Source: an optimization exercise on an open RTL-to-GDS flow (aim: small area). Production flows keep margins and buffers that such runs may drop.
At most, simulation tests tie the RTL to the original design; equivalence was not proved.
Not every run is shown, and edits may drop behaviour that the tests do not exercise.
For runs 5, 7 and 9, only the layout was checked, not whether the RTL still works.

==> flow/design.v <==
`timescale 1ns / 1ps
module PharmacyMem(
    input [4:0] studentID ,
    input clk,
    input [1:0] mode ,  
    input [7:0] checkInTime,
    output reg [4:0] listOutput,
    output reg listBusy ,
    output reg ready,
    input rst  
	);
reg[3:0] last;
reg[3:0] i;
reg[4:0]stdid[10:1];
reg[7:0]chkin[10:1];
reg[7:0] tempt;
reg[4:0] tempid;
always@(posedge clk)
begin
	if(rst)begin
		i=0;
		last = 0;
		listBusy = 0;
		ready = 0;
		listOutput = 0;
		stdid[1] = 0;stdid[2] = 0;stdid[3] = 0;stdid[4] = 0;stdid[5] = 0;stdid[6] = 0;stdid[7] = 0;stdid[8] = 0;stdid[9] = 0;stdid[10] = 0;
		chkin[1] = 0;chkin[2] = 0;chkin[3] = 0;chkin[4] = 0;chkin[5] = 0;chkin[6] = 0;chkin[7] = 0;chkin[8] = 0;chkin[9] = 0;chkin[10] = 0;
	end
	else if(mode == 2  && last!=10)begin
		listBusy = 0;
		last = last+1;
		stdid[last] = studentID;
		chkin[last] = checkInTime;
		if((stdid[10] != 0) && chkin[10] < chkin[5])begin
			tempt = chkin[5];
			chkin[5] = chkin[10];
			chkin[10] = tempt;
			tempid = stdid[5];
			stdid[5] = stdid[10];
			stdid[10] = tempid;
		end
		if((stdid[9] != 0) && chkin[9] < chkin[4])begin
			tempt = chkin[4];
			chkin[4] = chkin[9];
			chkin[9] = tempt;
			tempid = stdid[4];
			stdid[4] = stdid[9];
			stdid[9] = tempid;
		end
		if((stdid[8] != 0) && chkin[8] < chkin[4])begin
			tempt = chkin[4];
			chkin[4] = chkin[8];
			chkin[8] = tempt;
			tempid = stdid[4];
			stdid[4] = stdid[8];
			stdid[8] = tempid;
		end
		if((stdid[7] != 0) && chkin[7] < chkin[3])begin
			tempt = chkin[3];
			chkin[3] = chkin[7];
			chkin[7] = tempt;
			tempid = stdid[3];
			stdid[3] = stdid[7];
			stdid[7] = tempid;
		end
		if((stdid[6] != 0) && chkin[6] < chkin[3])begin
			tempt = chkin[3];
			chkin[3] = chkin[6];
			chkin[6] = tempt;
			tempid = stdid[3];
			stdid[3] = stdid[6];
			stdid[6] = tempid;
		end
		if((stdid[5] != 0) && chkin[5] < chkin[2])begin
			tempt = chkin[2];
			chkin[2] = chkin[5];
			chkin[5] = tempt;
			tempid = stdid[2];
			stdid[2] = stdid[5];
			stdid[5] = tempid;
		end
		if((stdid[4] != 0) && chkin[4] < chkin[2])begin
			tempt = chkin[2];
			chkin[2] = chkin[4];
			chkin[4] = tempt;
			tempid = stdid[2];
			stdid[2] = stdid[4];
			stdid[4] = tempid;
		end
		if((stdid[3] != 0) && chkin[3] < chkin[1])begin
			tempt = chkin[1];
			chkin[1] = chkin[3];
			chkin[3] = tempt;
			tempid = stdid[1];
			stdid[1] = stdid[3];
			stdid[3] = tempid;
		end
		if((stdid[2] != 0) && chkin[2] < chkin[1])begin
			tempt = chkin[1];
			chkin[1] = chkin[2];
			chkin[2] = tempt;
			tempid = stdid[1];
			stdid[1] = stdid[2];
			stdid[2] = tempid;
		end
		i=0;
	end
	else if(mode==3 && last!=0)begin
		listBusy = 0;
		stdid[1] = stdid[last];
		chkin[1] = chkin[last];
		stdid[last] = 0;
		chkin[last] = 0;
		last = last-1;
		if(((chkin[1] > chkin[2]) && (chkin[3] > chkin[2]) && (stdid[2] != 0)))begin
			tempt = chkin[1];
			chkin[1] = chkin[2];
			chkin[2] = tempt;
			tempid = stdid[1];
			stdid[1] = stdid[2];
			stdid[2] = tempid;
		end
		else if(((chkin[1] > chkin[2]) && (stdid[3]==0) && (stdid[2] != 0)))begin
			tempt = chkin[1];
			chkin[1] = chkin[2];
			chkin[2] = tempt;
			tempid = stdid[1];
			stdid[1] = stdid[2];
			stdid[2] = tempid;
		end
		else if((chkin[1] > chkin[3]) && (chkin[2] > chkin[3]) && (stdid[3] != 0))begin
			tempt = chkin[1];
			chkin[1] = chkin[3];
			chkin[3] = tempt;
			tempid = stdid[1];
			stdid[1] = stdid[3];
			stdid[3] = tempid;
		end
		if((chkin[2] > chkin[4]) && (chkin[5] > chkin[4]) && (stdid[4] != 0))begin
			tempt = chkin[2];
			chkin[2] = chkin[4];
			chkin[4] = tempt;
			tempid = stdid[2];
			stdid[2] = stdid[4];
			stdid[4] = tempid;
		end
		else if(((chkin[2] > chkin[4]) && (stdid[5]==0) && (stdid[4] != 0)))begin
			tempt = chkin[2];
			chkin[2] = chkin[4];
			chkin[4] = tempt;
			tempid = stdid[2];
			stdid[2] = stdid[4];
			stdid[4] = tempid;
		end
		else if((chkin[2] > chkin[5]) && (chkin[4] > chkin[5]) && (stdid[5] != 0))begin
			tempt = chkin[2];
			chkin[2] = chkin[5];
			chkin[5] = tempt;
			tempid = stdid[2];
			stdid[2] = stdid[5];
			stdid[5] = tempid;
		end
		if((chkin[3] > chkin[6]) && (chkin[7] > chkin[6]) && (stdid[6] != 0))begin
			tempt = chkin[3];
			chkin[3] = chkin[6];
			chkin[6] = tempt;
			tempid = stdid[3];
			stdid[3] = stdid[6];
			stdid[6] = tempid;
		end
		else if(((chkin[3] > chkin[6]) && (stdid[7]==0) && (stdid[6] != 0)))begin
			tempt = chkin[3];
			chkin[3] = chkin[6];
			chkin[6] = tempt;
			tempid = stdid[3];
			stdid[3] = stdid[6];
			stdid[6] = tempid;
		end
		else if((chkin[3] > chkin[7]) && (chkin[6] > chkin[7]) && (stdid[7] != 0))begin
			tempt = chkin[3];
			chkin[3] = chkin[7];
			chkin[7] = tempt;
			tempid = stdid[3];
			stdid[3] = stdid[7];
			stdid[7] = tempid;
		end
		if((chkin[4] > chkin[8]) && (chkin[9] > chkin[8]) && (stdid[8] != 0))begin
			tempt = chkin[4];
			chkin[4] = chkin[8];
			chkin[8] = tempt;
			tempid = stdid[4];
			stdid[4] = stdid[8];
			stdid[8] = tempid;
		end
		else if(((chkin[4] > chkin[8]) && (stdid[9]==0) && (stdid[8] != 0)))begin
			tempt = chkin[4];
			chkin[4] = chkin[8];
			chkin[8] = tempt;
			tempid = stdid[4];
			stdid[4] = stdid[8];
			stdid[8] = tempid;
		end
		else if((chkin[4] > chkin[9]) && (chkin[8] > chkin[9]) && (stdid[9] != 0))begin
			tempt = chkin[4];
			chkin[4] = chkin[9];
			chkin[9] = tempt;
			tempid = stdid[4];
			stdid[4] = stdid[9];
			stdid[9] = tempid;
		end
		i=0;
	end
	else if(mode == 0)begin
		if(i==0)begin
			ready=1;
			listBusy = 0;
			i=i+1;
		end
		if(i>0 && i<=last)begin
			listBusy=1;
			ready=0;
			listOutput = stdid[i];
			i=i+1;
		end
		else if(i>last)begin
			ready = 1;
			listBusy = 0;
			i = 1;
		end
	end
end
endmodule
==> flow/run.sh <==
#!/bin/bash
# synth_recipe.tcl (not shown) runs the flow's synth.tcl, then flattens the netlist and writes it again
# the make line also repeats each setting of config.mk as NAME=value (left out here)
make -C /OpenROAD-flow-scripts/flow DESIGN_CONFIG=/design/flow/config.mk WORK_HOME=/design/flow/orfs CLKGATE_MAP_FILE= SYNTH_SCRIPT=/design/flow/synth_recipe.tcl finish
==> flow/config.mk <==
export PLATFORM = sky130hd
export DESIGN_NAME = PharmacyMem
export DESIGN_NICKNAME = PharmacyMem
export VERILOG_FILES = /design/flow/design.v
export SDC_FILE = /design/flow/constraint.sdc
export NUM_CORES = 4
export LEC_CHECK = 0
export CAP_MARGIN = 20
export CORE_MARGIN = 2
export CORE_UTILIZATION = 40
export SETUP_SLACK_MARGIN = 0.2
export SLEW_MARGIN = 20
==> flow/constraint.sdc <==
create_clock -name core_clock -period 11.0 [get_ports {clk}]
set_input_delay 2.2000 -clock core_clock [delete_from_list [all_inputs] [get_ports {clk}]]
set_output_delay 2.2000 -clock core_clock [all_outputs]
set_load 0.01 [all_outputs]
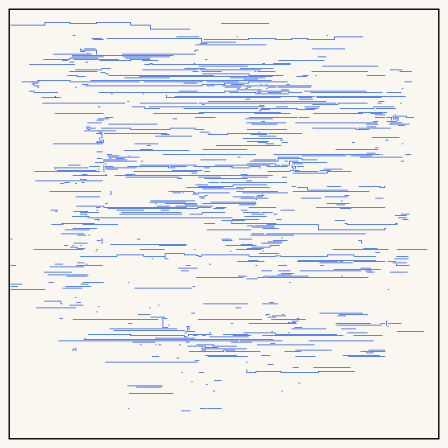
(run_1/met3.png)
wire length on this layer: 8380 µm
longest straight run: 97.5 µm
nets with wire on the layer: 360

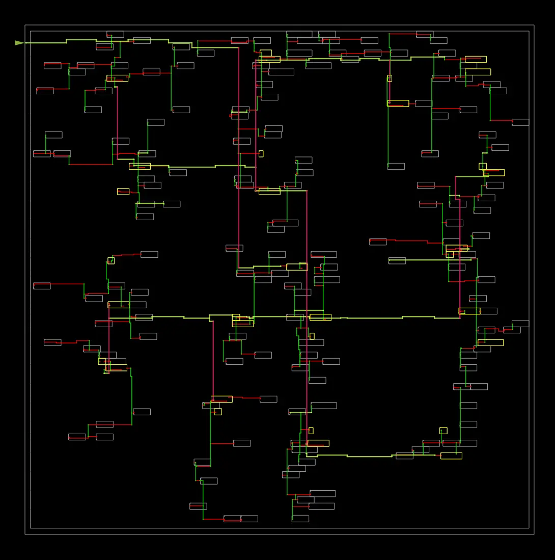
(run_1/final_clocks.png)
clock skew: 0.0191 ns
clock buffers: 19
total CTS buffers: 17
clk latency of the worst-skew pair: 0.52 ns
# clock sinks: 158

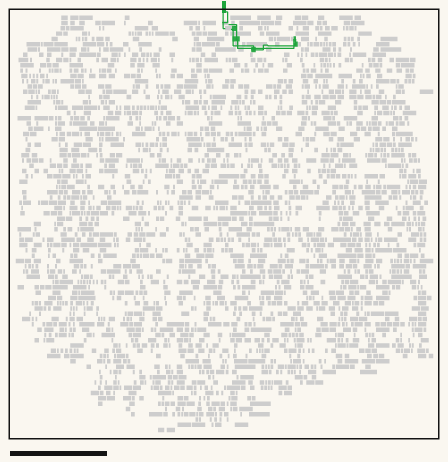
(run_1/port_nets.png)
The bar under the picture is 50 µm long.
legend:
  green:
    port: mode
    bits: 2
    direction: input
    end_cells: 5
    wire: 125 µm

==> flow_summary.ini, run 1 <==
[outcome]
status = finished clean

[flow_run]
maxCapViolations = 0

[clock_network]
clock_path_buffers = 2
clk_pin_slew_ns = 0.07
h-tree-depth = 4
ctsHoldBuffers = 0
tritoncts = yes

[placed_design]
gp_congestion = 1.02
dp_hpwl_mm = 66.5
dp_slack_ns = -0.264

[grt]
grt_max_degree = 65
track_usage_pct = 35.2
antenna_found_initial = 1
grt_pass1_vias = 19700
grt_pass1_wl_mm = 127
grt_overflow = 0

[drt]
drt_iter0_drc = 2875
wl_mm = 86.1
post_drt_wl_per_cell_um = 27.3
dr_total_vias = 20900
first_pass_iters = 7
vias_per_cell = 6.63
drc = 0

[synth]
ys_seq_area_share_pct = 17.6
syn_area_mm2 = 0.0187
synth_edf_count = 13
synth_seq_cells = 158
syn_avg_cell_area_um2 = 7.34
synthFlopType = dfxtp_1
ys_warn_count = 3
yosysUniqueCellTypes = 89
async_flop_share_pct = 0
synth_fp_nets = 2728
syn-instance-count = 2547

[floorplanning]
dieWidth_um = 220
die_area_mm2 = 0.0485
num_rows = 79
start_util_pct = 40.3
pin_count = 24
die_y_um = 220
coreArea_mm2 = 0.0464

[setup_path]
start_kind = input port
max_stage_delay_ns = 0.61
worst-path-buf-inv = 6
path_class = input port to register
critPathMostFrequentCell = ha_1
worst_ep_required_time_ns = 11.40
worst_ep_arrival_time_ns = 10.85
path_max_fanout = 22
crit_family = compound AO/OA/AOI/OAI gates
end_kind = register

[sta]
fin_crit_ns = 10.45
fin_crit_sh_pct = 95.0
tightest_slew_ns = 1.16
rsz0062_at_grt = false
setup_violations = 0
finalMaxSlewViolations = 0
final_hold_viol_count = 0
tns_ns = 0
fin_ws_ns = 0.552
slew_headroom_pct = 20.6
max_freq_mhz = 95.7

[cells_and_area]
final_layout_size_suffix_gt1_share_pct = 10.9
nets = 2720
area_growth_pct = 11.3

[worst_hold_path]
hold_class = register to register
[run 1: tightest hold or removal path: stages, from the launching register on]
cell and delay (ns):
dfxtp_1 0.31, inv_1 0.05, a211oi_1 0.05
[run 1: cell type report]
class	count	area, µm²	share of cell area (%)
multi-input cells	2066	14400	69.0
clock inverters	13	140	0.673
diodes	1	2.50	0.0120
flip-flops and latches	158	3290	15.8
clock buffers	19	453	2.18
inverters	133	499	2.40
repair buffers	163	1310	6.31
well taps	607	759	3.65
[run 1: cell usage after synthesis (55+ instances only)]
cell type	count	share of area (%)
o21ai_0	152	4.1
a21oi_1	176	4.7
clkbuf_1	139	2.8
ha_1	164	11
nand2_1	297	6.0
inv_1	132	2.6
a22oi_1	55	2.2
nor2_1	237	4.8
mux2i_1	206	11
a221oi_1	81	3.8
a211oi_1	70	2.8
dfxtp_1	145	16
[run 1: logic make-up after synthesis]
logic type      synth area share, %
flops                          17.6
compound gates                 30.2
buf+inv                        6.88
simple gates                   20.5
fa+ha+maj                      11.1
xor+xnor                      0.468
mux                            13.2
[run 1: repair_timing]
action	4_1_cts	5_1_grt
gates resized for setup	0	33
endpoints found under the setup margin	0	26
buffers inserted	0	5
[run 1: per-stage QoR]
step / util (%) / instances / instance area [µm²] / hold WS, ns
floorplan: - / 2547 / 18700 / 0.458
global placement: 43.2 / 3120 / 20000 / 0.446
detailed placement: 43.2 / 3120 / 20000 / 0.451
CTS: 44.5 / 3152 / 20600 / 0.463
global route: 44.9 / 3159 / 20800 / 0.473
finish: 44.9 / 3160 / 20800 / 0.459
[run 1: placed cells by master, fill, tap and decap left out, drive strengths merged, types with 12 or more instances in the layout]
master and count:
nand2 297, nor2 239, mux2i 206, a21oi 176
ha 164, o21ai 159, dfxtp 145, buf 141
inv 133, a221oi 81, a211oi 71, a22oi 55
nand3 53, nor3 49, and2 45, a21o 43
mux2 36, nand4 32, o211ai 30, nor2b 29
o221ai 28, nand2b 24, a2111oi 21, o21a 19
clkbuf 19, clkdlybuf4s50 18, or3 17, a311oi 14
o31ai 14, edfxtp 13, a31oi 13, o22ai 12
a222oi 12
[run 1: worst paths after layout]
kind                                           start                  endpoint  slack (ns)  cells after the start
worst min register to register    ready$_SDFFE_PP0P_        ready$_SDFFE_PP0P_        0.46                      2
worst max-delay path                  checkInTime[2]  chkin[2][0]$_SDFFE_PP0N_        0.55                     35
worst max register to register  last[1]$_SDFFE_PP0N_  chkin[2][0]$_SDFFE_PP0N_        0.73                     44
worst min-delay path              ready$_SDFFE_PP0P_        ready$_SDFFE_PP0P_        0.46                      2
[run 1: routing by layer]
layer / global-route usage, % / vias to the layer above / wire length, µm
li1: - / 9493 / -
met5: 0 / - / 0
met4: 16.2 / 0 / 4080
met1: 46.4 / 10100 / 35500
met2: 55.3 / 1151 / 38200
met3: 6.85 / 225 / 8380
[run 1: registers in the layout (all words and copies together), names as in the netlist]
signal / flops
chkin: 88
i: 4
last: 4
listBusy: 1
listOutput: 5
ready: 1
stdid: 55
==> run_1/final_all.png <==
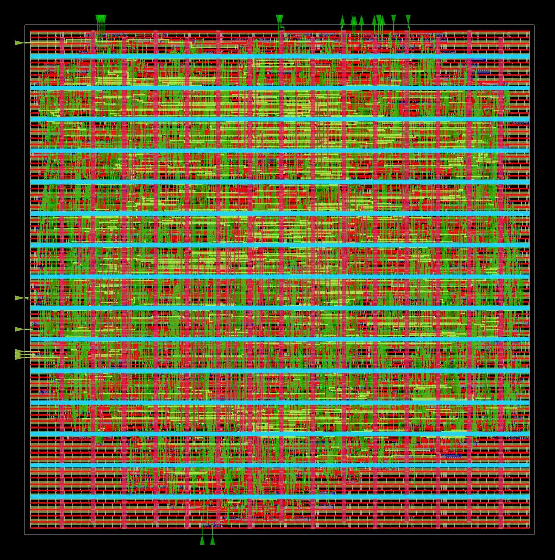

--- run 2 (diff from run 1) ---
==> flow/design.v (replaced) <==
`timescale 1ns / 1ps
module PharmacyMem(
    input [4:0] studentID ,
    input clk,
    input [1:0] mode ,  
    input [7:0] checkInTime,
    output reg [4:0] listOutput,
    output reg listBusy ,
    output reg ready,
    input rst  
	);
reg [3:0] last;           
reg [3:0] ptr;            
reg [12:0] slot [1:10];   
wire ins = (mode == 2'd2) && (last != 4'd10);
wire del = (mode == 2'd3) && (last != 4'd0);
function lt8(input [7:0] a, input [7:0] b);
	integer j;
	begin
		lt8 = 1'b0;
		for (j = 0; j < 8; j = j + 1)
			lt8 = (~a[j] & b[j]) | ((~a[j] | b[j]) & lt8);
	end
endfunction
wire [3:0] sel = mode[1] ? last : ptr;
reg  [12:0] rdata;
integer r;
always @* begin
	rdata = slot[1];
	for (r = 2; r <= 10; r = r + 1)
		if (sel == r) rdata = slot[r];
end
wire [12:0] newe = {studentID, checkInTime};
reg [12:0] a [1:10];
reg nza [1:10];
reg sw;
reg [12:0] tq;
integer c, q;
always @* begin
	for (q = 1; q <= 10; q = q + 1) begin
		a[q] = (q == last + 1) ? newe : slot[q];
		nza[q] = ins && (q <= last + 1) && (|a[q][12:8]);
	end
	for (c = 10; c >= 2; c = c - 1) begin
		sw = nza[c] && lt8(a[c][7:0], a[c/2][7:0]);
		tq = a[c/2];
		if (sw) begin a[c/2] = a[c]; a[c] = tq; nza[c/2] = 1'b1; end
	end
end
reg [7:0] st [1:10];
reg nzd [1:10];
reg sl [1:4];
reg sr [1:4];
reg [7:0] tp;
integer p, k;
always @* begin
	for (k = 1; k <= 10; k = k + 1) begin
		st[k] = slot[k][7:0];
		nzd[k] = del && (k < last) && (|slot[k][12:8]);
	end
	st[1] = rdata[7:0];
	for (p = 1; p <= 4; p = p + 1) begin
		sl[p] = nzd[2*p] && lt8(st[2*p], st[p]) &&
		        (lt8(st[2*p], st[2*p+1]) || !nzd[2*p+1]);
		sr[p] = nzd[2*p+1] && lt8(st[2*p+1], st[p]) &&
		        lt8(st[2*p+1], st[2*p]);
		tp = st[p];
		if (sl[p]) begin st[p] = st[2*p]; st[2*p] = tp; end
		if (sr[p]) begin st[p] = st[2*p+1]; st[2*p+1] = tp; end
	end
end
reg [12:0] d [1:10];
reg [12:0] tz;
integer m;
always @* begin
	for (m = 1; m <= 10; m = m + 1) d[m] = a[m];
	if (mode == 2'd3) d[1] = rdata;
	for (m = 1; m <= 4; m = m + 1) begin
		tz = d[m];
		if (sl[m]) begin d[m] = d[2*m]; d[2*m] = tz; end
		if (sr[m]) begin d[m] = d[2*m+1]; d[2*m+1] = tz; end
	end
end
integer w;
always @(posedge clk) begin
	for (w = 1; w <= 10; w = w + 1) slot[w] <= d[w];
	if (rst) begin
		last <= 4'd0;
		ptr <= 4'd1;
		listBusy <= 1'b0;
		ready <= 1'b0;
		listOutput <= 5'd0;
	end else if (ins) begin
		last <= last + 4'd1;
		ptr <= 4'd1;
		listBusy <= 1'b0;
	end else if (del) begin
		last <= last - 4'd1;
		ptr <= 4'd1;
		listBusy <= 1'b0;
	end else if (mode == 2'd0) begin
		if (ptr <= last) begin
			listBusy <= 1'b1;
			ready <= 1'b0;
			listOutput <= rdata[12:8];
			ptr <= ptr + 4'd1;
		end else begin
			listBusy <= 1'b0;
			ready <= 1'b1;
			ptr <= 4'd1;
		end
	end
end
endmodule
==> flow/flow/run.sh (new file) <==
#!/bin/bash
# Standard ORFS layout (standard.sh), with one change: Yosys's ABC step maps
# the logic with the area-oriented script in flow/abc_area.script.
set -euo pipefail
work=$(pwd)
rm -rf "$work/scripts_abc"
cp -r "$FLOW_HOME/scripts" "$work/scripts_abc"
cp "$work/flow/abc_area.script" "$work/scripts_abc/abc_area.script"
cp "$work/flow/abc_area.script" "$work/scripts_abc/abc_speed.script"
sed "s#^make -C #make SCRIPTS_DIR=$work/scripts_abc -C #" standard.sh > standard_abc.sh
grep -q "SCRIPTS_DIR=" standard_abc.sh
bash standard_abc.sh > "$work/flow_make.log" 2>&1
==> flow/flow/abc_area.script (new file) <==
strash
dch
amap -m
topo
==> flow/standard.sh (new file) <==
#!/bin/bash
# synth_recipe.tcl (not shown) runs the flow's synth.tcl, then flattens the netlist and writes it again
# the make line also repeats each setting of config.mk as NAME=value (left out here)
make -C /OpenROAD-flow-scripts/flow DESIGN_CONFIG=/design/flow/config.mk WORK_HOME=/design/flow/orfs CLKGATE_MAP_FILE= SYNTH_SCRIPT=/design/flow/synth_recipe.tcl "${@:-finish}"
--- a/flow/config.mk
+++ b/flow/config.mk
@@ -6,4 +6,5 @@
 export NUM_CORES = 4
 export LEC_CHECK = 0
+export ABC_AREA = 1
 export CAP_MARGIN = 20
 export CORE_MARGIN = 2
removed: flow/run.sh
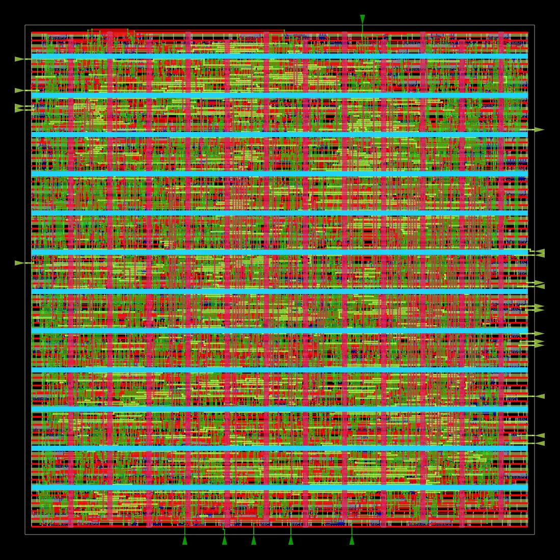
(run_2/final_all.png)
die area: 0.0312 mm²
Final Core Density: 62.4%
row count: 63
Die H: 177 µm

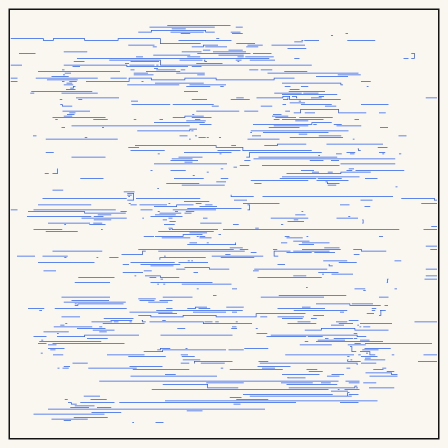
(run_2/met3.png)
nets with wire on the layer: 399
main direction: horizontal
longest straight run: 98.4 µm
GR Util met3: 6.89%
routed vias: 17900

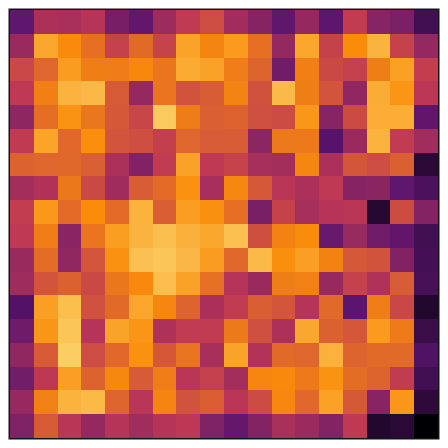
(run_2/density.png)
18 x 18 tiles, from black (low) to pale yellow (high), 0 to 100% covered.
nearly empty tiles: 0.30%
emptiest ninth of the die: middle right
densest ninth of the die: center
tiles over 75% full: 20%
fullest tile: 89%
mean over tiles: 57%
placeable core area: 0.0295 mm²
Starting Density: 40.5%

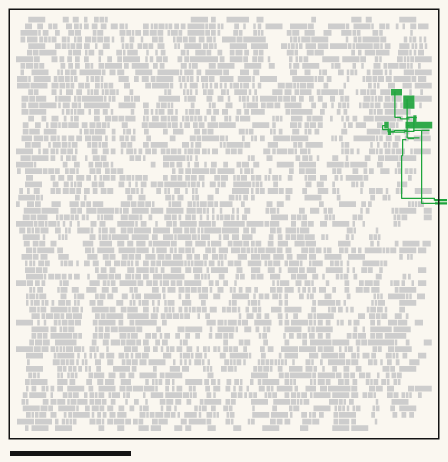
(run_2/port_nets.png)
The bar under the picture is 50 µm long.
legend:
  green:
    port: mode
    bits: 2
    direction: input
    end_cells: 7
    wire: 159 µm

==> flow_summary.ini, run 2 <==
[floorplanning]
pin_count = 24
dieWidth_um = 177

[sta]
fin_ws_ns = 0.373
tns_ns = 0
setup_violations = 0
tightest_slew_ns = 0.986
final_hold_viol_count = 0
fin_crit_ns = 10.63
fin_crit_sh_pct = 96.6
max_freq_mhz = 94.1
rsz0062_at_grt = true
slew_headroom_pct = 33.9
finClkSkew_ns = 0.0161
hold_slack_ns = 0.451
finalMaxSlewViolations = 0

[cells_and_area]
area_growth_pct = 54.1
fillers = 2718
antenna_cells = 0
nets = 2348
seqCellArea_mm2 = 0.00290
fin_area_mm2 = 0.0184
layout_common_cells = buf_4 (396), o22ai_1 (383), nor2_1 (257)
largest_reg_flops = 130
stdcell_count = 2719
final_layout_size_suffix_gt1_share_pct = 30.0
final_common_cell = buf_4
multi_input_area_mm2 = 0.00935

[flow_run]
maxCapViolations = 0

[drt]
wl_mm = 67.1
vias_per_cell = 6.57
drtAntennaViolNets = 0
drc = 0
post_drt_wl_per_cell_um = 24.7
drt_iter0_drc = 2132
first_pass_iters = 6

[placed_design]
gp_congestion = 1.06
port_buffers = 23
dp.cells = 2647
dp_hpwl_mm = 51.6
postPlaceCellArea_mm2 = 0.0162
dp_slack_ns = -1.05

[synth]
synth_edf_count = 0
synth-simple-area-share_pct = 15.7
syn_area_mm2 = 0.0119
async_flop_share_pct = 0
synthFlopType = dfxtp_1
yosysUniqueCellTypes = 44
yosysTopAreaCellShare_pct = 25.0
synthTopCellsByCount = o22ai_1 (477), nor2_1 (273), clkinv_1 (266)
yosys.area.top_type = o22ai_1
synth_fp_nets = 1855
synth_seq_cells = 145
synth_most_common_cell = o22ai_1
syn_avg_cell_area_um2 = 6.54
synthTopCellsByArea = o22ai_1 (25%), dfxtp_1 (24%), nor2_1 (8.6%), clkinv_1 (8.4%), a21oi_1 (6.8%)
synth_mux_area_share_pct = 0
synth_adder_area_share_pct = 1.53
syn-instance-count = 1824
ys_seq_area_share_pct = 24.3
ys_warn_count = 9
synth_top_family_by_area = compound AO/OA/AOI/OAI gates
synthXorXnorAreaFrac_pct = 0
synth_compound_area_share_pct = 50.1

[grt]
antenna_found_initial = 0
track_usage_pct = 41.1
grt_max_degree = 34
grt_pass1_vias = 16300
grt_pass1_wl_mm = 96.5
grt_overflow = 0

[clock_network]
clock_path_buffers = 2
clk_pin_slew_ns = 0.07
h-tree-depth = 4
cts_buffers = 17
tritoncts = yes
cts_sinks = 145
root_buffer = clkbuf_16
insertion_delay_ns = 0.47
ctsHoldBuffers = 0

[worst_hold_path]
hold_start = listOutput[1]$_SDFFE_PP0P_
hold_class = register to register

[setup_path]
worst_ep_arrival_time_ns = 10.98
worst_ep_required_time_ns = 11.35
end_kind = register
path_max_fanout = 6
crit_slowest_cell = a221oi_1
rrSetupSlack_ns = 0.46
r2r_start = last[0]$_SDFFE_PP0P_
crit_start = checkInTime[0]
start_kind = input port
max_stage_delay_ns = 0.34
path_class = input port to register

[outcome]
status = finished clean
==> run 2: cell count changes after synthesis, sizes merged, moves of 59 or more <==
cell	previous run	this run
ha	164	13
clkbuf	141	0
o22ai	12	477
inv	132	0
clkinv	1	266
mux2i	206	0
a211oi	71	12
nand2	297	112
==> run 2: path summary, 6_finish.rpt <==
| path | cells after the start | endpoint |
|---|---|---|
| setup reg to reg | 67 | slot[3][10]$_DFF_P_ |
| setup / recovery | 54 | slot[3][10]$_DFF_P_ |
| hold / removal | 2 | listOutput[1]$_SDFFE_PP0P_ |
| hold reg to reg | 2 | listOutput[1]$_SDFFE_PP0P_ |
==> run 2: layout make-up <==
cell class	count	area share, %
inverters	266	6.01
clock buffers	19	2.46
repair buffers	470	21.2
multi-input cells	1413	50.8
repair inverters	4	0.218
well taps	390	2.65
clock inverters	12	0.850
flip-flops and latches	145	15.8
==> run 2: per-layer routing <==
layer  wire length, µm  vias to the layer above  GRT usage [%]  share of wire (%)
met5                 0                        -              0                  0
met1             26400                     8374           53.0                 39
met4              4930                        0           26.4                7.3
li1                  -                     8127              -                  -
met2             29200                     1129           63.3                 44
met3              6530                      247           6.89                9.7
==> run 2: what timing repair did <==
action / 4_1_cts / 5_1_grt
buffers inserted: 16 / 17
resized for setup: 59 / 216
pin swaps: 23 / 78
cloned: 5 / 3
setup endpoints to repair: 93 / 93
hold endpoints to repair: 0 / 0
==> run 2: cells by family after synthesis <==
| family | after synthesis |
|---|---|
| AO/OA/AOI/OAI | 937 |
| adder cells (fa/ha/maj) | 14 |
| buffers and inverters | 266 |
| flip-flops | 145 |
| AND/OR/NAND/NOR | 462 |
==> run 2: worst max-delay path: cells and delay by family <==
family	cells	cell delay, ns
simple gates	6	0.63
compound gates	37	6.57
buf+inv	11	1.59
--- run 3 (diff from run 2) ---
--- a/flow/config.mk
+++ b/flow/config.mk
@@ -10,4 +10,5 @@
 export CORE_MARGIN = 2
 export CORE_UTILIZATION = 40
-export SETUP_SLACK_MARGIN = 0.2
+export GPL_TIMING_DRIVEN = 0
+export SETUP_SLACK_MARGIN = 0
 export SLEW_MARGIN = 20
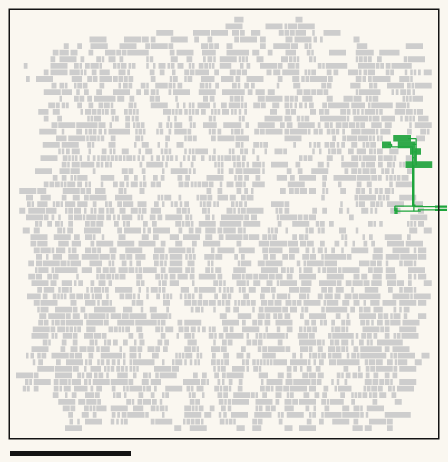
(run_3/port_nets.png)
The bar under the picture is 50 µm long.
legend:
  green:
    port: mode
    bits: 2
    direction: input
    end_cells: 7
    wire: 114 µm

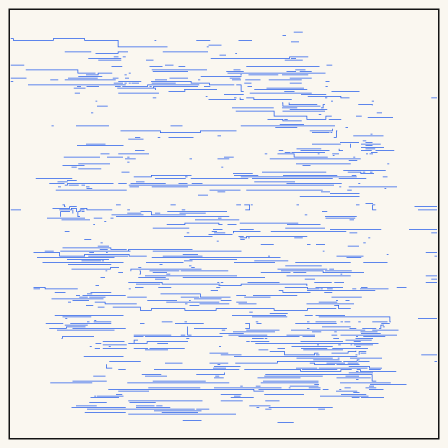
(run_3/met3.png)
longest straight run: 84.4 µm
share of all routed wire: 11%
routed wire length: 61.2 mm
routed vias: 16900
GR Util met3: 6.72%

==> flow_summary.ini, run 3 <==
[floorplanning]
die_y_um = 177
dieWidth_um = 177
coreArea_mm2 = 0.0295
die_area_mm2 = 0.0312
pin_count = 24
num_rows = 63
start_util_pct = 40.5

[sta]
tns_ns = -7.20
final_hold_viol_count = 0
fin_crit_ns = 11.29
rsz0062_at_grt = true
max_freq_mhz = 88.6
slew_headroom_pct = 14.2
fin_crit_sh_pct = 103
setup_violations = 59
tightest_slew_ns = 1.29
fin_ws_ns = -0.286
finalMaxSlewViolations = 0
hold_slack_ns = 0.450
finClkSkew_ns = 0.0147

[placed_design]
port_buffers = 23
gp_congestion = 0.998
dp_hpwl_mm = 41.0

[setup_path]
path_class = input port to register
start_kind = input port
max_stage_delay_ns = 0.44
worst_ep_arrival_time_ns = 11.62
crit_family = compound AO/OA/AOI/OAI gates
worst_ep_required_time_ns = 11.34
crit_slowest_cell = a222oi_1
path_max_fanout = 12
critPathMostFrequentCell = o21ai_1
worst-path-stages = 61
reg2reg_depth = 57
end_kind = register
worst-path-buf-inv = 12

[drt]
drc = 0
drt_iter0_drc = 2564
drtAntennaViolNets = 0
vias_per_cell = 6.97
post_drt_wl_per_cell_um = 25.3
first_pass_iters = 6

[cells_and_area]
area_growth_pct = 38.4
layout_common_cells = o22ai_1 (389), nor2_1 (254), clkinv_1 (211)
nets = 2045
final_common_cell = o22ai_1
fillers = 2835
largest_reg_flops = 130
antenna_cells = 0
final_layout_size_suffix_gt1_share_pct = 22.0

[synth]
synth_most_common_cell = o22ai_1
synth_seq_cells = 145
syn-instance-count = 1824
synth_fp_nets = 1855
synthTopCellsByCount = o22ai_1 (477), nor2_1 (273), clkinv_1 (266)
synthFlopType = dfxtp_1
synth_edf_count = 0
async_flop_share_pct = 0
syn_area_mm2 = 0.0119
yosysTopAreaCellShare_pct = 25.0
ys_warn_count = 9
yosys.area.top_type = o22ai_1
ys_seq_area_share_pct = 24.3
syn_avg_cell_area_um2 = 6.54
synthTopCellsByArea = o22ai_1 (25%), dfxtp_1 (24%), nor2_1 (8.6%), clkinv_1 (8.4%), a21oi_1 (6.8%)
yosysUniqueCellTypes = 44

[clock_network]
insertion_delay_ns = 0.47
root_buffer = clkbuf_16
cts_buffers = 17
h-tree-depth = 4
ctsHoldBuffers = 0
clk_pin_slew_ns = 0.06
clock_path_buffers = 2
tritoncts = yes
cts_sinks = 145

[outcome]
violations = negative setup slack
status = finished with violations

[grt]
grt_max_degree = 49
antenna_found_initial = 0
track_usage_pct = 37.3
grt_overflow = 0
grt_pass1_wl_mm = 88.4
grt_pass1_vias = 14700

[worst_hold_path]
hold_class = register to register
hold_path_depth = 2

[flow_run]
maxCapViolations = 0
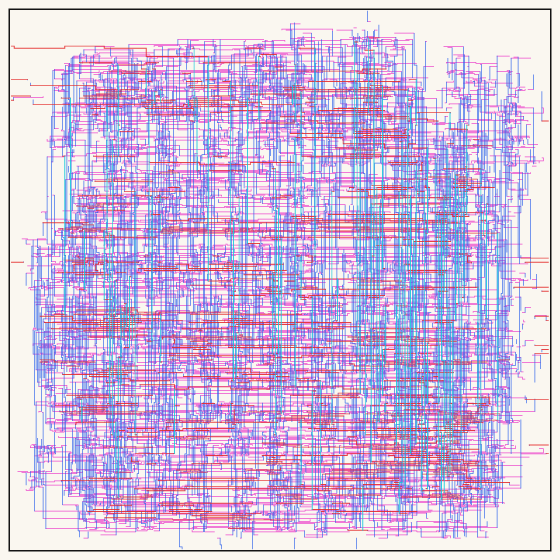
(run_3/metal_stack.png)
legend:
  magenta:
    layer: met1
    wire_length: 24.8 mm
  red:
    layer: met3
    wire_length: 6540 µm
  cyan:
    layer: met4
    wire_length: 4210 µm
  blue:
    layer: met2
    wire_length: 25.6 mm

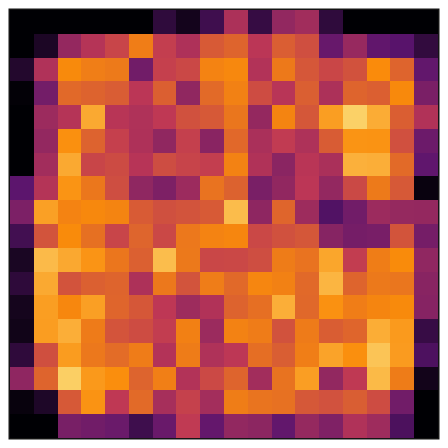
(run_3/density.png)
18 x 18 tiles, from black (low) to pale yellow (high), 0 to 100% covered.
Final Core Density: 56.0%

==> run 3: cell families after synthesis <==
| kind of cell | count (synthesis) | share of synthesized area [%] |
|---|---|---|
| AOI/OAI and AO/OA | 937 | 50.1 |
| and+or+nand+nor | 462 | 15.7 |
| buffers and inverters | 266 | 8.37 |
| DFF | 145 | 24.3 |
| adders and majority gates | 14 | 1.53 |
==> run 3: final cells by class <==
| class | count | area (µm²) | share of cell area, % |
|---|---|---|---|
| multi-input cells | 1425 | 9810 | 59.4 |
| flip-flops and latches | 145 | 2910 | 17.6 |
| repair buffers | 150 | 1390 | 8.41 |
| inverters | 266 | 1270 | 7.66 |
| well taps | 390 | 488 | 2.95 |
| clock buffers | 18 | 439 | 2.66 |
| clock inverters | 14 | 138 | 0.833 |
| repair inverters | 9 | 75.1 | 0.454 |
==> run 3: tightest hold or removal path, cell delays in order, from the launching register on <==
cell     delay [ns]
dfxtp_1        0.32
nand2_1        0.04
o21ai_0        0.05
==> run 3: metrics by stage <==
stage               instances  worst slack [ns]  cell area [µm²]
floorplan                1824            -0.236            12400
global placement         2237             -5.11            13100
detailed placement       2243             -4.43            13200
CTS                      2350           0.00242            15000
global route             2417            -0.634            16500
finish                   2417            -0.286            16500
==> run 3: worst paths after layout <==
path,startpoint,endpoint,slack (ns)
worst max register to register,last[0]$_SDFFE_PP0P_,slot[4][9]$_DFF_P_,-0.22
worst min-delay path,listOutput[3]$_SDFFE_PP0P_,listOutput[3]$_SDFFE_PP0P_,0.45
worst max-delay path,checkInTime[0],slot[4][5]$_DFF_P_,-0.29
worst min register to register,listOutput[3]$_SDFFE_PP0P_,listOutput[3]$_SDFFE_PP0P_,0.45
==> run 3: metal layers <==
layer  wire length [µm]  up-vias  GRT usage (%)
met5                  0        -              0
met3               6540      268           6.72
met1              24800     7882           50.6
li1                   -     7545              -
met4               4210        0           22.1
met2              25600     1155           54.9
==> run 3: repair_timing <==
item	CTS	global route
resized for setup	186	207
setup endpoints to repair	117	113
pin swaps	30	72
setup buffers	57	63
cloned	18	4
==> run_3/final_clocks.png <==
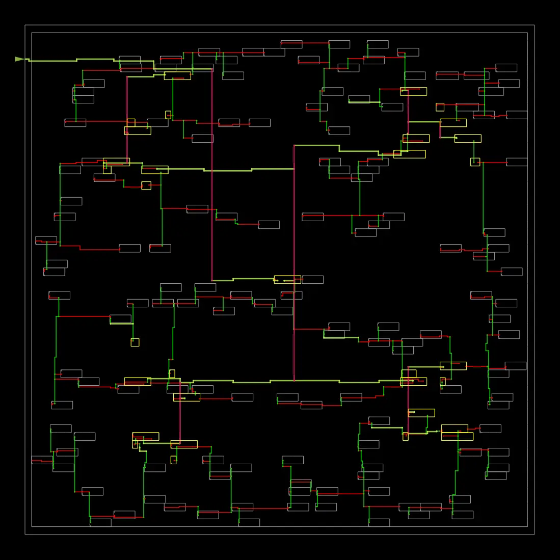

--- run 4 (diff from run 3) ---
==> flow/flow/abc_area.script (replaced) <==
strash
dch
amap -m
topo
stime -c
buffer -c
upsize -c
dnsize -c
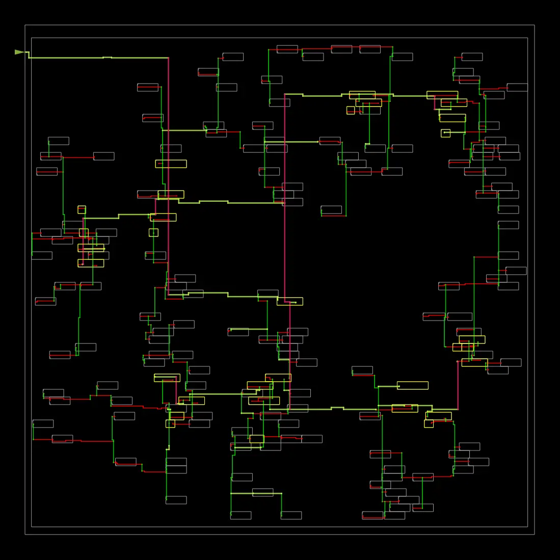
(run_4/final_clocks.png)
Seq cells: 145
clock skew: 0.0171 ns

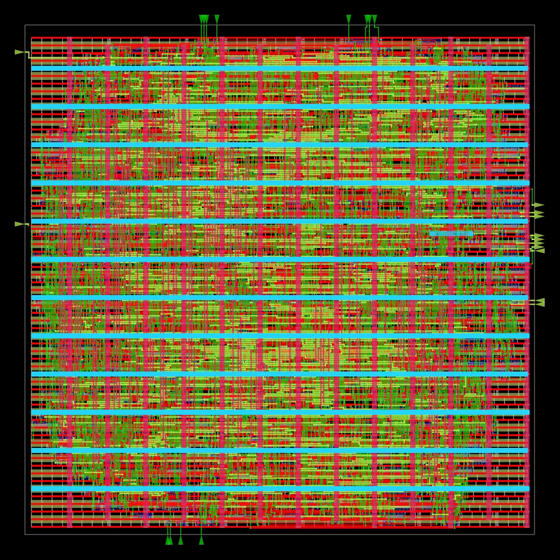
(run_4/final_all.png)
Die H: 181 µm
IO Pins: 24
die area: 0.0329 mm²
Die Wd: 181 µm
row count: 64

==> flow_summary.ini, run 4 <==
[outcome]
status = finished clean

[setup_path]
max_stage_delay_ns = 0.79
rr_endpoint = slot[4][12]$_DFF_P_
end_kind = register
path_max_fanout = 10
crit_slowest_cell = clkbuf_1
rrSetupSlack_ns = 0.32
reg2reg_depth = 55
start_kind = input port
worst_ep_required_time_ns = 11.35

[worst_hold_path]
hold_path_depth = 2
hold_class = register to register
min_to = listOutput[3]$_SDFFE_PP0P_

[cells_and_area]
seqCellArea_mm2 = 0.00291
stdcell_count = 2453
multi_input_area_mm2 = 0.00937
fillers = 3209
layout_common_cells = o22ai_1 (382), nor2_1 (258), inv_1 (227)
area_growth_pct = 25.0
antenna_cells = 0
largest_reg_flops = 130
final_layout_size_suffix_gt1_share_pct = 16.3
final_common_cell = o22ai_1

[sta]
slew_headroom_pct = 27.0
fin_crit_ns = 10.79
max_freq_mhz = 92.7
fin_ws_ns = 0.209
setup_violations = 0
final_hold_viol_count = 0
hold_slack_ns = 0.451
tightest_slew_ns = 1.10
tns_ns = 0

[synth]
yosysTopAreaCellShare_pct = 23.3
syn_area_mm2 = 0.0126
synth_edf_count = 0
yosys.area.top_type = o22ai_1
synthFlopType = dfxtp_1
synthTopCellsByCount = o22ai_1 (469), nor2_1 (270), inv_1 (241)
synthTopCellsByArea = o22ai_1 (23%), dfxtp_1 (23%), nor2_1 (8.1%), inv_1 (7.2%), a21oi_1 (6.3%)
ys_warn_count = 9
synth_fp_nets = 1979
yosysUniqueCellTypes = 68

[clock_network]
ctsHoldBuffers = 0
root_buffer = clkbuf_16
clk_pin_slew_ns = 0.07
insertion_delay_ns = 0.47

[drt]
drtAntennaViolNets = 0
drc = 0
vias_per_cell = 7.03

[placed_design]
port_buffers = 15
gp_congestion = 1.10
dp_slack_ns = -2.82

[grt]
grt_max_degree = 17
antenna_found_initial = 3
grt_overflow = 0

[floorplanning]
coreArea_mm2 = 0.0307
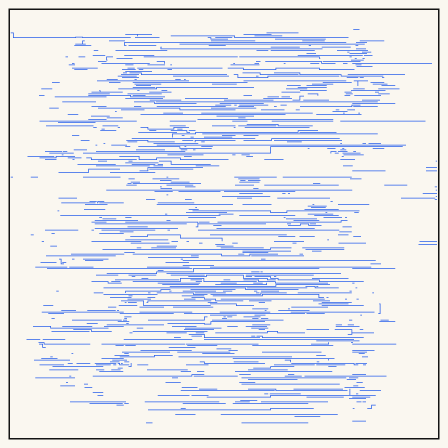
(run_4/met3.png)
share of all routed wire: 14%
nets with wire on the layer: 464

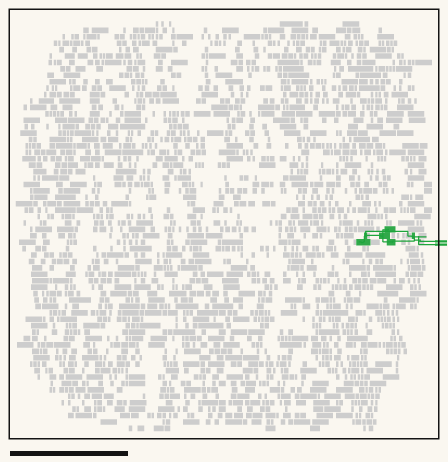
(run_4/port_nets.png)
The bar under the picture is 50 µm long.
legend:
  green:
    port: mode
    bits: 2
    direction: input
    end_cells: 7
    wire: 88.6 µm

-- run 4: per-layer routing --
metal / vias up / routed length (µm) / global-route usage (%)
met4: 2 / 4580 / 21.5
met1: 8097 / 27900 / 55.2
li1: 7531 / - / -
met5: - / 13 / 0
met3: 261 / 10200 / 12.7
met2: 1365 / 27800 / 56.4
-- run 4: cell families (layout without fill, tap and decap cells) --
| family | after synthesis | in the layout | share of synthesized area (%) |
|---|---|---|---|
| and+or+nand+nor | 462 | 463 | 15.1 |
| adders and majority gates | 14 | 14 | 1.45 |
| DFF | 145 | 145 | 23.1 |
| buffers and inverters | 390 | 498 | 11.9 |
| AOI/OAI and AO/OA | 937 | 937 | 48.5 |
-- run 4: how the worst max path moves through the flow --
stage | start | endpoint | depth (start not counted)
after global placement | mode[1] | slot[4][7]$_DFF_P_ | 55
after global routing | mode[1] | slot[4][5]$_DFF_P_ | 62
after floorplan | mode[1] | slot[4][10]$_DFF_P_ | 58
final | checkInTime[5] | slot[4][12]$_DFF_P_ | 46
after detailed placement | mode[1] | slot[4][7]$_DFF_P_ | 55
after CTS | mode[1] | slot[4][7]$_DFF_P_ | 58
-- run 4: layout make-up --
type	count	share of cell area (%)
inverters	266	6.57
repair buffers	78	4.24
plain buffers	122	3.78
clock inverters	13	1.27
clock buffers	19	2.88
flip-flops and latches	145	18.5
multi-input cells	1414	59.6
well taps	396	3.15
-- run 4: what timing repair did --
action / CTS / global route
gates resized for setup: 118 / 186
pin swaps: 9 / 43
setup endpoints to repair: 117 / 117
hold endpoints to repair: 0 / 0
setup buffers: 14 / 46
cloned: 0 / 3
-- run 4: stage by stage --
step / util (%) / instance area (µm²)
finish: 51.1 / 15700
global route: 51.1 / 15700
CTS: 47.1 / 14500
detailed placement: 43.1 / 13200
global placement: 43.0 / 13200
floorplan: - / 12600
-- run 4: worst max-delay path: cells and delay by family --
kind,cells,cell delay (ns)
and+or+nand+nor,3,0.39
AOI/OAI and AO/OA,34,6.44
buffers and inverters,9,2.06
==> run_4/density.png <==
18 x 18 tiles, from black (low) to pale yellow (high), 0 to 100% covered.
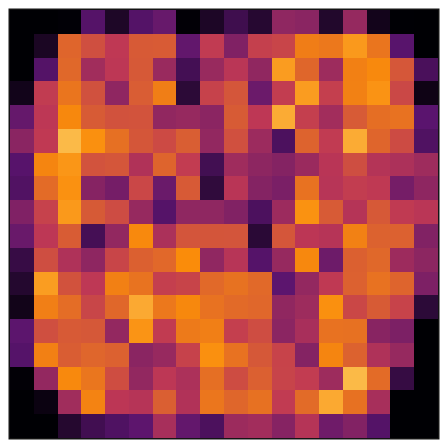

--- run 5 (diff from run 4) ---
--- a/flow/design.v
+++ b/flow/design.v
@@ -24,11 +24,16 @@
 endfunction
 wire [3:0] sel = mode[1] ? last : ptr;
-reg  [12:0] rdata;
+reg  [7:0] rtime;
+reg  [4:0] rid;
 integer r;
 always @* begin
-	rdata = slot[1];
-	for (r = 2; r <= 10; r = r + 1)
-		if (sel == r) rdata = slot[r];
+	rtime = 8'd0;
+	rid = 5'd0;
+	for (r = 1; r <= 10; r = r + 1) begin
+		rtime = rtime | ({8{last == r}} & slot[r][7:0]);
+		rid = rid | ({5{sel == r}} & slot[r][12:8]);
+	end
 end
+wire [12:0] rdata = {rid, rtime};
 wire [12:0] newe = {studentID, checkInTime};
 reg [12:0] a [1:10];
@@ -39,6 +44,6 @@
 always @* begin
 	for (q = 1; q <= 10; q = q + 1) begin
-		a[q] = (q == last + 1) ? newe : slot[q];
-		nza[q] = ins && (q <= last + 1) && (|a[q][12:8]);
+		a[q] = (last == q - 1) ? newe : slot[q];
+		nza[q] = ins && (last >= q - 1) && (|a[q][12:8]);
 	end
 	for (c = 10; c >= 2; c = c - 1) begin
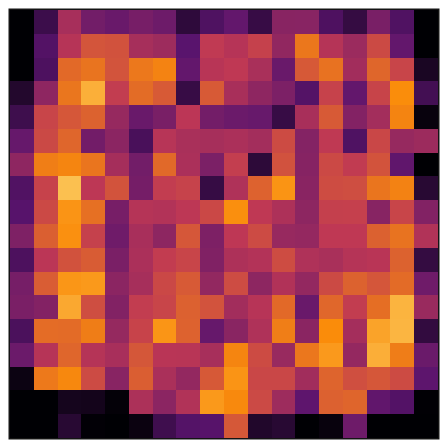
(run_5/density.png)
18 x 18 tiles, from black (low) to pale yellow (high), 0 to 100% covered.
Final Core Density: 48.4%
Starting Density: 40.8%
placeable core area: 0.0298 mm²

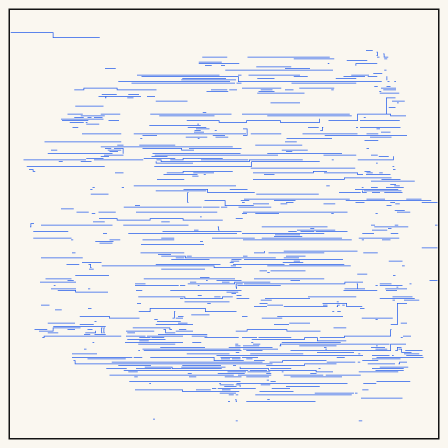
(run_5/met3.png)
wire length on this layer: 6830 µm
main direction: horizontal
nets with wire on the layer: 379
longest straight run: 82.1 µm
GR Util met3: 7.97%
routed vias: 16000

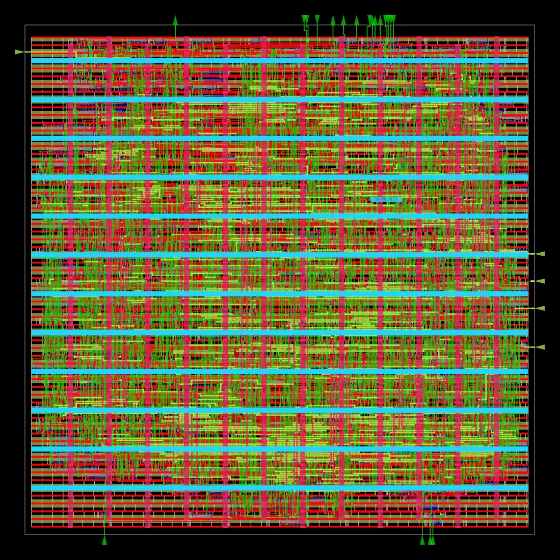
(run_5/final_all.png)
row count: 63
Die Wd: 178 µm
Layout Cells excl Fill: 2339
Die H: 178 µm

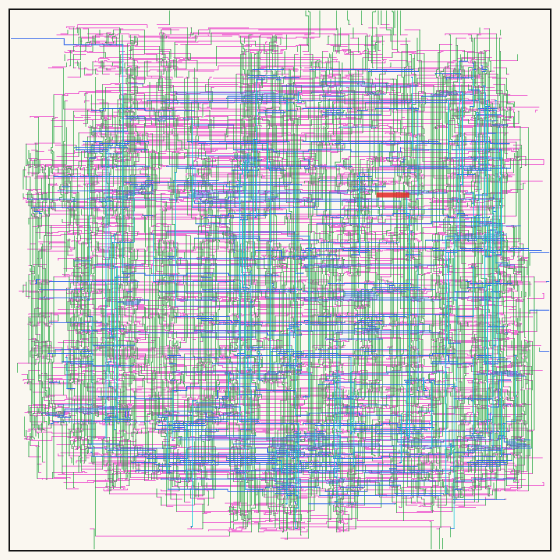
(run_5/metal_stack.png)
legend:
  red:
    layer: met5
    wire_length: 9.20 µm
  cyan:
    layer: met4
    wire_length: 2810 µm
  green:
    layer: met2
    wire_length: 27.1 mm
  magenta:
    layer: met1
    wire_length: 24.4 mm
  blue:
    layer: met3
    wire_length: 6830 µm
wire per inst: 26.1 µm
routed wire length: 61.2 mm

==> flow_summary.ini, run 5 <==
[synth]
async_flop_share_pct = 0
ys_warn_count = 9
synth_fp_nets = 1888
yosys.area.top_type = dfxtp_1
syn-instance-count = 1859
ys_seq_area_share_pct = 23.9
synth_edf_count = 0
synth_seq_cells = 145
synth_most_common_cell = o22ai_1
yosysTopAreaCellShare_pct = 23.9
yosysUniqueCellTypes = 61
syn_area_mm2 = 0.0122
syn_avg_cell_area_um2 = 6.55
synthTopCellsByCount = o22ai_1 (439), inv_1 (257), nor2_1 (254)
synthTopCellsByArea = dfxtp_1 (24%), o22ai_1 (23%), inv_1 (7.9%), nor2_1 (7.8%), a21oi_1 (5.5%)
synthFlopType = dfxtp_1

[placed_design]
port_buffers = 16
dp_slack_ns = -1.70
gp_congestion = 1.03
dp_hpwl_mm = 47.9

[floorplanning]
pin_count = 24
die_area_mm2 = 0.0318

[clock_network]
insertion_delay_ns = 0.48
cts_sinks = 145
tritoncts = yes
root_buffer = clkbuf_16
ctsHoldBuffers = 0
h-tree-depth = 4
clock_path_buffers = 2
cts_buffers = 17
clk_pin_slew_ns = 0.06

[sta]
slew_headroom_pct = 23.2
fin_crit_sh_pct = 97.5
max_freq_mhz = 93.2
fin_ws_ns = 0.272
tns_ns = 0
hold_slack_ns = 0.506
final_hold_viol_count = 0
finalMaxSlewViolations = 0
tightest_slew_ns = 1.15
setup_violations = 0
fin_crit_ns = 10.73
finClkSkew_ns = 0.0171

[setup_path]
crit_start = studentID[4]
critPathMostFrequentCell = o22ai_1
r2r_start = last[0]$_SDFFE_PP0P_
rr_endpoint = slot[2][0]$_DFF_P_
start_kind = input port
max_stage_delay_ns = 0.65
end_kind = register
crit_slowest_cell = clkdlybuf4s50_1
path_class = input port to register
path_max_fanout = 10
worst_ep_arrival_time_ns = 11.10
reg2reg_depth = 56
endpoint = slot[2][0]$_DFF_P_
rrSetupSlack_ns = 0.50
worst_ep_required_time_ns = 11.37

[cells_and_area]
nets = 1966
antenna_cells = 0
largest_reg_flops = 130
layout_common_cells = o22ai_1 (399), inv_1 (251), nor2_1 (249)
fillers = 3111
area_growth_pct = 18.5
final_common_cell = o22ai_1
final_layout_size_suffix_gt1_share_pct = 12.4

[grt]
grt_overflow = 0
grt_pass1_vias = 14400
track_usage_pct = 37.3
grt_pass1_wl_mm = 87.5
grt_max_degree = 17
antenna_found_initial = 1

[drt]
drt_iter0_drc = 2354
drc = 0
vias_per_cell = 6.84
drtAntennaViolNets = 0
first_pass_iters = 9

[outcome]
status = finished clean

[worst_hold_path]
hold_class = register to register

[flow_run]
maxCapViolations = 0
run 5: cell count changes after synthesis, moves of 7 or more:
| cell | change |
|---|---|
| nor3_1 | +11 |
| o21ai_0 | -24 |
| o22a_1 | -14 |
| a21oi_1 | -26 |
| buf_1 | +7 |
| clkbuf_1 | -17 |
| or3_1 | +8 |
| inv_1 | +16 |
| o22ai_1 | -30 |
| nor2_1 | -16 |
| nand2_1 | -16 |
| a222oi_1 | +16 |
run 5: worst min path at each step:
stage / from / cells past startpoint / to
2_1_floorplan: ptr[3]$_SDFFE_PP0N_ / 2 / ptr[3]$_SDFFE_PP0N_
3_3_place_gp: ready$_SDFFE_PP0P_ / 2 / ready$_SDFFE_PP0P_
3_5_place_dp: listBusy$_SDFFE_PP0N_ / 2 / listBusy$_SDFFE_PP0N_
4_1_cts: listBusy$_SDFFE_PP0N_ / 2 / listBusy$_SDFFE_PP0N_
5_1_grt: ready$_SDFFE_PP0P_ / 2 / ready$_SDFFE_PP0P_
6_report: listBusy$_SDFFE_PP0N_ / 2 / listBusy$_SDFFE_PP0N_
run 5: logic make-up (layout without fill, tap and decap cells):
| group | count (synthesis) | after routing | share of synthesized area (%) |
|---|---|---|---|
| flip-flops | 145 | 145 | 23.9 |
| AO/OA/AOI/OAI | 853 | 854 | 46.9 |
| adder cells (fa/ha/maj) | 12 | 12 | 1.23 |
| AND/OR/NAND/NOR | 446 | 447 | 15.3 |
| buffers and inverters | 403 | 491 | 12.7 |
run 5: per-stage QoR:
| stage | util (%) | cell area [µm²] | instances |
|---|---|---|---|
| after CTS | 45.8 | 13600 | 2306 |
| after floorplan | - | 12200 | 1859 |
| after detailed placement | 43.1 | 12800 | 2266 |
| final | 48.4 | 14400 | 2339 |
| after global routing | 48.4 | 14400 | 2339 |
| after global placement | 43.0 | 12800 | 2265 |
run 5: timing repair:
| action | 4_1_cts | 5_1_grt |
|---|---|---|
| buffers inserted | 9 | 32 |
| pin swaps | 2 | 45 |
| setup endpoints to repair | 95 | 94 |
| cloned | 0 | 2 |
| gates resized for setup | 44 | 119 |
run 5: worst max-delay path: cells and delay by family:
kind / cells / cell delay (ns)
buf+inv: 10 / 2.66
simple gates: 7 / 1.02
compound gates: 27 / 5.18
run 5: cell type report:
cell class | instances | area, µm² | area share [%]
buffer | 118 | 524 | 3.63
clock buffer | 18 | 439 | 3.04
clock inverter | 13 | 138 | 0.954
inverter | 284 | 1100 | 7.62
multi-input combinational | 1313 | 8360 | 57.9
sequential | 145 | 2900 | 20.1
tap | 390 | 488 | 3.38
timing repair buffer | 58 | 478 | 3.31
run 5: layer usage:
metal	GRT usage (%)	vias up	part of all wire, %
li1	-	7163	-
met1	48.0	7582	40
met2	59.7	1045	44
met3	7.97	198	11
met4	16.8	2	4.6
met5	0	-	0.015
--- run 6 (diff from run 5) ---
--- a/flow/design.v
+++ b/flow/design.v
@@ -39,5 +39,5 @@
 reg [12:0] a [1:10];
 reg nza [1:10];
-reg sw;
+reg sw1, sw2;
 reg [12:0] tq;
 integer c, q;
@@ -47,8 +47,16 @@
 		nza[q] = ins && (last >= q - 1) && (|a[q][12:8]);
 	end
-	for (c = 10; c >= 2; c = c - 1) begin
-		sw = nza[c] && lt8(a[c][7:0], a[c/2][7:0]);
-		tq = a[c/2];
-		if (sw) begin a[c/2] = a[c]; a[c] = tq; nza[c/2] = 1'b1; end
+	sw1 = nza[10] && lt8(a[10][7:0], a[5][7:0]);
+	tq = a[5];
+	if (sw1) begin a[5] = a[10]; a[10] = tq; nza[5] = 1'b1; end
+	for (c = 4; c >= 1; c = c - 1) begin
+		sw1 = nza[2*c+1] && lt8(a[2*c+1][7:0], a[c][7:0]);
+		sw2 = nza[2*c] && (sw1 ? lt8(a[2*c][7:0], a[2*c+1][7:0])
+		                       : lt8(a[2*c][7:0], a[c][7:0]));
+		tq = a[c];
+		if (sw1) begin a[c] = a[2*c+1]; a[2*c+1] = tq; end
+		tq = a[c];
+		if (sw2) begin a[c] = a[2*c]; a[2*c] = tq; end
+		if (sw1 || sw2) nza[c] = 1'b1;
 	end
 end
==> flow_summary.ini, run 6 <==
[placed_design]
port_buffers = 15
gp_congestion = 1.07
dp.cells = 2269
dp_hpwl_mm = 52.1
postPlaceCellArea_mm2 = 0.0131

[setup_path]
worst_ep_arrival_time_ns = 11.07
crit_slowest_cell = nor4_1
start_kind = input port
path_max_fanout = 10
worst_ep_required_time_ns = 11.37
rrSetupSlack_ns = 0.44
path_class = input port to register
end_kind = register
critPathMostFrequentCell = o22ai_1
max_stage_delay_ns = 0.59

[cells_and_area]
final_common_cell = o22ai_1
fillers = 3272
largest_reg_flops = 130
final_layout_size_suffix_gt1_share_pct = 7.61
layout_common_cells = o22ai_1 (452), inv_1 (231), nor2_1 (227)
fin_area_mm2 = 0.0139
stdcell_count = 2316
nets = 1934
multi_input_area_mm2 = 0.00817
area_growth_pct = 12.5
seqCellArea_mm2 = 0.00290

[clock_network]
cts_buffers = 17
clk_pin_slew_ns = 0.06
root_buffer = clkbuf_16
h-tree-depth = 4
clock_path_buffers = 2
ctsHoldBuffers = 0
tritoncts = yes

[synth]
synthTopCellsByCount = o22ai_1 (460), inv_1 (233), nor2_1 (228)
synth_fp_nets = 1885
syn_area_mm2 = 0.0124
synth_edf_count = 0
async_flop_share_pct = 0
ys_seq_area_share_pct = 23.4
yosysTopAreaCellShare_pct = 23.4
syn_avg_cell_area_um2 = 6.68
synthTopCellsByArea = dfxtp_1 (23%), o22ai_1 (23%), inv_1 (7.1%), nor2_1 (6.9%), a21oi_1 (4.8%)
ys_warn_count = 9
synthFlopType = dfxtp_1
syn-instance-count = 1857
synth_most_common_cell = o22ai_1
synth_seq_cells = 145
yosys.area.top_type = dfxtp_1
yosysUniqueCellTypes = 65

[grt]
grt_pass1_vias = 15200
grt_overflow = 0
grt_max_degree = 17
grt_use_met1_pct = 48.4
grt_use_met3_pct = 9.01
antenna_found_initial = 4
grt_pass1_wl_mm = 94.6
top_usage_layer = met2
use_met2_pct = 62.5

[sta]
setup_violations = 0
fin_crit_ns = 10.70
tightest_slew_ns = 1.19
tns_ns = 0
slew_headroom_pct = 20.1
final_hold_viol_count = 0
max_freq_mhz = 93.5
finalMaxSlewViolations = 0
fin_crit_sh_pct = 97.2
hold_slack_ns = 0.456

[worst_hold_path]
hold_class = register to register

[floorplanning]
dieWidth_um = 180
pin_count = 24
num_rows = 64
die_y_um = 180
die_area_mm2 = 0.0324

[flow_run]
maxCapViolations = 0

[drt]
first_pass_iters = 7
drc = 0
drt_iter0_drc = 2846
drtAntennaViolNets = 0
post_drt_wl_per_cell_um = 28.3
dr_total_vias = 16600
vias_per_cell = 7.18

[outcome]
status = finished clean
## run 6: timing repair
| action | in CTS | in global routing |
|---|---|---|
| cloned | 0 | 1 |
| setup buffers | 0 | 11 |
| pin swaps | 0 | 7 |
| setup endpoints to repair | 92 | 55 |
| gates resized for setup | 18 | 27 |
## run 6: final timing paths
kind / cells past startpoint / end / startpoint
worst max-delay path: 38 / slot[4][9]$_DFF_P_ / studentID[1]
worst min-delay path: 2 / listOutput[3]$_SDFFE_PP0P_ / listOutput[3]$_SDFFE_PP0P_
worst max register to register: 41 / slot[4][9]$_DFF_P_ / last[3]$_SDFFE_PP0P_
worst min register to register: 2 / listOutput[3]$_SDFFE_PP0P_ / listOutput[3]$_SDFFE_PP0P_
## run 6: layout make-up
cell class,count,area share [%]
plain buffers,119,3.55
clock inverters,8,0.897
inverters,263,7.26
multi-input cells,1330,58.6
well taps,396,3.55
flip-flops and latches,145,20.8
diodes,1,0.0179
repair buffers,29,1.79
clock buffers,24,3.53
repair inverters,1,0.0359
## run 6: cells by family after synthesis
kind of cell    Yosys count  synth area share [%]
buf+inv                 382                  11.9
fa+ha+maj                11                  1.11
flops                   145                  23.4
simple gates            426                  14.7
compound gates          893                  48.9
## run 6: critical path, delay by kind of cell
kind	cells	cell delay (ns)
buf+inv	7	1.99
compound gates	25	5.31
simple gates	6	1.54
## run 6: layer usage
layer / up-vias / wire length (µm) / share of wire, %
li1: 7231 / - / -
met1: 7895 / 25200 / 38
met2: 1275 / 29600 / 45
met3: 231 / 7660 / 12
met4: 2 / 3040 / 4.6
met5: - / 12 / 0.018
## run 6: through the flow
stage | utilization (%) | setup slack (ns)
after global routing | 45.6 | -0.0103
after detailed placement | 42.7 | -1.81
final | 45.6 | 0.303
after floorplan | - | 1.68
after CTS | 45.0 | 0.0113
after global placement | 42.7 | -1.91
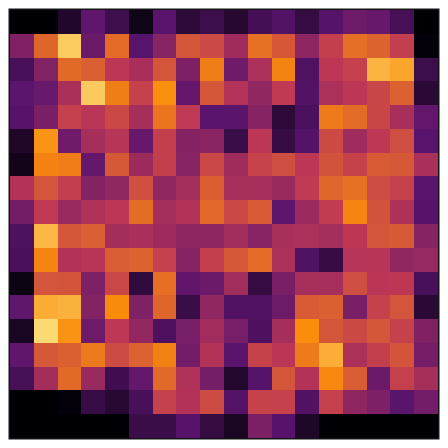
(run_6/density.png)
18 x 18 tiles, from black (low) to pale yellow (high), 0 to 100% covered.
Starting Density: 40.5%
Final Core Density: 45.6%
placeable core area: 0.0306 mm²

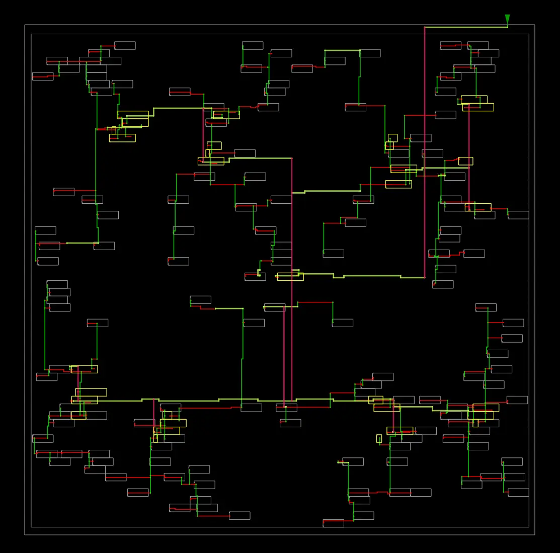
(run_6/final_clocks.png)
clk latency of the worst-skew pair: 0.47 ns
clock buffers: 24
# clock sinks: 145
clock skew: 0.0163 ns

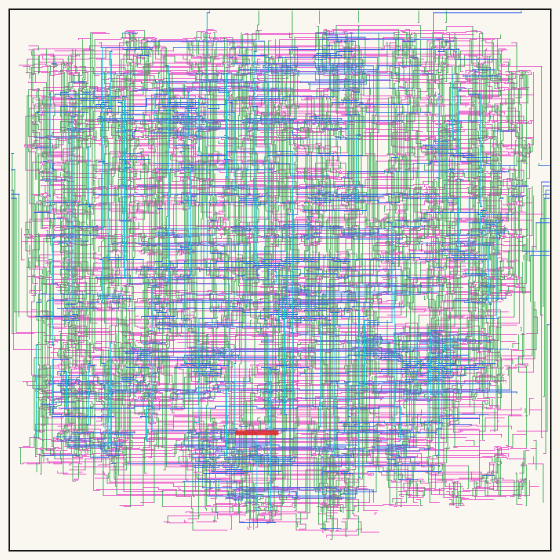
(run_6/metal_stack.png)
routed wire length: 65.5 mm
GRT Util Overall: 38.5%

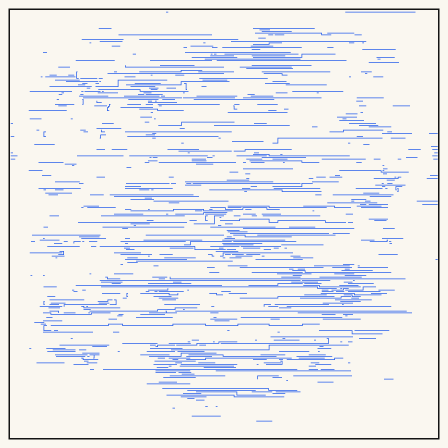
(run_6/met3.png)
share of all routed wire: 12%
wire length on this layer: 7660 µm
nets with wire on the layer: 446
main direction: horizontal
longest straight run: 98.9 µm

==> run_6/final_all.png <==
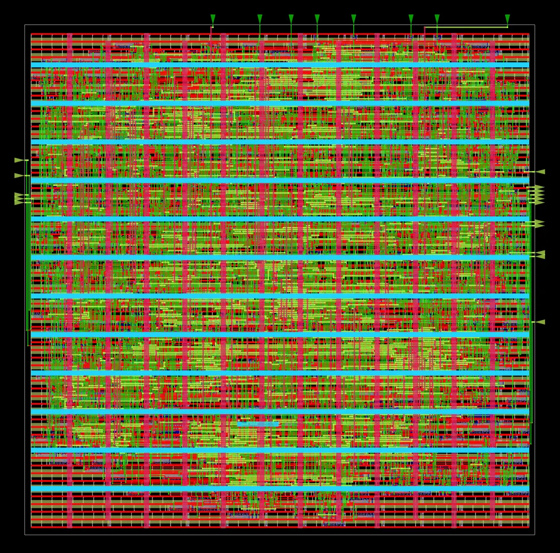

--- run 7 (diff from run 6) ---
--- a/flow/design.v
+++ b/flow/design.v
@@ -61,25 +61,39 @@
 	end
 end
-reg [7:0] st [1:10];
+wire [7:0] x = rtime;
+reg [7:0] tt [1:10];
 reg nzd [1:10];
+integer k;
+always @* begin
+	for (k = 1; k <= 10; k = k + 1) begin
+		tt[k] = slot[k][7:0];
+		nzd[k] = del && (k < last) && (|slot[k][12:8]);
+	end
+end
+wire c23 = lt8(tt[2], tt[3]), c32 = lt8(tt[3], tt[2]);
+wire c45 = lt8(tt[4], tt[5]), c54 = lt8(tt[5], tt[4]);
+wire c67 = lt8(tt[6], tt[7]), c76 = lt8(tt[7], tt[6]);
+wire c89 = lt8(tt[8], tt[9]), c98 = lt8(tt[9], tt[8]);
+wire s1l = nzd[2] && lt8(tt[2], x) && (c23 || !nzd[3]);
+wire s1r = nzd[3] && lt8(tt[3], x) && c32;
+wire l4p = s1l ? lt8(tt[4], x) : lt8(tt[4], tt[2]);
+wire l5p = s1l ? lt8(tt[5], x) : lt8(tt[5], tt[2]);
+wire s2l = nzd[4] && l4p && (c45 || !nzd[5]);
+wire s2r = nzd[5] && l5p && c54;
+wire l6p = s1r ? lt8(tt[6], x) : lt8(tt[6], tt[3]);
+wire l7p = s1r ? lt8(tt[7], x) : lt8(tt[7], tt[3]);
+wire s3l = nzd[6] && l6p && (c67 || !nzd[7]);
+wire s3r = nzd[7] && l7p && c76;
+wire l8p = s2l ? (s1l ? lt8(tt[8], x) : lt8(tt[8], tt[2])) : lt8(tt[8], tt[4]);
+wire l9p = s2l ? (s1l ? lt8(tt[9], x) : lt8(tt[9], tt[2])) : lt8(tt[9], tt[4]);
+wire s4l = nzd[8] && l8p && (c89 || !nzd[9]);
+wire s4r = nzd[9] && l9p && c98;
 reg sl [1:4];
 reg sr [1:4];
-reg [7:0] tp;
-integer p, k;
 always @* begin
-	for (k = 1; k <= 10; k = k + 1) begin
-		st[k] = slot[k][7:0];
-		nzd[k] = del && (k < last) && (|slot[k][12:8]);
-	end
-	st[1] = rdata[7:0];
-	for (p = 1; p <= 4; p = p + 1) begin
-		sl[p] = nzd[2*p] && lt8(st[2*p], st[p]) &&
-		        (lt8(st[2*p], st[2*p+1]) || !nzd[2*p+1]);
-		sr[p] = nzd[2*p+1] && lt8(st[2*p+1], st[p]) &&
-		        lt8(st[2*p+1], st[2*p]);
-		tp = st[p];
-		if (sl[p]) begin st[p] = st[2*p]; st[2*p] = tp; end
-		if (sr[p]) begin st[p] = st[2*p+1]; st[2*p+1] = tp; end
-	end
+	sl[1] = s1l; sr[1] = s1r;
+	sl[2] = s2l; sr[2] = s2r;
+	sl[3] = s3l; sr[3] = s3r;
+	sl[4] = s4l; sr[4] = s4r;
 end
 reg [12:0] d [1:10];
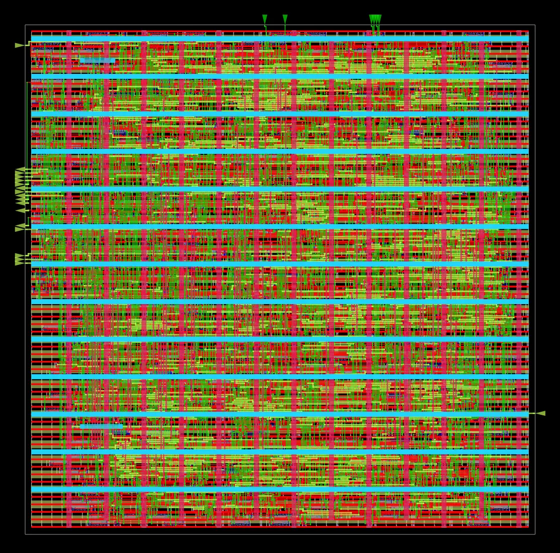
(run_7/final_all.png)
routed wire length: 68.4 mm
die area: 0.0341 mm²
Layout Cells excl Fill: 2508
Die H: 185 µm

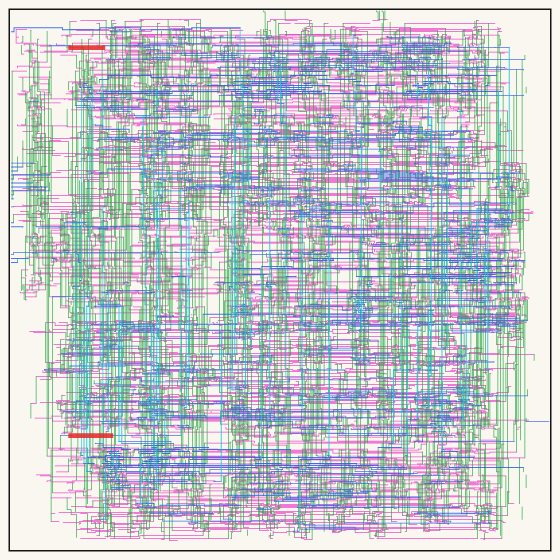
(run_7/metal_stack.png)
legend:
  magenta:
    layer: met1
    wire_length: 28.2 mm
  green:
    layer: met2
    wire_length: 28.2 mm
  red:
    layer: met5
    wire_length: 24.8 µm
  cyan:
    layer: met4
    wire_length: 3220 µm
  blue:
    layer: met3
    wire_length: 8790 µm

==> flow_summary.ini, run 7 <==
[outcome]
status = finished clean

[floorplanning]
pin_count = 24
dieWidth_um = 185
num_rows = 66

[grt]
grt_use_met1_pct = 55.0
grt_pass1_wl_mm = 98.5
use_met2_pct = 57.5
antenna_found_initial = 3
grt_use_met3_pct = 8.69
grt_pass1_vias = 15400
track_usage_pct = 39.2
grt_overflow = 0
top_usage_layer = met2
grt_max_degree = 17

[drt]
first_pass_iters = 11
vias_per_cell = 7.01
dr_total_vias = 17600
drc = 0
drtAntennaViolNets = 0
post_drt_wl_per_cell_um = 27.3
drt_iter0_drc = 3845

[clock_network]
insertion_delay_ns = 0.46
clock_path_buffers = 2
cts_sinks = 145
h-tree-depth = 4
cts_buffers = 17
clk_pin_slew_ns = 0.06
ctsHoldBuffers = 0
tritoncts = yes
root_buffer = clkbuf_16

[synth]
async_flop_share_pct = 0
synthFlopType = dfxtp_1
ys_seq_area_share_pct = 22.3
yosys.area.top_type = dfxtp_1
synth_seq_cells = 145
yosysUniqueCellTypes = 64
syn-instance-count = 2010
yosysTopAreaCellShare_pct = 22.3
syn_area_mm2 = 0.0130
synthTopCellsByArea = dfxtp_1 (22%), o22ai_1 (20%), nor2_1 (8.4%), inv_1 (6.8%), a21oi_1 (5.5%)
synth_fp_nets = 2038
ys_warn_count = 9
syn_avg_cell_area_um2 = 6.49
synth_most_common_cell = o22ai_1
synthTopCellsByCount = o22ai_1 (421), nor2_1 (292), inv_1 (235)
synth_edf_count = 0

[placed_design]
postPlaceCellArea_mm2 = 0.0138
dp_slack_ns = -0.728
port_buffers = 16
dp_hpwl_mm = 54.5
gp_congestion = 1.02

[cells_and_area]
final_common_cell = o22ai_1
largest_reg_flops = 130
nets = 2080
layout_common_cells = o22ai_1 (408), nor2_1 (292), inv_1 (234)
fin_area_mm2 = 0.0146
area_growth_pct = 11.9
final_layout_size_suffix_gt1_share_pct = 6.83

[setup_path]
worst_ep_arrival_time_ns = 10.91
path_max_fanout = 10
r2r_start = last[0]$_SDFFE_PP0P_
rr_endpoint = slot[4][11]$_DFF_P_
reg2reg_depth = 47
end_kind = register
rrSetupSlack_ns = 0.50
path_class = input port to register
start_kind = input port
crit_slowest_cell = o22ai_2
worst_ep_required_time_ns = 11.30
max_stage_delay_ns = 0.42

[sta]
setup_violations = 0
finalMaxSlewViolations = 0
slew_headroom_pct = 23.4
fin_crit_ns = 10.61
tightest_slew_ns = 1.12
final_hold_viol_count = 0
max_freq_mhz = 94.3
fin_ws_ns = 0.391
fin_crit_sh_pct = 96.4
finClkSkew_ns = 0.0106

[worst_hold_path]
hold_start = listOutput[0]$_SDFFE_PP0P_
min_to = listOutput[0]$_SDFFE_PP0P_
hold_path_depth = 2
hold_class = register to register

[flow_run]
maxCapViolations = 0
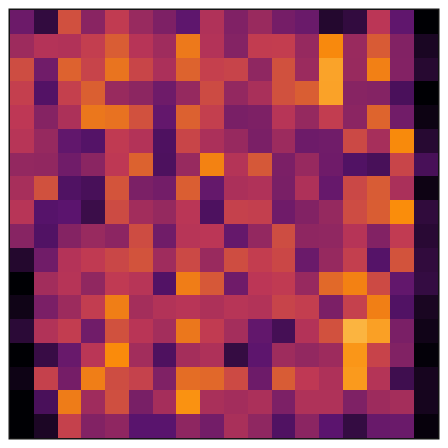
(run_7/density.png)
18 x 18 tiles, from black (low) to pale yellow (high), 0 to 100% covered.
tiles over 75% full: 2.5%
fullest tile: 84%
nearly empty tiles: 2.5%
mean over tiles: 41%
placeable core area: 0.0323 mm²
Starting Density: 40.4%

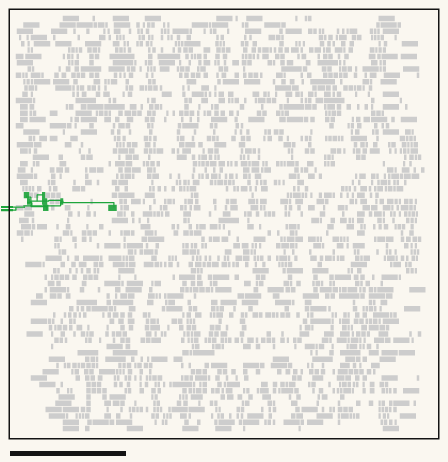
(run_7/port_nets.png)
The bar under the picture is 50 µm long.
legend:
  green:
    port: mode
    bits: 2
    direction: input
    end_cells: 7
    wire: 91.1 µm

-- run 7: layout make-up --
class | instances | area (µm²)
Clock buffer | 20 | 447
Timing Repair Buffer | 23 | 205
Buffer | 137 | 567
Antenna cell | 1 | 2.50
Tap cell | 442 | 553
Clock inverter | 12 | 158
Sequential cell | 145 | 2900
Fill cell | 3471 | 17700
Inverter | 271 | 1020
Multi-Input combinational cell | 1457 | 8740
-- run 7: metrics by stage --
stage | setup TNS [ns] | hold slack (ns) | utilization, % | cells
floorplan | 0 | 0.475 | - | 2010
CTS | 0 | 0.463 | 44.8 | 2501
finish | 0 | 0.461 | 45.2 | 2508
global placement | -37.38 | 0.444 | 42.6 | 2468
detailed placement | -32.47 | 0.445 | 42.7 | 2469
global route | -0.0322 | 0.489 | 45.2 | 2507
-- run 7: how the worst max path moves through the flow --
stage	to	cells past startpoint	from
after global placement	slot[4][9]$_DFF_P_	45	checkInTime[0]
after CTS	slot[4][9]$_DFF_P_	41	mode[1]
after detailed placement	slot[4][9]$_DFF_P_	45	checkInTime[0]
after global routing	slot[4][8]$_DFF_P_	42	mode[1]
final	slot[4][11]$_DFF_P_	47	checkInTime[1]
after floorplan	slot[4][0]$_DFF_P_	44	checkInTime[1]
-- run 7: cells by family (layout without fill, tap and decap cells) --
| kind of cell | Yosys count | count (layout) | share of synthesized area, % |
|---|---|---|---|
| DFF | 145 | 145 | 22.3 |
| buffers and inverters | 408 | 463 | 12.1 |
| and+or+nand+nor | 520 | 520 | 16.6 |
| AOI/OAI and AO/OA | 926 | 926 | 47.9 |
| adders and majority gates | 11 | 11 | 1.06 |
| other | 0 | 1 | 0 |
-- run 7: timing repair --
action / in CTS / in global routing
setup buffers: 0 / 6
resized for setup: 12 / 21
endpoints found under the setup margin: 33 / 109
pin swaps: 0 / 1
-- run 7: layer usage --
metal / up-vias / part of all wire, %
met5: - / 0.035
met4: 4 / 4.7
met3: 191 / 13
met2: 1473 / 41
met1: 8199 / 41
li1: 7707 / -
-- run 7: critical path, delay by kind of cell --
kind	cells	cell delay [ns]
compound gates	29	6.27
simple gates	5	0.49
buf+inv	13	1.94
--- run 8 (diff from run 7) ---
==> flow/design.v (replaced) <==
`timescale 1ns / 1ps
module PharmacyMem(
    input [4:0] studentID ,
    input clk,
    input [1:0] mode ,  
    input [7:0] checkInTime,
    output reg [4:0] listOutput,
    output reg listBusy ,
    output reg ready,
    input rst  
	);
reg [3:0] last;           
reg [3:0] ptr;            
reg [12:0] slot [1:10];   
wire ins = (mode == 2'd2) && (last != 4'd10);
wire del = (mode == 2'd3) && (last != 4'd0);
function lt8(input [7:0] a, input [7:0] b);
	integer j;
	begin
		lt8 = 1'b0;
		for (j = 0; j < 8; j = j + 1)
			lt8 = (~a[j] & b[j]) | ((~a[j] | b[j]) & lt8);
	end
endfunction
wire [3:0] sel = mode[1] ? last : ptr;
reg  [12:0] rdata;
integer r;
always @* begin
	rdata = slot[1];
	for (r = 2; r <= 10; r = r + 1)
		if (sel == r) rdata = slot[r];
end
wire [12:0] newe = {studentID, checkInTime};
reg [12:0] a [1:10];
reg nza [1:10];
reg sw;
reg [12:0] tq;
integer c, q;
always @* begin
	for (q = 1; q <= 10; q = q + 1) begin
		a[q] = (q == last + 1) ? newe : slot[q];
		nza[q] = ins && (q <= last + 1) && (|a[q][12:8]);
	end
	for (c = 10; c >= 2; c = c - 1) begin
		sw = nza[c] && lt8(a[c][7:0], a[c/2][7:0]);
		tq = a[c/2];
		if (sw) begin a[c/2] = a[c]; a[c] = tq; nza[c/2] = 1'b1; end
	end
end
reg [7:0] st [1:10];
reg nzd [1:10];
reg sl [1:4];
reg sr [1:4];
reg [7:0] tp;
integer p, k;
always @* begin
	for (k = 1; k <= 10; k = k + 1) begin
		st[k] = slot[k][7:0];
		nzd[k] = del && (k < last) && (|slot[k][12:8]);
	end
	st[1] = rdata[7:0];
	for (p = 1; p <= 4; p = p + 1) begin
		sl[p] = nzd[2*p] && lt8(st[2*p], st[p]) &&
		        (lt8(st[2*p], st[2*p+1]) || !nzd[2*p+1]);
		sr[p] = nzd[2*p+1] && lt8(st[2*p+1], st[p]) &&
		        lt8(st[2*p+1], st[2*p]);
		tp = st[p];
		if (sl[p]) begin st[p] = st[2*p]; st[2*p] = tp; end
		if (sr[p]) begin st[p] = st[2*p+1]; st[2*p+1] = tp; end
	end
end
reg [12:0] d [1:10];
reg [12:0] tz;
integer m;
always @* begin
	for (m = 1; m <= 10; m = m + 1) d[m] = a[m];
	if (mode == 2'd3) d[1] = rdata;
	for (m = 1; m <= 4; m = m + 1) begin
		tz = d[m];
		if (sl[m]) begin d[m] = d[2*m]; d[2*m] = tz; end
		if (sr[m]) begin d[m] = d[2*m+1]; d[2*m+1] = tz; end
	end
end
integer w;
always @(posedge clk) begin
	for (w = 1; w <= 10; w = w + 1) slot[w] <= d[w];
	if (rst) begin
		last <= 4'd0;
		ptr <= 4'd1;
		listBusy <= 1'b0;
		ready <= 1'b0;
		listOutput <= 5'd0;
	end else if (ins) begin
		last <= last + 4'd1;
		ptr <= 4'd1;
		listBusy <= 1'b0;
	end else if (del) begin
		last <= last - 4'd1;
		ptr <= 4'd1;
		listBusy <= 1'b0;
	end else if (mode == 2'd0) begin
		if (ptr <= last) begin
			listBusy <= 1'b1;
			ready <= 1'b0;
			listOutput <= rdata[12:8];
			ptr <= ptr + 4'd1;
		end else begin
			listBusy <= 1'b0;
			ready <= 1'b1;
			ptr <= 4'd1;
		end
	end
end
endmodule
==> flow/run.sh (new file) <==
#!/bin/bash
# synth_recipe.tcl (not shown) runs the flow's synth.tcl, then flattens the netlist and writes it again
# the make line also repeats each setting of config.mk as NAME=value (left out here)
make -C /OpenROAD-flow-scripts/flow DESIGN_CONFIG=/design/flow/config.mk WORK_HOME=/design/flow/orfs CLKGATE_MAP_FILE= SYNTH_SCRIPT=/design/flow/synth_recipe.tcl finish
removed: flow/flow/run.sh
removed: flow/flow/abc_area.script
removed: flow/standard.sh
==> flow_summary.ini, run 8 <==
[floorplanning]
pin_count = 24
die_area_mm2 = 0.0407
die_y_um = 202
num_rows = 72
dieWidth_um = 202

[synth]
ys_warn_count = 9
synthFlopType = dfxtp_1
ys_seq_area_share_pct = 18.6
yosysUniqueCellTypes = 59
syn_area_mm2 = 0.0156
syn-instance-count = 2855
async_flop_share_pct = 0
synthTopCellsByArea = nand2_1 (24%), dfxtp_1 (19%), o21ai_0 (13%), inv_1 (9.1%), nand3_1 (6.7%)
synth_seq_cells = 145
yosysTopAreaCellShare_pct = 23.9
syn_avg_cell_area_um2 = 5.48
yosys.area.top_type = nand2_1
synth_most_common_cell = nand2_1
synth_edf_count = 0
synth_fp_nets = 2886
synthTopCellsByCount = nand2_1 (995), o21ai_0 (392), inv_1 (380)

[drt]
vias_per_cell = 5.74
first_pass_iters = 8
routed.top_layer = met5
dr_wl_met2_mm = 36.1
drtAntennaViolNets = 0
drc = 0
wl_met1_mm = 32.7
drt_iter0_drc = 2132
route.met3.wl_mm = 7.05

[grt]
antenna_found_initial = 1
grt_max_degree = 17
grt_pass1_vias = 18200
grt_pass1_wl_mm = 117
grt_overflow = 0

[cells_and_area]
seqCellArea_mm2 = 0.00290
largest_reg_flops = 130
layout_common_cells = nand2_1 (995), o21ai_0 (392), inv_1 (380)
fillers = 4314
multi_input_area_mm2 = 0.0106
area_growth_pct = 9.70
final_common_cell = nand2_1
final_layout_size_suffix_gt1_share_pct = 7.91
nets = 2928

[setup_path]
worst_ep_arrival_time_ns = 9.90
start_kind = input port
path_max_fanout = 10
end_kind = register
crit_slowest_cell = o21ai_0
max_stage_delay_ns = 0.72
path_class = input port to register
critPathMostFrequentCell = nand2_1
worst_ep_required_time_ns = 11.32

[placed_design]
gp_congestion = 1.04
dp_slack_ns = 1.24
dp_hpwl_mm = 67.5

[clock_network]
tritoncts = yes
postCtsSetupRepairBufs = 0
cts_buffers = 17
cts_sinks = 145
h-tree-depth = 4
ctsHoldBuffers = 0
clk_pin_slew_ns = 0.06
root_buffer = clkbuf_16
cts-resized-gates = 0
insertion_delay_ns = 0.47
clock_path_buffers = 2

[sta]
tightest_slew_ns = 1.14
final_hold_viol_count = 0
fin_crit_sh_pct = 87.1
fin_ws_ns = 1.42
rsz0062_at_grt = false
setup_violations = 0
slew_headroom_pct = 22.9
finClkSkew_ns = 0.0127
fin_crit_ns = 9.58
max_freq_mhz = 104
tns_ns = 0
finalMaxSlewViolations = 0

[flow_run]
maxCapViolations = 0

[worst_hold_path]
hold_class = register to register

[outcome]
status = finished clean
-- run 8: cell type report --
cell class	instances	share of cell area [%]
clock inverter	8	0.890
sequential	145	16.9
clock buffer	22	2.82
tap	518	3.78
antenna	1	0.0146
inverter	410	8.97
buffer	118	3.78
multi-input combinational	2182	61.5
timing repair buffer	23	1.34
-- run 8: worst paths after layout --
path                                             from  slack, ns                    end  cells after the start
worst max register to register   last[0]$_SDFFE_PP0P_       2.75     slot[9][2]$_DFF_P_                     56
worst max-delay path                          mode[1]       1.42     slot[8][0]$_DFF_P_                     43
worst min register to register  listBusy$_SDFFE_PP0N_       0.49  listBusy$_SDFFE_PP0N_                      2
worst min-delay path            listBusy$_SDFFE_PP0N_       0.49  listBusy$_SDFFE_PP0N_                      2
-- run 8: worst max-delay path, delay by kind of cell --
kind	cells	cell delay [ns]
buf+inv	9	2.12
simple gates	20	2.59
compound gates	14	2.94
-- run 8: through the flow --
step	cell area (µm²)	hold slack (ns)	instances
after CTS	17200	0.489	3426
after detailed placement	16500	0.475	3396
final	17200	0.487	3427
after global routing	17200	0.534	3426
after floorplan	15600	0.473	2855
after global placement	16500	0.465	3396
-- run 8: kinds of logic (layout without fill, tap and decap cells) --
group,Yosys count,after routing,share of synthesized area (%)
other,0,1,0
buffers and inverters,528,581,14.0
AND/OR/NAND/NOR,1415,1415,38.7
flip-flops,145,145,18.6
AO/OA/AOI/OAI,737,737,26.6
multiplexers,14,14,0.896
adder cells (fa/ha/maj),14,14,1.17
XOR/XNOR,2,2,0.112
-- run 8: routing by layer --
| metal | vias to the layer above | track usage, % |
|---|---|---|
| li1 | 9380 | - |
| met1 | 9041 | 48.9 |
| met2 | 989 | 63.8 |
| met3 | 244 | 7.24 |
| met4 | 2 | 25.8 |
| met5 | - | 0 |
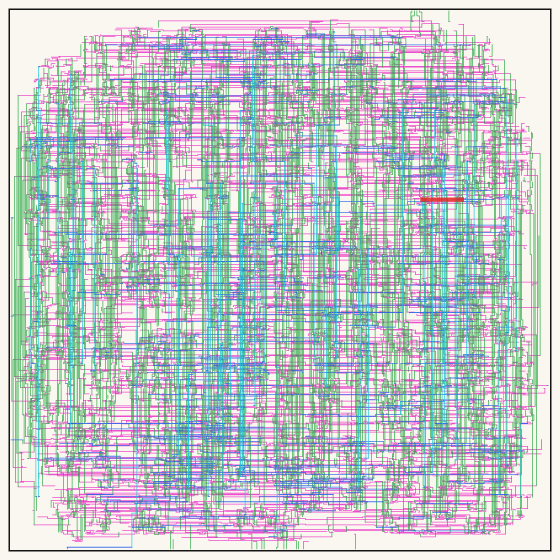
(run_8/metal_stack.png)
legend:
  red:
    layer: met5
    wire_length: 14.7 µm
  cyan:
    layer: met4
    wire_length: 6130 µm
  magenta:
    layer: met1
    wire_length: 32.7 mm
  blue:
    layer: met3
    wire_length: 7050 µm
  green:
    layer: met2
    wire_length: 36.1 mm
routed wire length: 82.0 mm
wire per inst: 23.9 µm
routed vias: 19700
GRT Util Overall: 39.7%

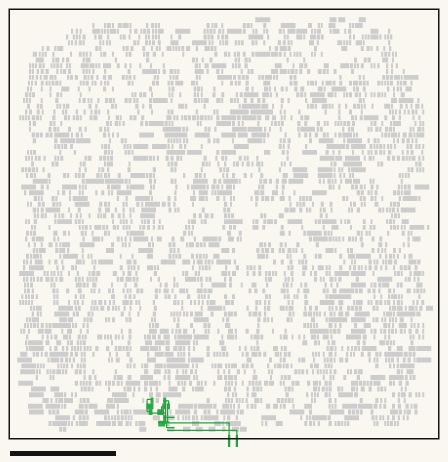
(run_8/port_nets.png)
The bar under the picture is 50 µm long.
legend:
  green:
    port: mode
    bits: 2
    direction: input
    end_cells: 12
    wire: 139 µm
Port Buffer Count: 23

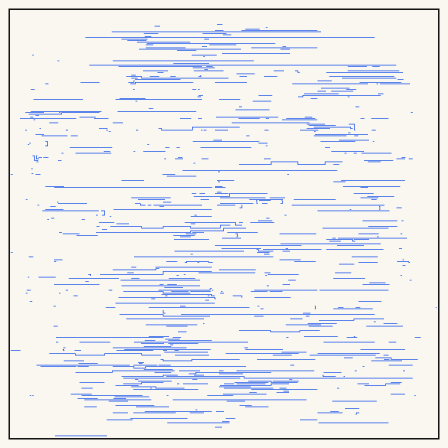
(run_8/met3.png)
GR Util met3: 7.24%

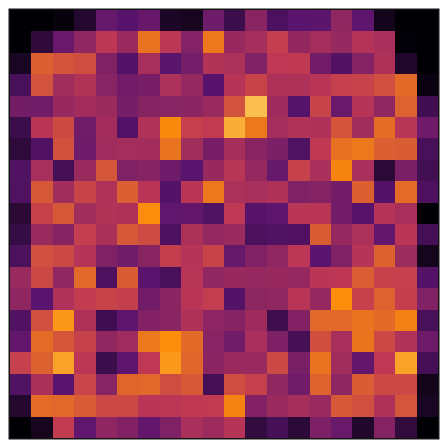
(run_8/density.png)
20 x 20 tiles, from black (low) to pale yellow (high), 0 to 100% covered.
fullest tile: 86%
mean over tiles: 41%
nearly empty tiles: 3.0%
tiles over 75% full: 2.2%
Final Core Density: 44.4%
placeable core area: 0.0386 mm²
Starting Density: 40.5%

--- run 9 (changed files replaced; the others as in run 8) ---
removed: flow/run.sh
==> flow/design.v <==
`timescale 1ns / 1ps
module PharmacyMem(
    input [4:0] studentID ,
    input clk,
    input [1:0] mode ,  
    input [7:0] checkInTime,
    output reg [4:0] listOutput,
    output reg listBusy ,
    output reg ready,
    input rst  
	);
reg [3:0] last;           
reg [3:0] ptr;            
reg [12:0] slot [1:10];   
wire ins = (mode == 2'd2) && (last != 4'd10);
wire del = (mode == 2'd3) && (last != 4'd0);
wire mdel = (mode == 2'd3);
function lt8(input [7:0] a, input [7:0] b);
	integer j;
	begin
		lt8 = 1'b0;
		for (j = 0; j < 8; j = j + 1)
			lt8 = (~a[j] & b[j]) | ((~a[j] | b[j]) & lt8);
	end
endfunction
function [7:0] tm(input [12:0] e); tm = e[7:0]; endfunction
function nz(input [12:0] e); nz = |e[12:8]; endfunction
wire [3:0] sel = mode[1] ? last : ptr;
reg  [7:0] rtime;
reg  [4:0] rid;
integer r;
always @* begin
	rtime = 8'd0;
	rid = {5{sel == 4'd0}} & studentID;
	for (r = 1; r <= 10; r = r + 1) begin
		rtime = rtime | ({8{last == r}} & slot[r][7:0]);
		rid = rid | ({5{sel == r}} & slot[r][12:8]);
	end
end
wire [12:0] x = {rid, rtime};
wire [12:0] xw = {rid, rtime | ({8{last == 4'd0}} & checkInTime)};
wire [12:0] newe = {studentID, checkInTime};
reg [12:0] a [1:10];
reg za [1:10];
integer q;
always @* begin
	for (q = 1; q <= 10; q = q + 1) begin
		a[q] = (last == q - 1) ? newe : slot[q];
		za[q] = ins && (last >= q - 1) && nz(a[q]);
	end
end
wire c89 = lt8(tm(a[8]), tm(a[9]));
wire c67 = lt8(tm(a[6]), tm(a[7]));
wire i5 = za[10] && lt8(checkInTime, tm(slot[5]));
wire [12:0] b5  = (i5 || last == 4'd4) ? newe : slot[5];
wire [12:0] b10 = i5 ? slot[5] : a[10];
wire zb5 = za[5] || i5;
wire i4r = za[9] && lt8(tm(a[9]), tm(slot[4]));
wire i4l = za[8] && (i4r ? c89 : lt8(tm(a[8]), tm(slot[4])));
wire [12:0] t4 = i4r ? a[9] : a[4];
wire [12:0] b9 = i4r ? a[4] : a[9];
wire [12:0] b4 = i4l ? a[8] : t4;
wire [12:0] b8 = i4l ? t4 : a[8];
wire zb4 = za[4] || i4r || i4l;
wire i3r = za[7] && lt8(tm(a[7]), tm(slot[3]));
wire [12:0] t3 = i3r ? a[7] : a[3];
wire i3l = za[6] && lt8(tm(a[6]), tm(t3));
wire [12:0] b7 = i3r ? a[3] : a[7];
wire [12:0] b3 = i3l ? a[6] : t3;
wire [12:0] b6 = i3l ? t3 : a[6];
wire zb3 = za[3] || i3r || i3l;
wire i2r = zb5 && lt8(tm(b5), tm(slot[2]));
wire c45 = lt8(tm(b4), tm(b5));
wire i2l = zb4 && (i2r ? c45 : lt8(tm(b4), tm(slot[2])));
wire [12:0] t2 = i2r ? b5 : a[2];
wire [12:0] c5 = i2r ? a[2] : b5;
wire [12:0] c2 = i2l ? b4 : t2;
wire [12:0] c4 = i2l ? t2 : b4;
wire zc2 = za[2] || i2r || i2l;
wire i1r = zb3 && lt8(tm(b3), tm(slot[1]));
wire i1l = zc2 && (i1r ? lt8(tm(c2), tm(b3)) : lt8(tm(c2), tm(slot[1])));
wire [7:0] u2 = tm(slot[2]), u3 = tm(slot[3]), u4 = tm(slot[4]), u5 = tm(slot[5]);
wire [7:0] u6 = tm(slot[6]), u7 = tm(slot[7]), u8 = tm(slot[8]), u9 = tm(slot[9]);
reg zd [1:10];
integer k;
always @* for (k = 1; k <= 10; k = k + 1) zd[k] = del && (k < last) && nz(slot[k]);
wire c23 = lt8(u2, u3), c32 = lt8(u3, u2);
wire c54 = lt8(u5, u4);
wire c76 = lt8(u7, u6);
wire c98 = lt8(u9, u8);
wire kl1 = zd[2] && (c23 || !zd[3]), kr1 = zd[3] && c32;
wire kl2 = zd[4] && (c45 || !zd[5]), kr2 = zd[5] && c54;
wire kl3 = zd[6] && (c67 || !zd[7]), kr3 = zd[7] && c76;
wire kl4 = zd[8] && (c89 || !zd[9]), kr4 = zd[9] && c98;
wire [7:0] m1 = kr1 ? u3 : u2;
wire [7:0] m2 = kr2 ? u5 : u4;
wire [7:0] m3 = kr3 ? u7 : u6;
wire [7:0] m4 = kr4 ? u9 : u8;
wire g1 = lt8(m1, rtime);
wire s1l = kl1 && g1, s1r = kr1 && g1;
wire [7:0] q2 = s1l ? rtime : u2;
wire [7:0] q3 = s1r ? rtime : u3;
wire g2 = lt8(m2, q2);
wire s2l = kl2 && g2, s2r = kr2 && g2;
wire g3 = lt8(m3, q3);
wire s3l = kl3 && g3, s3r = kr3 && g3;
wire [7:0] q4 = s2l ? q2 : u4;
wire g4 = lt8(m4, q4);
wire s4l = kl4 && g4, s4r = kr4 && g4;
reg sl [1:4];
reg sr [1:4];
always @* begin
	sl[1] = s1l; sr[1] = s1r;
	sl[2] = s2l; sr[2] = s2r;
	sl[3] = s3l; sr[3] = s3r;
	sl[4] = s4l; sr[4] = s4r;
end
wire [12:0] p1 = (mdel || last == 4'd0) ? xw : slot[1];
wire to_l = i1l || sl[1];                
wire to_r = (i1r && !i1l) || sr[1];      
wire l_r  = i1l && i1r;                  
wire l_p  = (i1l && !i1r) || sl[1];      
wire r_p  = i1r || sr[1];                
wire [12:0] d1 = to_l ? c2 : (to_r ? b3 : p1);
wire [12:0] d2 = l_r ? b3 : (l_p ? p1 : c2);
wire [12:0] d3 = r_p ? p1 : b3;
wire [12:0] e2 = sl[2] ? c4 : (sr[2] ? c5 : d2);
wire [12:0] e4 = sl[2] ? d2 : c4;
wire [12:0] e5 = sr[2] ? d2 : c5;
wire [12:0] e3 = sl[3] ? b6 : (sr[3] ? b7 : d3);
wire [12:0] e6 = sl[3] ? d3 : b6;
wire [12:0] e7 = sr[3] ? d3 : b7;
wire [12:0] f4 = sl[4] ? b8 : (sr[4] ? b9 : e4);
wire [12:0] f8 = sl[4] ? e4 : b8;
wire [12:0] f9 = sr[4] ? e4 : b9;
always @(posedge clk) begin
	slot[1] <= d1;  slot[2] <= e2;  slot[3] <= e3;  slot[4] <= f4;
	slot[5] <= e5;  slot[6] <= e6;  slot[7] <= e7;  slot[8] <= f8;
	slot[9] <= f9;  slot[10] <= b10;
	if (rst) begin
		last <= 4'd0;
		ptr <= 4'd1;
		listBusy <= 1'b0;
		ready <= 1'b0;
		listOutput <= 5'd0;
	end else if (ins) begin
		last <= last + 4'd1;
		ptr <= 4'd1;
		listBusy <= 1'b0;
	end else if (del) begin
		last <= last - 4'd1;
		ptr <= 4'd1;
		listBusy <= 1'b0;
	end else if (mode == 2'd0) begin
		if (ptr <= last) begin
			listBusy <= 1'b1;
			ready <= 1'b0;
			listOutput <= rid;
			ptr <= ptr + 4'd1;
		end else begin
			listBusy <= 1'b0;
			ready <= 1'b1;
			ptr <= 4'd1;
		end
	end
end
endmodule
==> flow/flow/run.sh <==
#!/bin/bash
# Standard ORFS layout (standard.sh), with two changes: Yosys's ABC step maps
# the logic with the area-oriented script in flow/abc_area.script, and the
# port buffers are buf_2 cells.
set -euo pipefail
work=$(pwd)
rm -rf "$work/scripts_abc"
cp -r "$FLOW_HOME/scripts" "$work/scripts_abc"
cp "$work/flow/abc_area.script" "$work/scripts_abc/abc_area.script"
cp "$work/flow/abc_area.script" "$work/scripts_abc/abc_speed.script"
sed "s#^make -C #make SCRIPTS_DIR=$work/scripts_abc BUFFER_PORTS_ARGS=\"-buffer_cell sky130_fd_sc_hd__buf_2\" -C #" standard.sh > standard_abc.sh
grep -q "SCRIPTS_DIR=" standard_abc.sh
bash standard_abc.sh > "$work/flow_make.log" 2>&1
==> flow/flow/abc_area.script <==
strash
dch
amap -m -F 3 -A 8 -C 1000
strash
dch
amap -m -F 3 -A 8 -C 1000
strash
dch
amap -m -F 3 -A 8 -C 1000
strash
dch
amap -m -F 3 -A 8 -C 1000
strash
dch
amap -m -F 3 -A 8 -C 1000
strash
dch
amap -m -F 3 -A 8 -C 1000
strash
dch
amap -m -F 3 -A 8 -C 1000
topo
stime -c
buffer -c
upsize -c
dnsize -c
==> flow/standard.sh <==
#!/bin/bash
# synth_recipe.tcl (not shown) runs the flow's synth.tcl, then flattens the netlist and writes it again
# the make line also repeats each setting of config.mk as NAME=value (left out here)
make -C /OpenROAD-flow-scripts/flow DESIGN_CONFIG=/design/flow/config.mk WORK_HOME=/design/flow/orfs CLKGATE_MAP_FILE= SYNTH_SCRIPT=/design/flow/synth_recipe.tcl "${@:-finish}"
==> flow/config.mk <==
export PLATFORM = sky130hd
export DESIGN_NAME = PharmacyMem
export DESIGN_NICKNAME = PharmacyMem
export VERILOG_FILES = /design/flow/design.v
export SDC_FILE = /design/flow/constraint.sdc
export NUM_CORES = 4
export LEC_CHECK = 0
export ABC_AREA = 1
export CAP_MARGIN = 20
export CORE_MARGIN = 2
export CORE_UTILIZATION = 40
export CTS_BUF_LIST = sky130_fd_sc_hd__clkbuf_8
export GPL_TIMING_DRIVEN = 0
export SETUP_SLACK_MARGIN = 0
export SLEW_MARGIN = 20
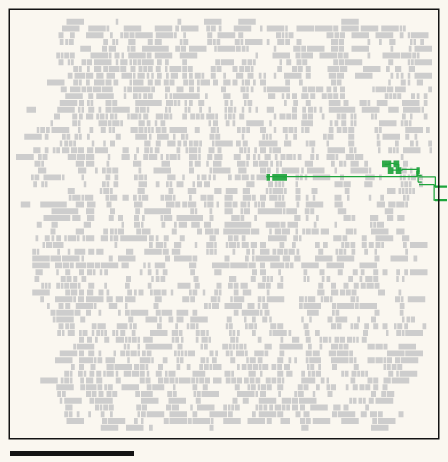
(run_9/port_nets.png)
The bar under the picture is 50 µm long.
legend:
  green:
    port: mode
    bits: 2
    direction: input
    end_cells: 8
    wire: 117 µm

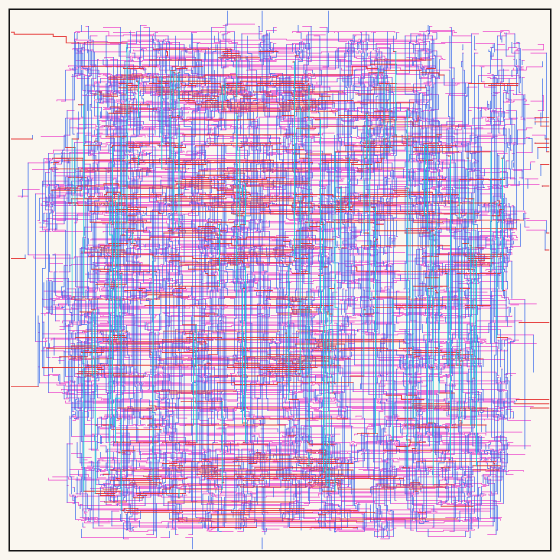
(run_9/metal_stack.png)
legend:
  magenta:
    layer: met1
    wire_length: 23.8 mm
  red:
    layer: met3
    wire_length: 6620 µm
  cyan:
    layer: met4
    wire_length: 3350 µm
  blue:
    layer: met2
    wire_length: 24.2 mm

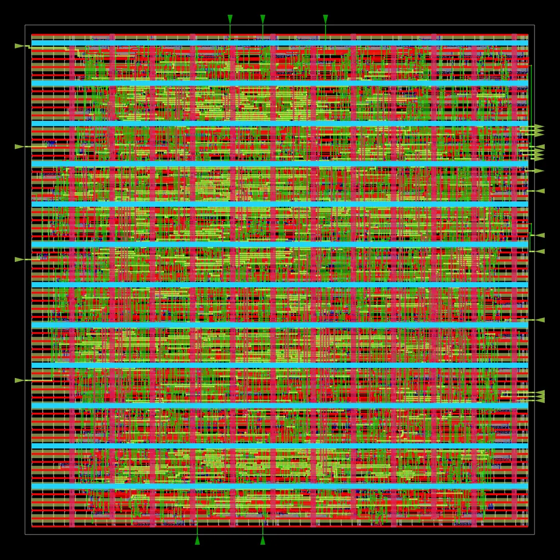
(run_9/final_all.png)
row count: 61
Layout Cells excl Fill: 2069
routed wire length: 57.9 mm

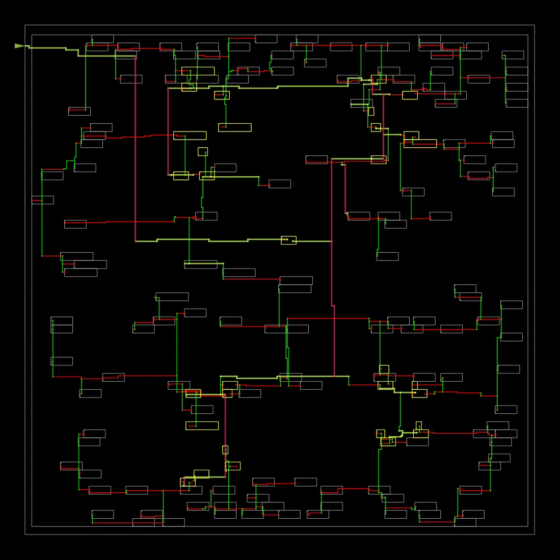
(run_9/final_clocks.png)
clk latency of the worst-skew pair: 0.51 ns
clock buffers: 18

==> flow_summary.ini, run 9 <==
[floorplanning]
start_util_pct = 40.6
die_area_mm2 = 0.0296
dieWidth_um = 172
coreArea_mm2 = 0.0278
pin_count = 24

[sta]
fin_ws_ns = 0.372
max_freq_mhz = 94.1
tightest_slew_ns = 1.13
slew_headroom_pct = 24.8
tns_ns = 0
setup_violations = 0
finClkSkew_ns = 0.0230
final_hold_viol_count = 0

[drt]
first_pass_iters = 9
drc = 0
drtAntennaViolNets = 0
drt_iter0_drc = 2924
vias_per_cell = 7.21
post_drt_wl_per_cell_um = 28.0

[grt]
antenna_found_initial = 0
grt_pass1_wl_mm = 83.0
grt_pass1_vias = 13100
track_usage_pct = 37.9
grt_max_degree = 17
grt_overflow = 0

[placed_design]
postPlaceCellArea_mm2 = 0.0118
port_buffers = 17
dp_slack_ns = -2.14
dp_hpwl_mm = 45.5
gp_congestion = 1.00

[synth]
synth_top_family_by_area = compound AO/OA/AOI/OAI gates
syn_avg_cell_area_um2 = 7.09
ys_warn_count = 7
synth_edf_count = 8
synthTopCellsByArea = dfxtp_1 (24%), o22ai_1 (24%), a222oi_1 (6.2%), inv_1 (5.9%), nor2_1 (4.6%)
synthXorXnorAreaFrac_pct = 0
yosysUniqueCellTypes = 62
synth_compound_area_share_pct = 51.0
yosys.area.top_type = dfxtp_1
synth_seq_cells = 145
synth_mux_area_share_pct = 0
synth_fp_nets = 1618
synth-simple-area-share_pct = 11.1
synthFlopType = dfxtp_1
synthTopCellsByCount = o22ai_1 (427), inv_1 (177), nor2_1 (139)
ys_seq_area_share_pct = 26.4
syn_area_mm2 = 0.0113
async_flop_share_pct = 0

[clock_network]
root_buffer = clkbuf_8
cts_sinks = 145
clock_path_buffers = 2
h-tree-depth = 4
clk_pin_slew_ns = 0.09
cts_buffers = 17
tritoncts = yes

[cells_and_area]
layout_common_cells = o22ai_1 (400), inv_1 (174), dfxtp_1 (137)
fin_area_mm2 = 0.0132
area_growth_pct = 16.7
final_common_cell = o22ai_1
nets = 1704
largest_reg_flops = 130
post-route-util_pct = 47.4
antenna_cells = 0
final_layout_size_suffix_gt1_share_pct = 12.8
fillers = 2979

[setup_path]
max_stage_delay_ns = 0.41
end_kind = register
r2r_start = last[1]$_SDFFE_PP0P_
worst_ep_arrival_time_ns = 11.06
reg2reg_depth = 62
crit_slowest_cell = a222oi_1
rr_endpoint = slot[4][12]$_DFF_P_
worst-path-buf-inv = 9
worst_ep_required_time_ns = 11.43
crit_family = compound AO/OA/AOI/OAI gates
rrSetupSlack_ns = 0.69

[outcome]
status = finished clean

[worst_hold_path]
hold_path_depth = 2
min_to = listOutput[4]$_SDFFE_PP0P_
hold_class = register to register
hold_start = listOutput[4]$_SDFFE_PP0P_

[flow_run]
maxCapViolations = 0
-- run 9: area by class of cell --
cell class / count / area [µm²] / area share (%)
Multi-Input combinational cell: 1141 / 7540 / 57.3
Timing Repair Buffer: 65 / 465 / 3.53
Buffer: 106 / 463 / 3.51
Tap cell: 378 / 473 / 3.59
Inverter: 202 / 787 / 5.97
Sequential cell: 145 / 2980 / 22.6
Clock buffer: 18 / 248 / 1.88
Clock inverter: 14 / 213 / 1.61
-- run 9: through the flow --
stage / cells / hold WS (ns)
final: 2069 / 0.455
after global routing: 2069 / 0.485
after CTS: 2033 / 0.459
after detailed placement: 1987 / 0.439
after global placement: 1987 / 0.432
after floorplan: 1592 / 0.463
-- run 9: per-layer routing --
layer  vias to the layer above  routed length (µm)  global-route usage [%]
met4                         0                3350                    17.7
met3                       217                6620                    6.66
met1                      7011               23800                    52.5
met2                      1183               24200                    57.2
met5                         -                   0                       0
li1                       6513                   -                       -
-- run 9: logic make-up (layout without fill, tap and decap cells) --
group                    Yosys count  after routing
AO/OA/AOI/OAI                    838            840
buffers and inverters            308            405
adder cells (fa/ha/maj)            9              9
flip-flops                       145            145
AND/OR/NAND/NOR                  292            292
-- run 9: what timing repair did --
item                                    CTS  global route
resized for setup                        32            80
buffers inserted                         14            34
pin swaps                                 6            24
endpoints found under the setup margin   39            39
cloned                                    0             2
-- run 9: worst max-delay path by stage --
stage / slack, ns / depth (start not counted) / start / end
floorplan: 1.32 / 60 / checkInTime[1] / slot[4][10]$_DFF_P_
global placement: -2.28 / 58 / checkInTime[2] / slot[4][10]$_DFF_P_
detailed placement: -2.14 / 57 / checkInTime[2] / slot[4][10]$_DFF_P_
CTS: 0.02 / 62 / checkInTime[0] / slot[4][10]$_DFF_P_
global route: -0.08 / 56 / checkInTime[2] / slot[8][5]$_DFF_P_
finish: 0.37 / 56 / checkInTime[2] / slot[4][12]$_DFF_P_
-- run 9: worst min-delay path, cell delays in order, from the launching register on --
cell     delay [ns]
dfxtp_1        0.33
nand2_1        0.04
o21ai_0        0.05
--- run 10 (diff from run 9) ---
--- a/flow/design.v
+++ b/flow/design.v
@@ -32,5 +32,5 @@
 always @* begin
 	rtime = 8'd0;
-	rid = {5{sel == 4'd0}} & studentID;
+	rid = 5'd0;
 	for (r = 1; r <= 10; r = r + 1) begin
 		rtime = rtime | ({8{last == r}} & slot[r][7:0]);
@@ -39,5 +39,4 @@
 end
 wire [12:0] x = {rid, rtime};
-wire [12:0] xw = {rid, rtime | ({8{last == 4'd0}} & checkInTime)};
 wire [12:0] newe = {studentID, checkInTime};
 reg [12:0] a [1:10];
@@ -56,6 +55,6 @@
 wire [12:0] b10 = i5 ? slot[5] : a[10];
 wire zb5 = za[5] || i5;
-wire i4r = za[9] && lt8(tm(a[9]), tm(slot[4]));
-wire i4l = za[8] && (i4r ? c89 : lt8(tm(a[8]), tm(slot[4])));
+wire i4r = za[9] && lt8(tm(a[9]), tm(a[4]));
+wire i4l = za[8] && (i4r ? c89 : lt8(tm(a[8]), tm(a[4])));
 wire [12:0] t4 = i4r ? a[9] : a[4];
 wire [12:0] b9 = i4r ? a[4] : a[9];
@@ -63,14 +62,13 @@
 wire [12:0] b8 = i4l ? t4 : a[8];
 wire zb4 = za[4] || i4r || i4l;
-wire i3r = za[7] && lt8(tm(a[7]), tm(slot[3]));
+wire i3r = za[7] && lt8(tm(a[7]), tm(a[3]));
+wire i3l = za[6] && (i3r ? c67 : lt8(tm(a[6]), tm(a[3])));
 wire [12:0] t3 = i3r ? a[7] : a[3];
-wire i3l = za[6] && lt8(tm(a[6]), tm(t3));
 wire [12:0] b7 = i3r ? a[3] : a[7];
 wire [12:0] b3 = i3l ? a[6] : t3;
 wire [12:0] b6 = i3l ? t3 : a[6];
 wire zb3 = za[3] || i3r || i3l;
-wire i2r = zb5 && lt8(tm(b5), tm(slot[2]));
-wire c45 = lt8(tm(b4), tm(b5));
-wire i2l = zb4 && (i2r ? c45 : lt8(tm(b4), tm(slot[2])));
+wire i2r = zb5 && lt8(tm(b5), tm(a[2]));
+wire i2l = zb4 && (i2r ? lt8(tm(b4), tm(b5)) : lt8(tm(b4), tm(a[2])));
 wire [12:0] t2 = i2r ? b5 : a[2];
 wire [12:0] c5 = i2r ? a[2] : b5;
@@ -78,6 +76,6 @@
 wire [12:0] c4 = i2l ? t2 : b4;
 wire zc2 = za[2] || i2r || i2l;
-wire i1r = zb3 && lt8(tm(b3), tm(slot[1]));
-wire i1l = zc2 && (i1r ? lt8(tm(c2), tm(b3)) : lt8(tm(c2), tm(slot[1])));
+wire i1r = zb3 && lt8(tm(b3), tm(a[1]));
+wire i1l = zc2 && (i1r ? lt8(tm(c2), tm(b3)) : lt8(tm(c2), tm(a[1])));
 wire [7:0] u2 = tm(slot[2]), u3 = tm(slot[3]), u4 = tm(slot[4]), u5 = tm(slot[5]);
 wire [7:0] u6 = tm(slot[6]), u7 = tm(slot[7]), u8 = tm(slot[8]), u9 = tm(slot[9]);
@@ -86,5 +84,5 @@
 always @* for (k = 1; k <= 10; k = k + 1) zd[k] = del && (k < last) && nz(slot[k]);
 wire c23 = lt8(u2, u3), c32 = lt8(u3, u2);
-wire c54 = lt8(u5, u4);
+wire c45 = lt8(u4, u5), c54 = lt8(u5, u4);
 wire c76 = lt8(u7, u6);
 wire c98 = lt8(u9, u8);
@@ -116,5 +114,5 @@
 	sl[4] = s4l; sr[4] = s4r;
 end
-wire [12:0] p1 = (mdel || last == 4'd0) ? xw : slot[1];
+wire [12:0] p1 = mdel ? x : a[1];
 wire to_l = i1l || sl[1];                
 wire to_r = (i1r && !i1l) || sr[1];      
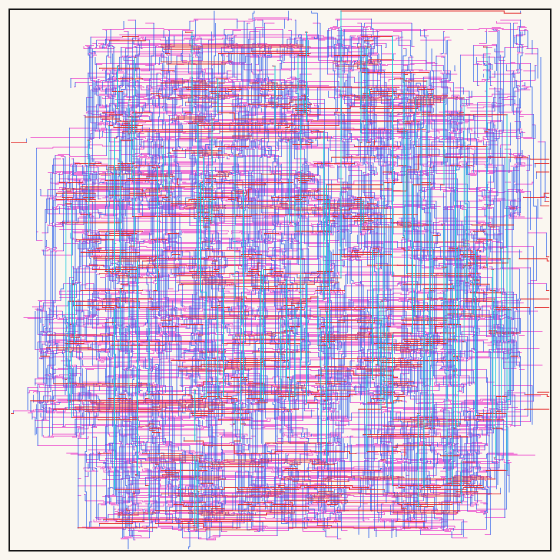
(run_10/metal_stack.png)
routed wire length: 60.1 mm
wire per inst: 28.4 µm
GRT Util Overall: 38.1%
routed vias: 15400

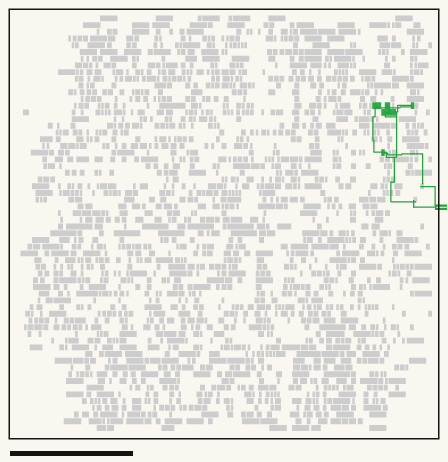
(run_10/port_nets.png)
The bar under the picture is 50 µm long.
legend:
  green:
    port: mode
    bits: 2
    direction: input
    end_cells: 7
    wire: 175 µm

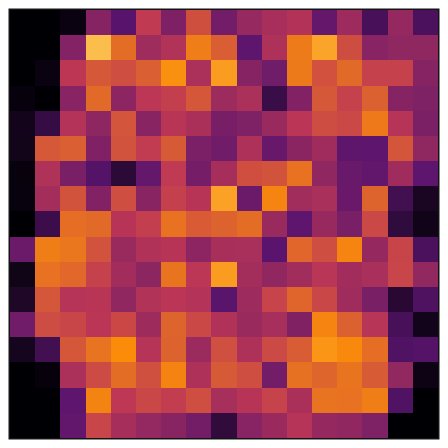
(run_10/density.png)
17 x 17 tiles, from black (low) to pale yellow (high), 0 to 100% covered.
Final Core Density: 46.6%
placeable core area: 0.0285 mm²
Starting Density: 40.3%

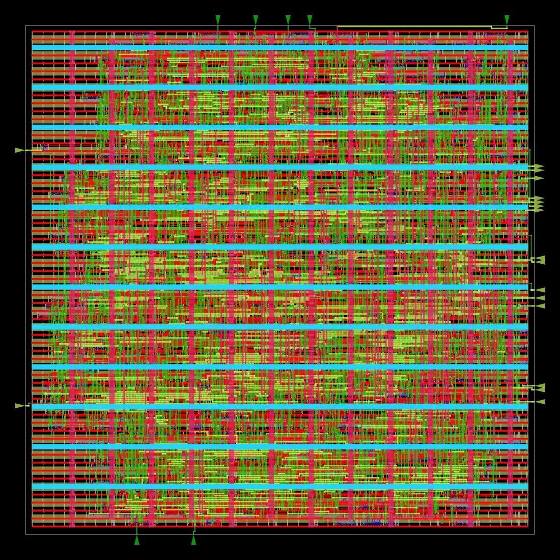
(run_10/final_all.png)
Die H: 173 µm
Die Wd: 173 µm
Layout Cells excl Fill: 2118
die area: 0.0301 mm²

==> flow_summary.ini, run 10 <==
[outcome]
status = finished clean

[placed_design]
gp_congestion = 1.07
dp_hpwl_mm = 46.8
port_buffers = 17
dp.cells = 2052
dp_slack_ns = -2.93

[setup_path]
end_kind = register
critPathMostFrequentCell = o221ai_1
crit_slowest_cell = a222oi_1
r2r_start = last[0]$_SDFFE_PP0P_
rrSetupSlack_ns = 0.44
worst_ep_arrival_time_ns = 11.17
path_class = input port to register
max_stage_delay_ns = 0.36
reg2reg_depth = 60
worst_ep_required_time_ns = 11.43
start_kind = input port
path_max_fanout = 10
rr_endpoint = slot[4][9]$_DFF_P_

[drt]
first_pass_iters = 7
drc = 0
drtAntennaViolNets = 0
vias_per_cell = 7.28
drt_iter0_drc = 2952

[grt]
grt_pass1_vias = 13800
grt_pass1_wl_mm = 87.0
antenna_found_initial = 0
grt_overflow = 0
grt_max_degree = 17

[sta]
setup_violations = 0
finalMaxSlewViolations = 0
final_hold_viol_count = 0
finClkSkew_ns = 0.0282
tightest_slew_ns = 1.03
max_freq_mhz = 93.1
slew_headroom_pct = 30.7
fin_crit_ns = 10.75
hold_slack_ns = 0.478
fin_ws_ns = 0.255
fin_crit_sh_pct = 97.7

[clock_network]
clock_path_buffers = 2
h-tree-depth = 4
root_buffer = clkbuf_8
tritoncts = yes
cts_sinks = 145
clk_pin_slew_ns = 0.09
cts_buffers = 17
insertion_delay_ns = 0.52

[synth]
yosys.area.top_type = o22ai_1
synth_most_common_cell = o22ai_1
yosysTopAreaCellShare_pct = 24.7
synth_seq_cells = 145
synthTopCellsByCount = o22ai_1 (453), inv_1 (207), dfxtp_1 (137)
synth_edf_count = 8
async_flop_share_pct = 0
yosysUniqueCellTypes = 66
syn_avg_cell_area_um2 = 6.96
synthFlopType = dfxtp_1
syn_area_mm2 = 0.0115
syn-instance-count = 1650
synthTopCellsByArea = o22ai_1 (25%), dfxtp_1 (24%), inv_1 (6.8%), nor2_1 (4.4%), o21ai_0 (3.9%)
ys_seq_area_share_pct = 26.0
ys_warn_count = 7
synth_fp_nets = 1676

[flow_run]
maxCapViolations = 0

[cells_and_area]
final_layout_size_suffix_gt1_share_pct = 11.7
area_growth_pct = 15.5
nets = 1747
antenna_cells = 0
layout_common_cells = o22ai_1 (425), inv_1 (206), dfxtp_1 (137)
final_common_cell = o22ai_1
largest_reg_flops = 130

[worst_hold_path]
hold_class = register to register
hold_path_depth = 2
min_to = listBusy$_SDFFE_PP0N_
hold_start = listBusy$_SDFFE_PP0N_

[floorplanning]
pin_count = 24
num_rows = 62
run 10: cell count changes after synthesis, sizes merged, moves of 7 or more:
| cell | previous run | this run |
|---|---|---|
| o22ai | 430 | 455 |
| nand3 | 5 | 16 |
| o221ai | 34 | 42 |
| inv | 196 | 225 |
| buf | 23 | 15 |
| clkbuf | 83 | 90 |
| a21oi | 76 | 84 |
| a222oi | 70 | 38 |
run 10: kinds of logic after synthesis:
kind of cell	synth area share, %
adders and majority gates	0.981
and+or+nand+nor	10.7
buffers and inverters	11.1
AOI/OAI and AO/OA	51.2
DFF	26.0
run 10: critical path: cells and delay by family:
family                 cells  cell delay, ns
AOI/OAI and AO/OA         35            5.86
and+or+nand+nor            9            1.05
buffers and inverters     15            2.05
run 10: metrics by stage:
stage,cell area (µm²),setup TNS [ns]
floorplan,11500,0
global placement,12000,-163.99
detailed placement,12100,-158.82
CTS,12800,0
global route,13300,-1.31
finish,13300,0
run 10: repair_timing:
| action | 4_1_cts | 5_1_grt |
|---|---|---|
| buffers inserted | 13 | 20 |
| pin swaps | 9 | 21 |
| hold buffers | 0 | 0 |
| cloned | 0 | 1 |
| setup endpoints to repair | 78 | 40 |
| resized for setup | 52 | 78 |
run 10: how the worst max path moves through the flow:
stage	depth (start not counted)	from	to	slack, ns
floorplan	62	checkInTime[1]	slot[4][8]$_DFF_P_	1.39
global placement	57	checkInTime[1]	slot[4][9]$_DFF_P_	-3.04
detailed placement	57	checkInTime[1]	slot[4][9]$_DFF_P_	-2.93
CTS	62	checkInTime[1]	slot[8][5]$_DFF_P_	0.02
global route	57	checkInTime[1]	slot[4][9]$_DFF_P_	-0.1
finish	59	checkInTime[1]	slot[4][9]$_DFF_P_	0.25
run 10: area by class of cell:
cell class,count,area [µm²]
Timing Repair Buffer,52,392
Tap cell,384,480
Clock inverter,15,184
Buffer,105,493
Inverter,229,885
Clock buffer,17,234
Multi-Input combinational cell,1171,7610
Fill cell,3016,15200
Sequential cell,145,2980
run 10: per-layer routing:
layer  vias up  wire [µm]  global-route usage [%]
met5         -          0                       0
met4         0       3840                    20.4
met3       233       7060                    6.05
met2      1306      25100                    57.1
met1      7271      24000                    52.5
li1       6619          -                       -

-- afterwards: timing with drivers on the ports --
The flow's constraints put no driver on any port. The routed layouts listed below were extracted and timed again, unchanged, in two steps. Step 1 (the two cells are an assumption about what drives the block):
set clk [get_ports {clk}]
set_driving_cell -lib_cell sky130_fd_sc_hd__clkbuf_16 $clk
set_driving_cell -lib_cell sky130_fd_sc_hd__buf_2 [delete_from_list [all_inputs] $clk]
Step 2 times the ports against the registers' clock, not the clock port: input delays grow and output delays shrink by t, the midpoint of the rising clock arrivals with the driver on. Three values: ideal, step 1, step 2; two values: the first two.
run	shift t [ns]	setup slack, ns	worst hold slack (ns)	worst data-port slew with drivers (ns)	pins driven straight from the clock port
run 1	0.573	0.552 / 0.576 / 0.003	0.459 / 0.459 / 0.459	0.04	1
run 2	0.511	0.373 / 0.389 / -0.122	0.451 / 0.451 / 0.451	0.05	1
run 3	0.512	-0.286 / -0.255 / -0.767	0.450 / 0.450 / 0.450	0.06	1
run 4	0.518	0.209 / 0.215 / -0.302	0.451 / 0.451 / 0.451	0.08	1
run 5	0.522	0.272 / 0.293 / -0.229	0.506 / 0.506 / 0.506	0.06	1
run 6	0.516	0.303 / 0.299 / -0.218	0.456 / 0.456 / 0.456	0.09	1
run 7	0.512	0.391 / 0.420 / -0.092	0.461 / 0.461 / 0.461	0.08	1
run 8	0.522	1.423 / 1.436 / 0.914	0.487 / 0.487 / 0.487	0.06	1
run 9	0.550	0.372 / 0.381 / -0.170	0.455 / 0.455 / 0.455	0.04	1
run 10	0.548	0.255 / 0.262 / -0.286	0.478 / 0.478 / 0.478	0.04	1
With both steps, setup timing fails in 7 of these runs, where it was met with ideal ports. For run 1, which loses most, drivers alone change the setup slack by +0.024 ns; drivers and shift together by -0.549 ns.
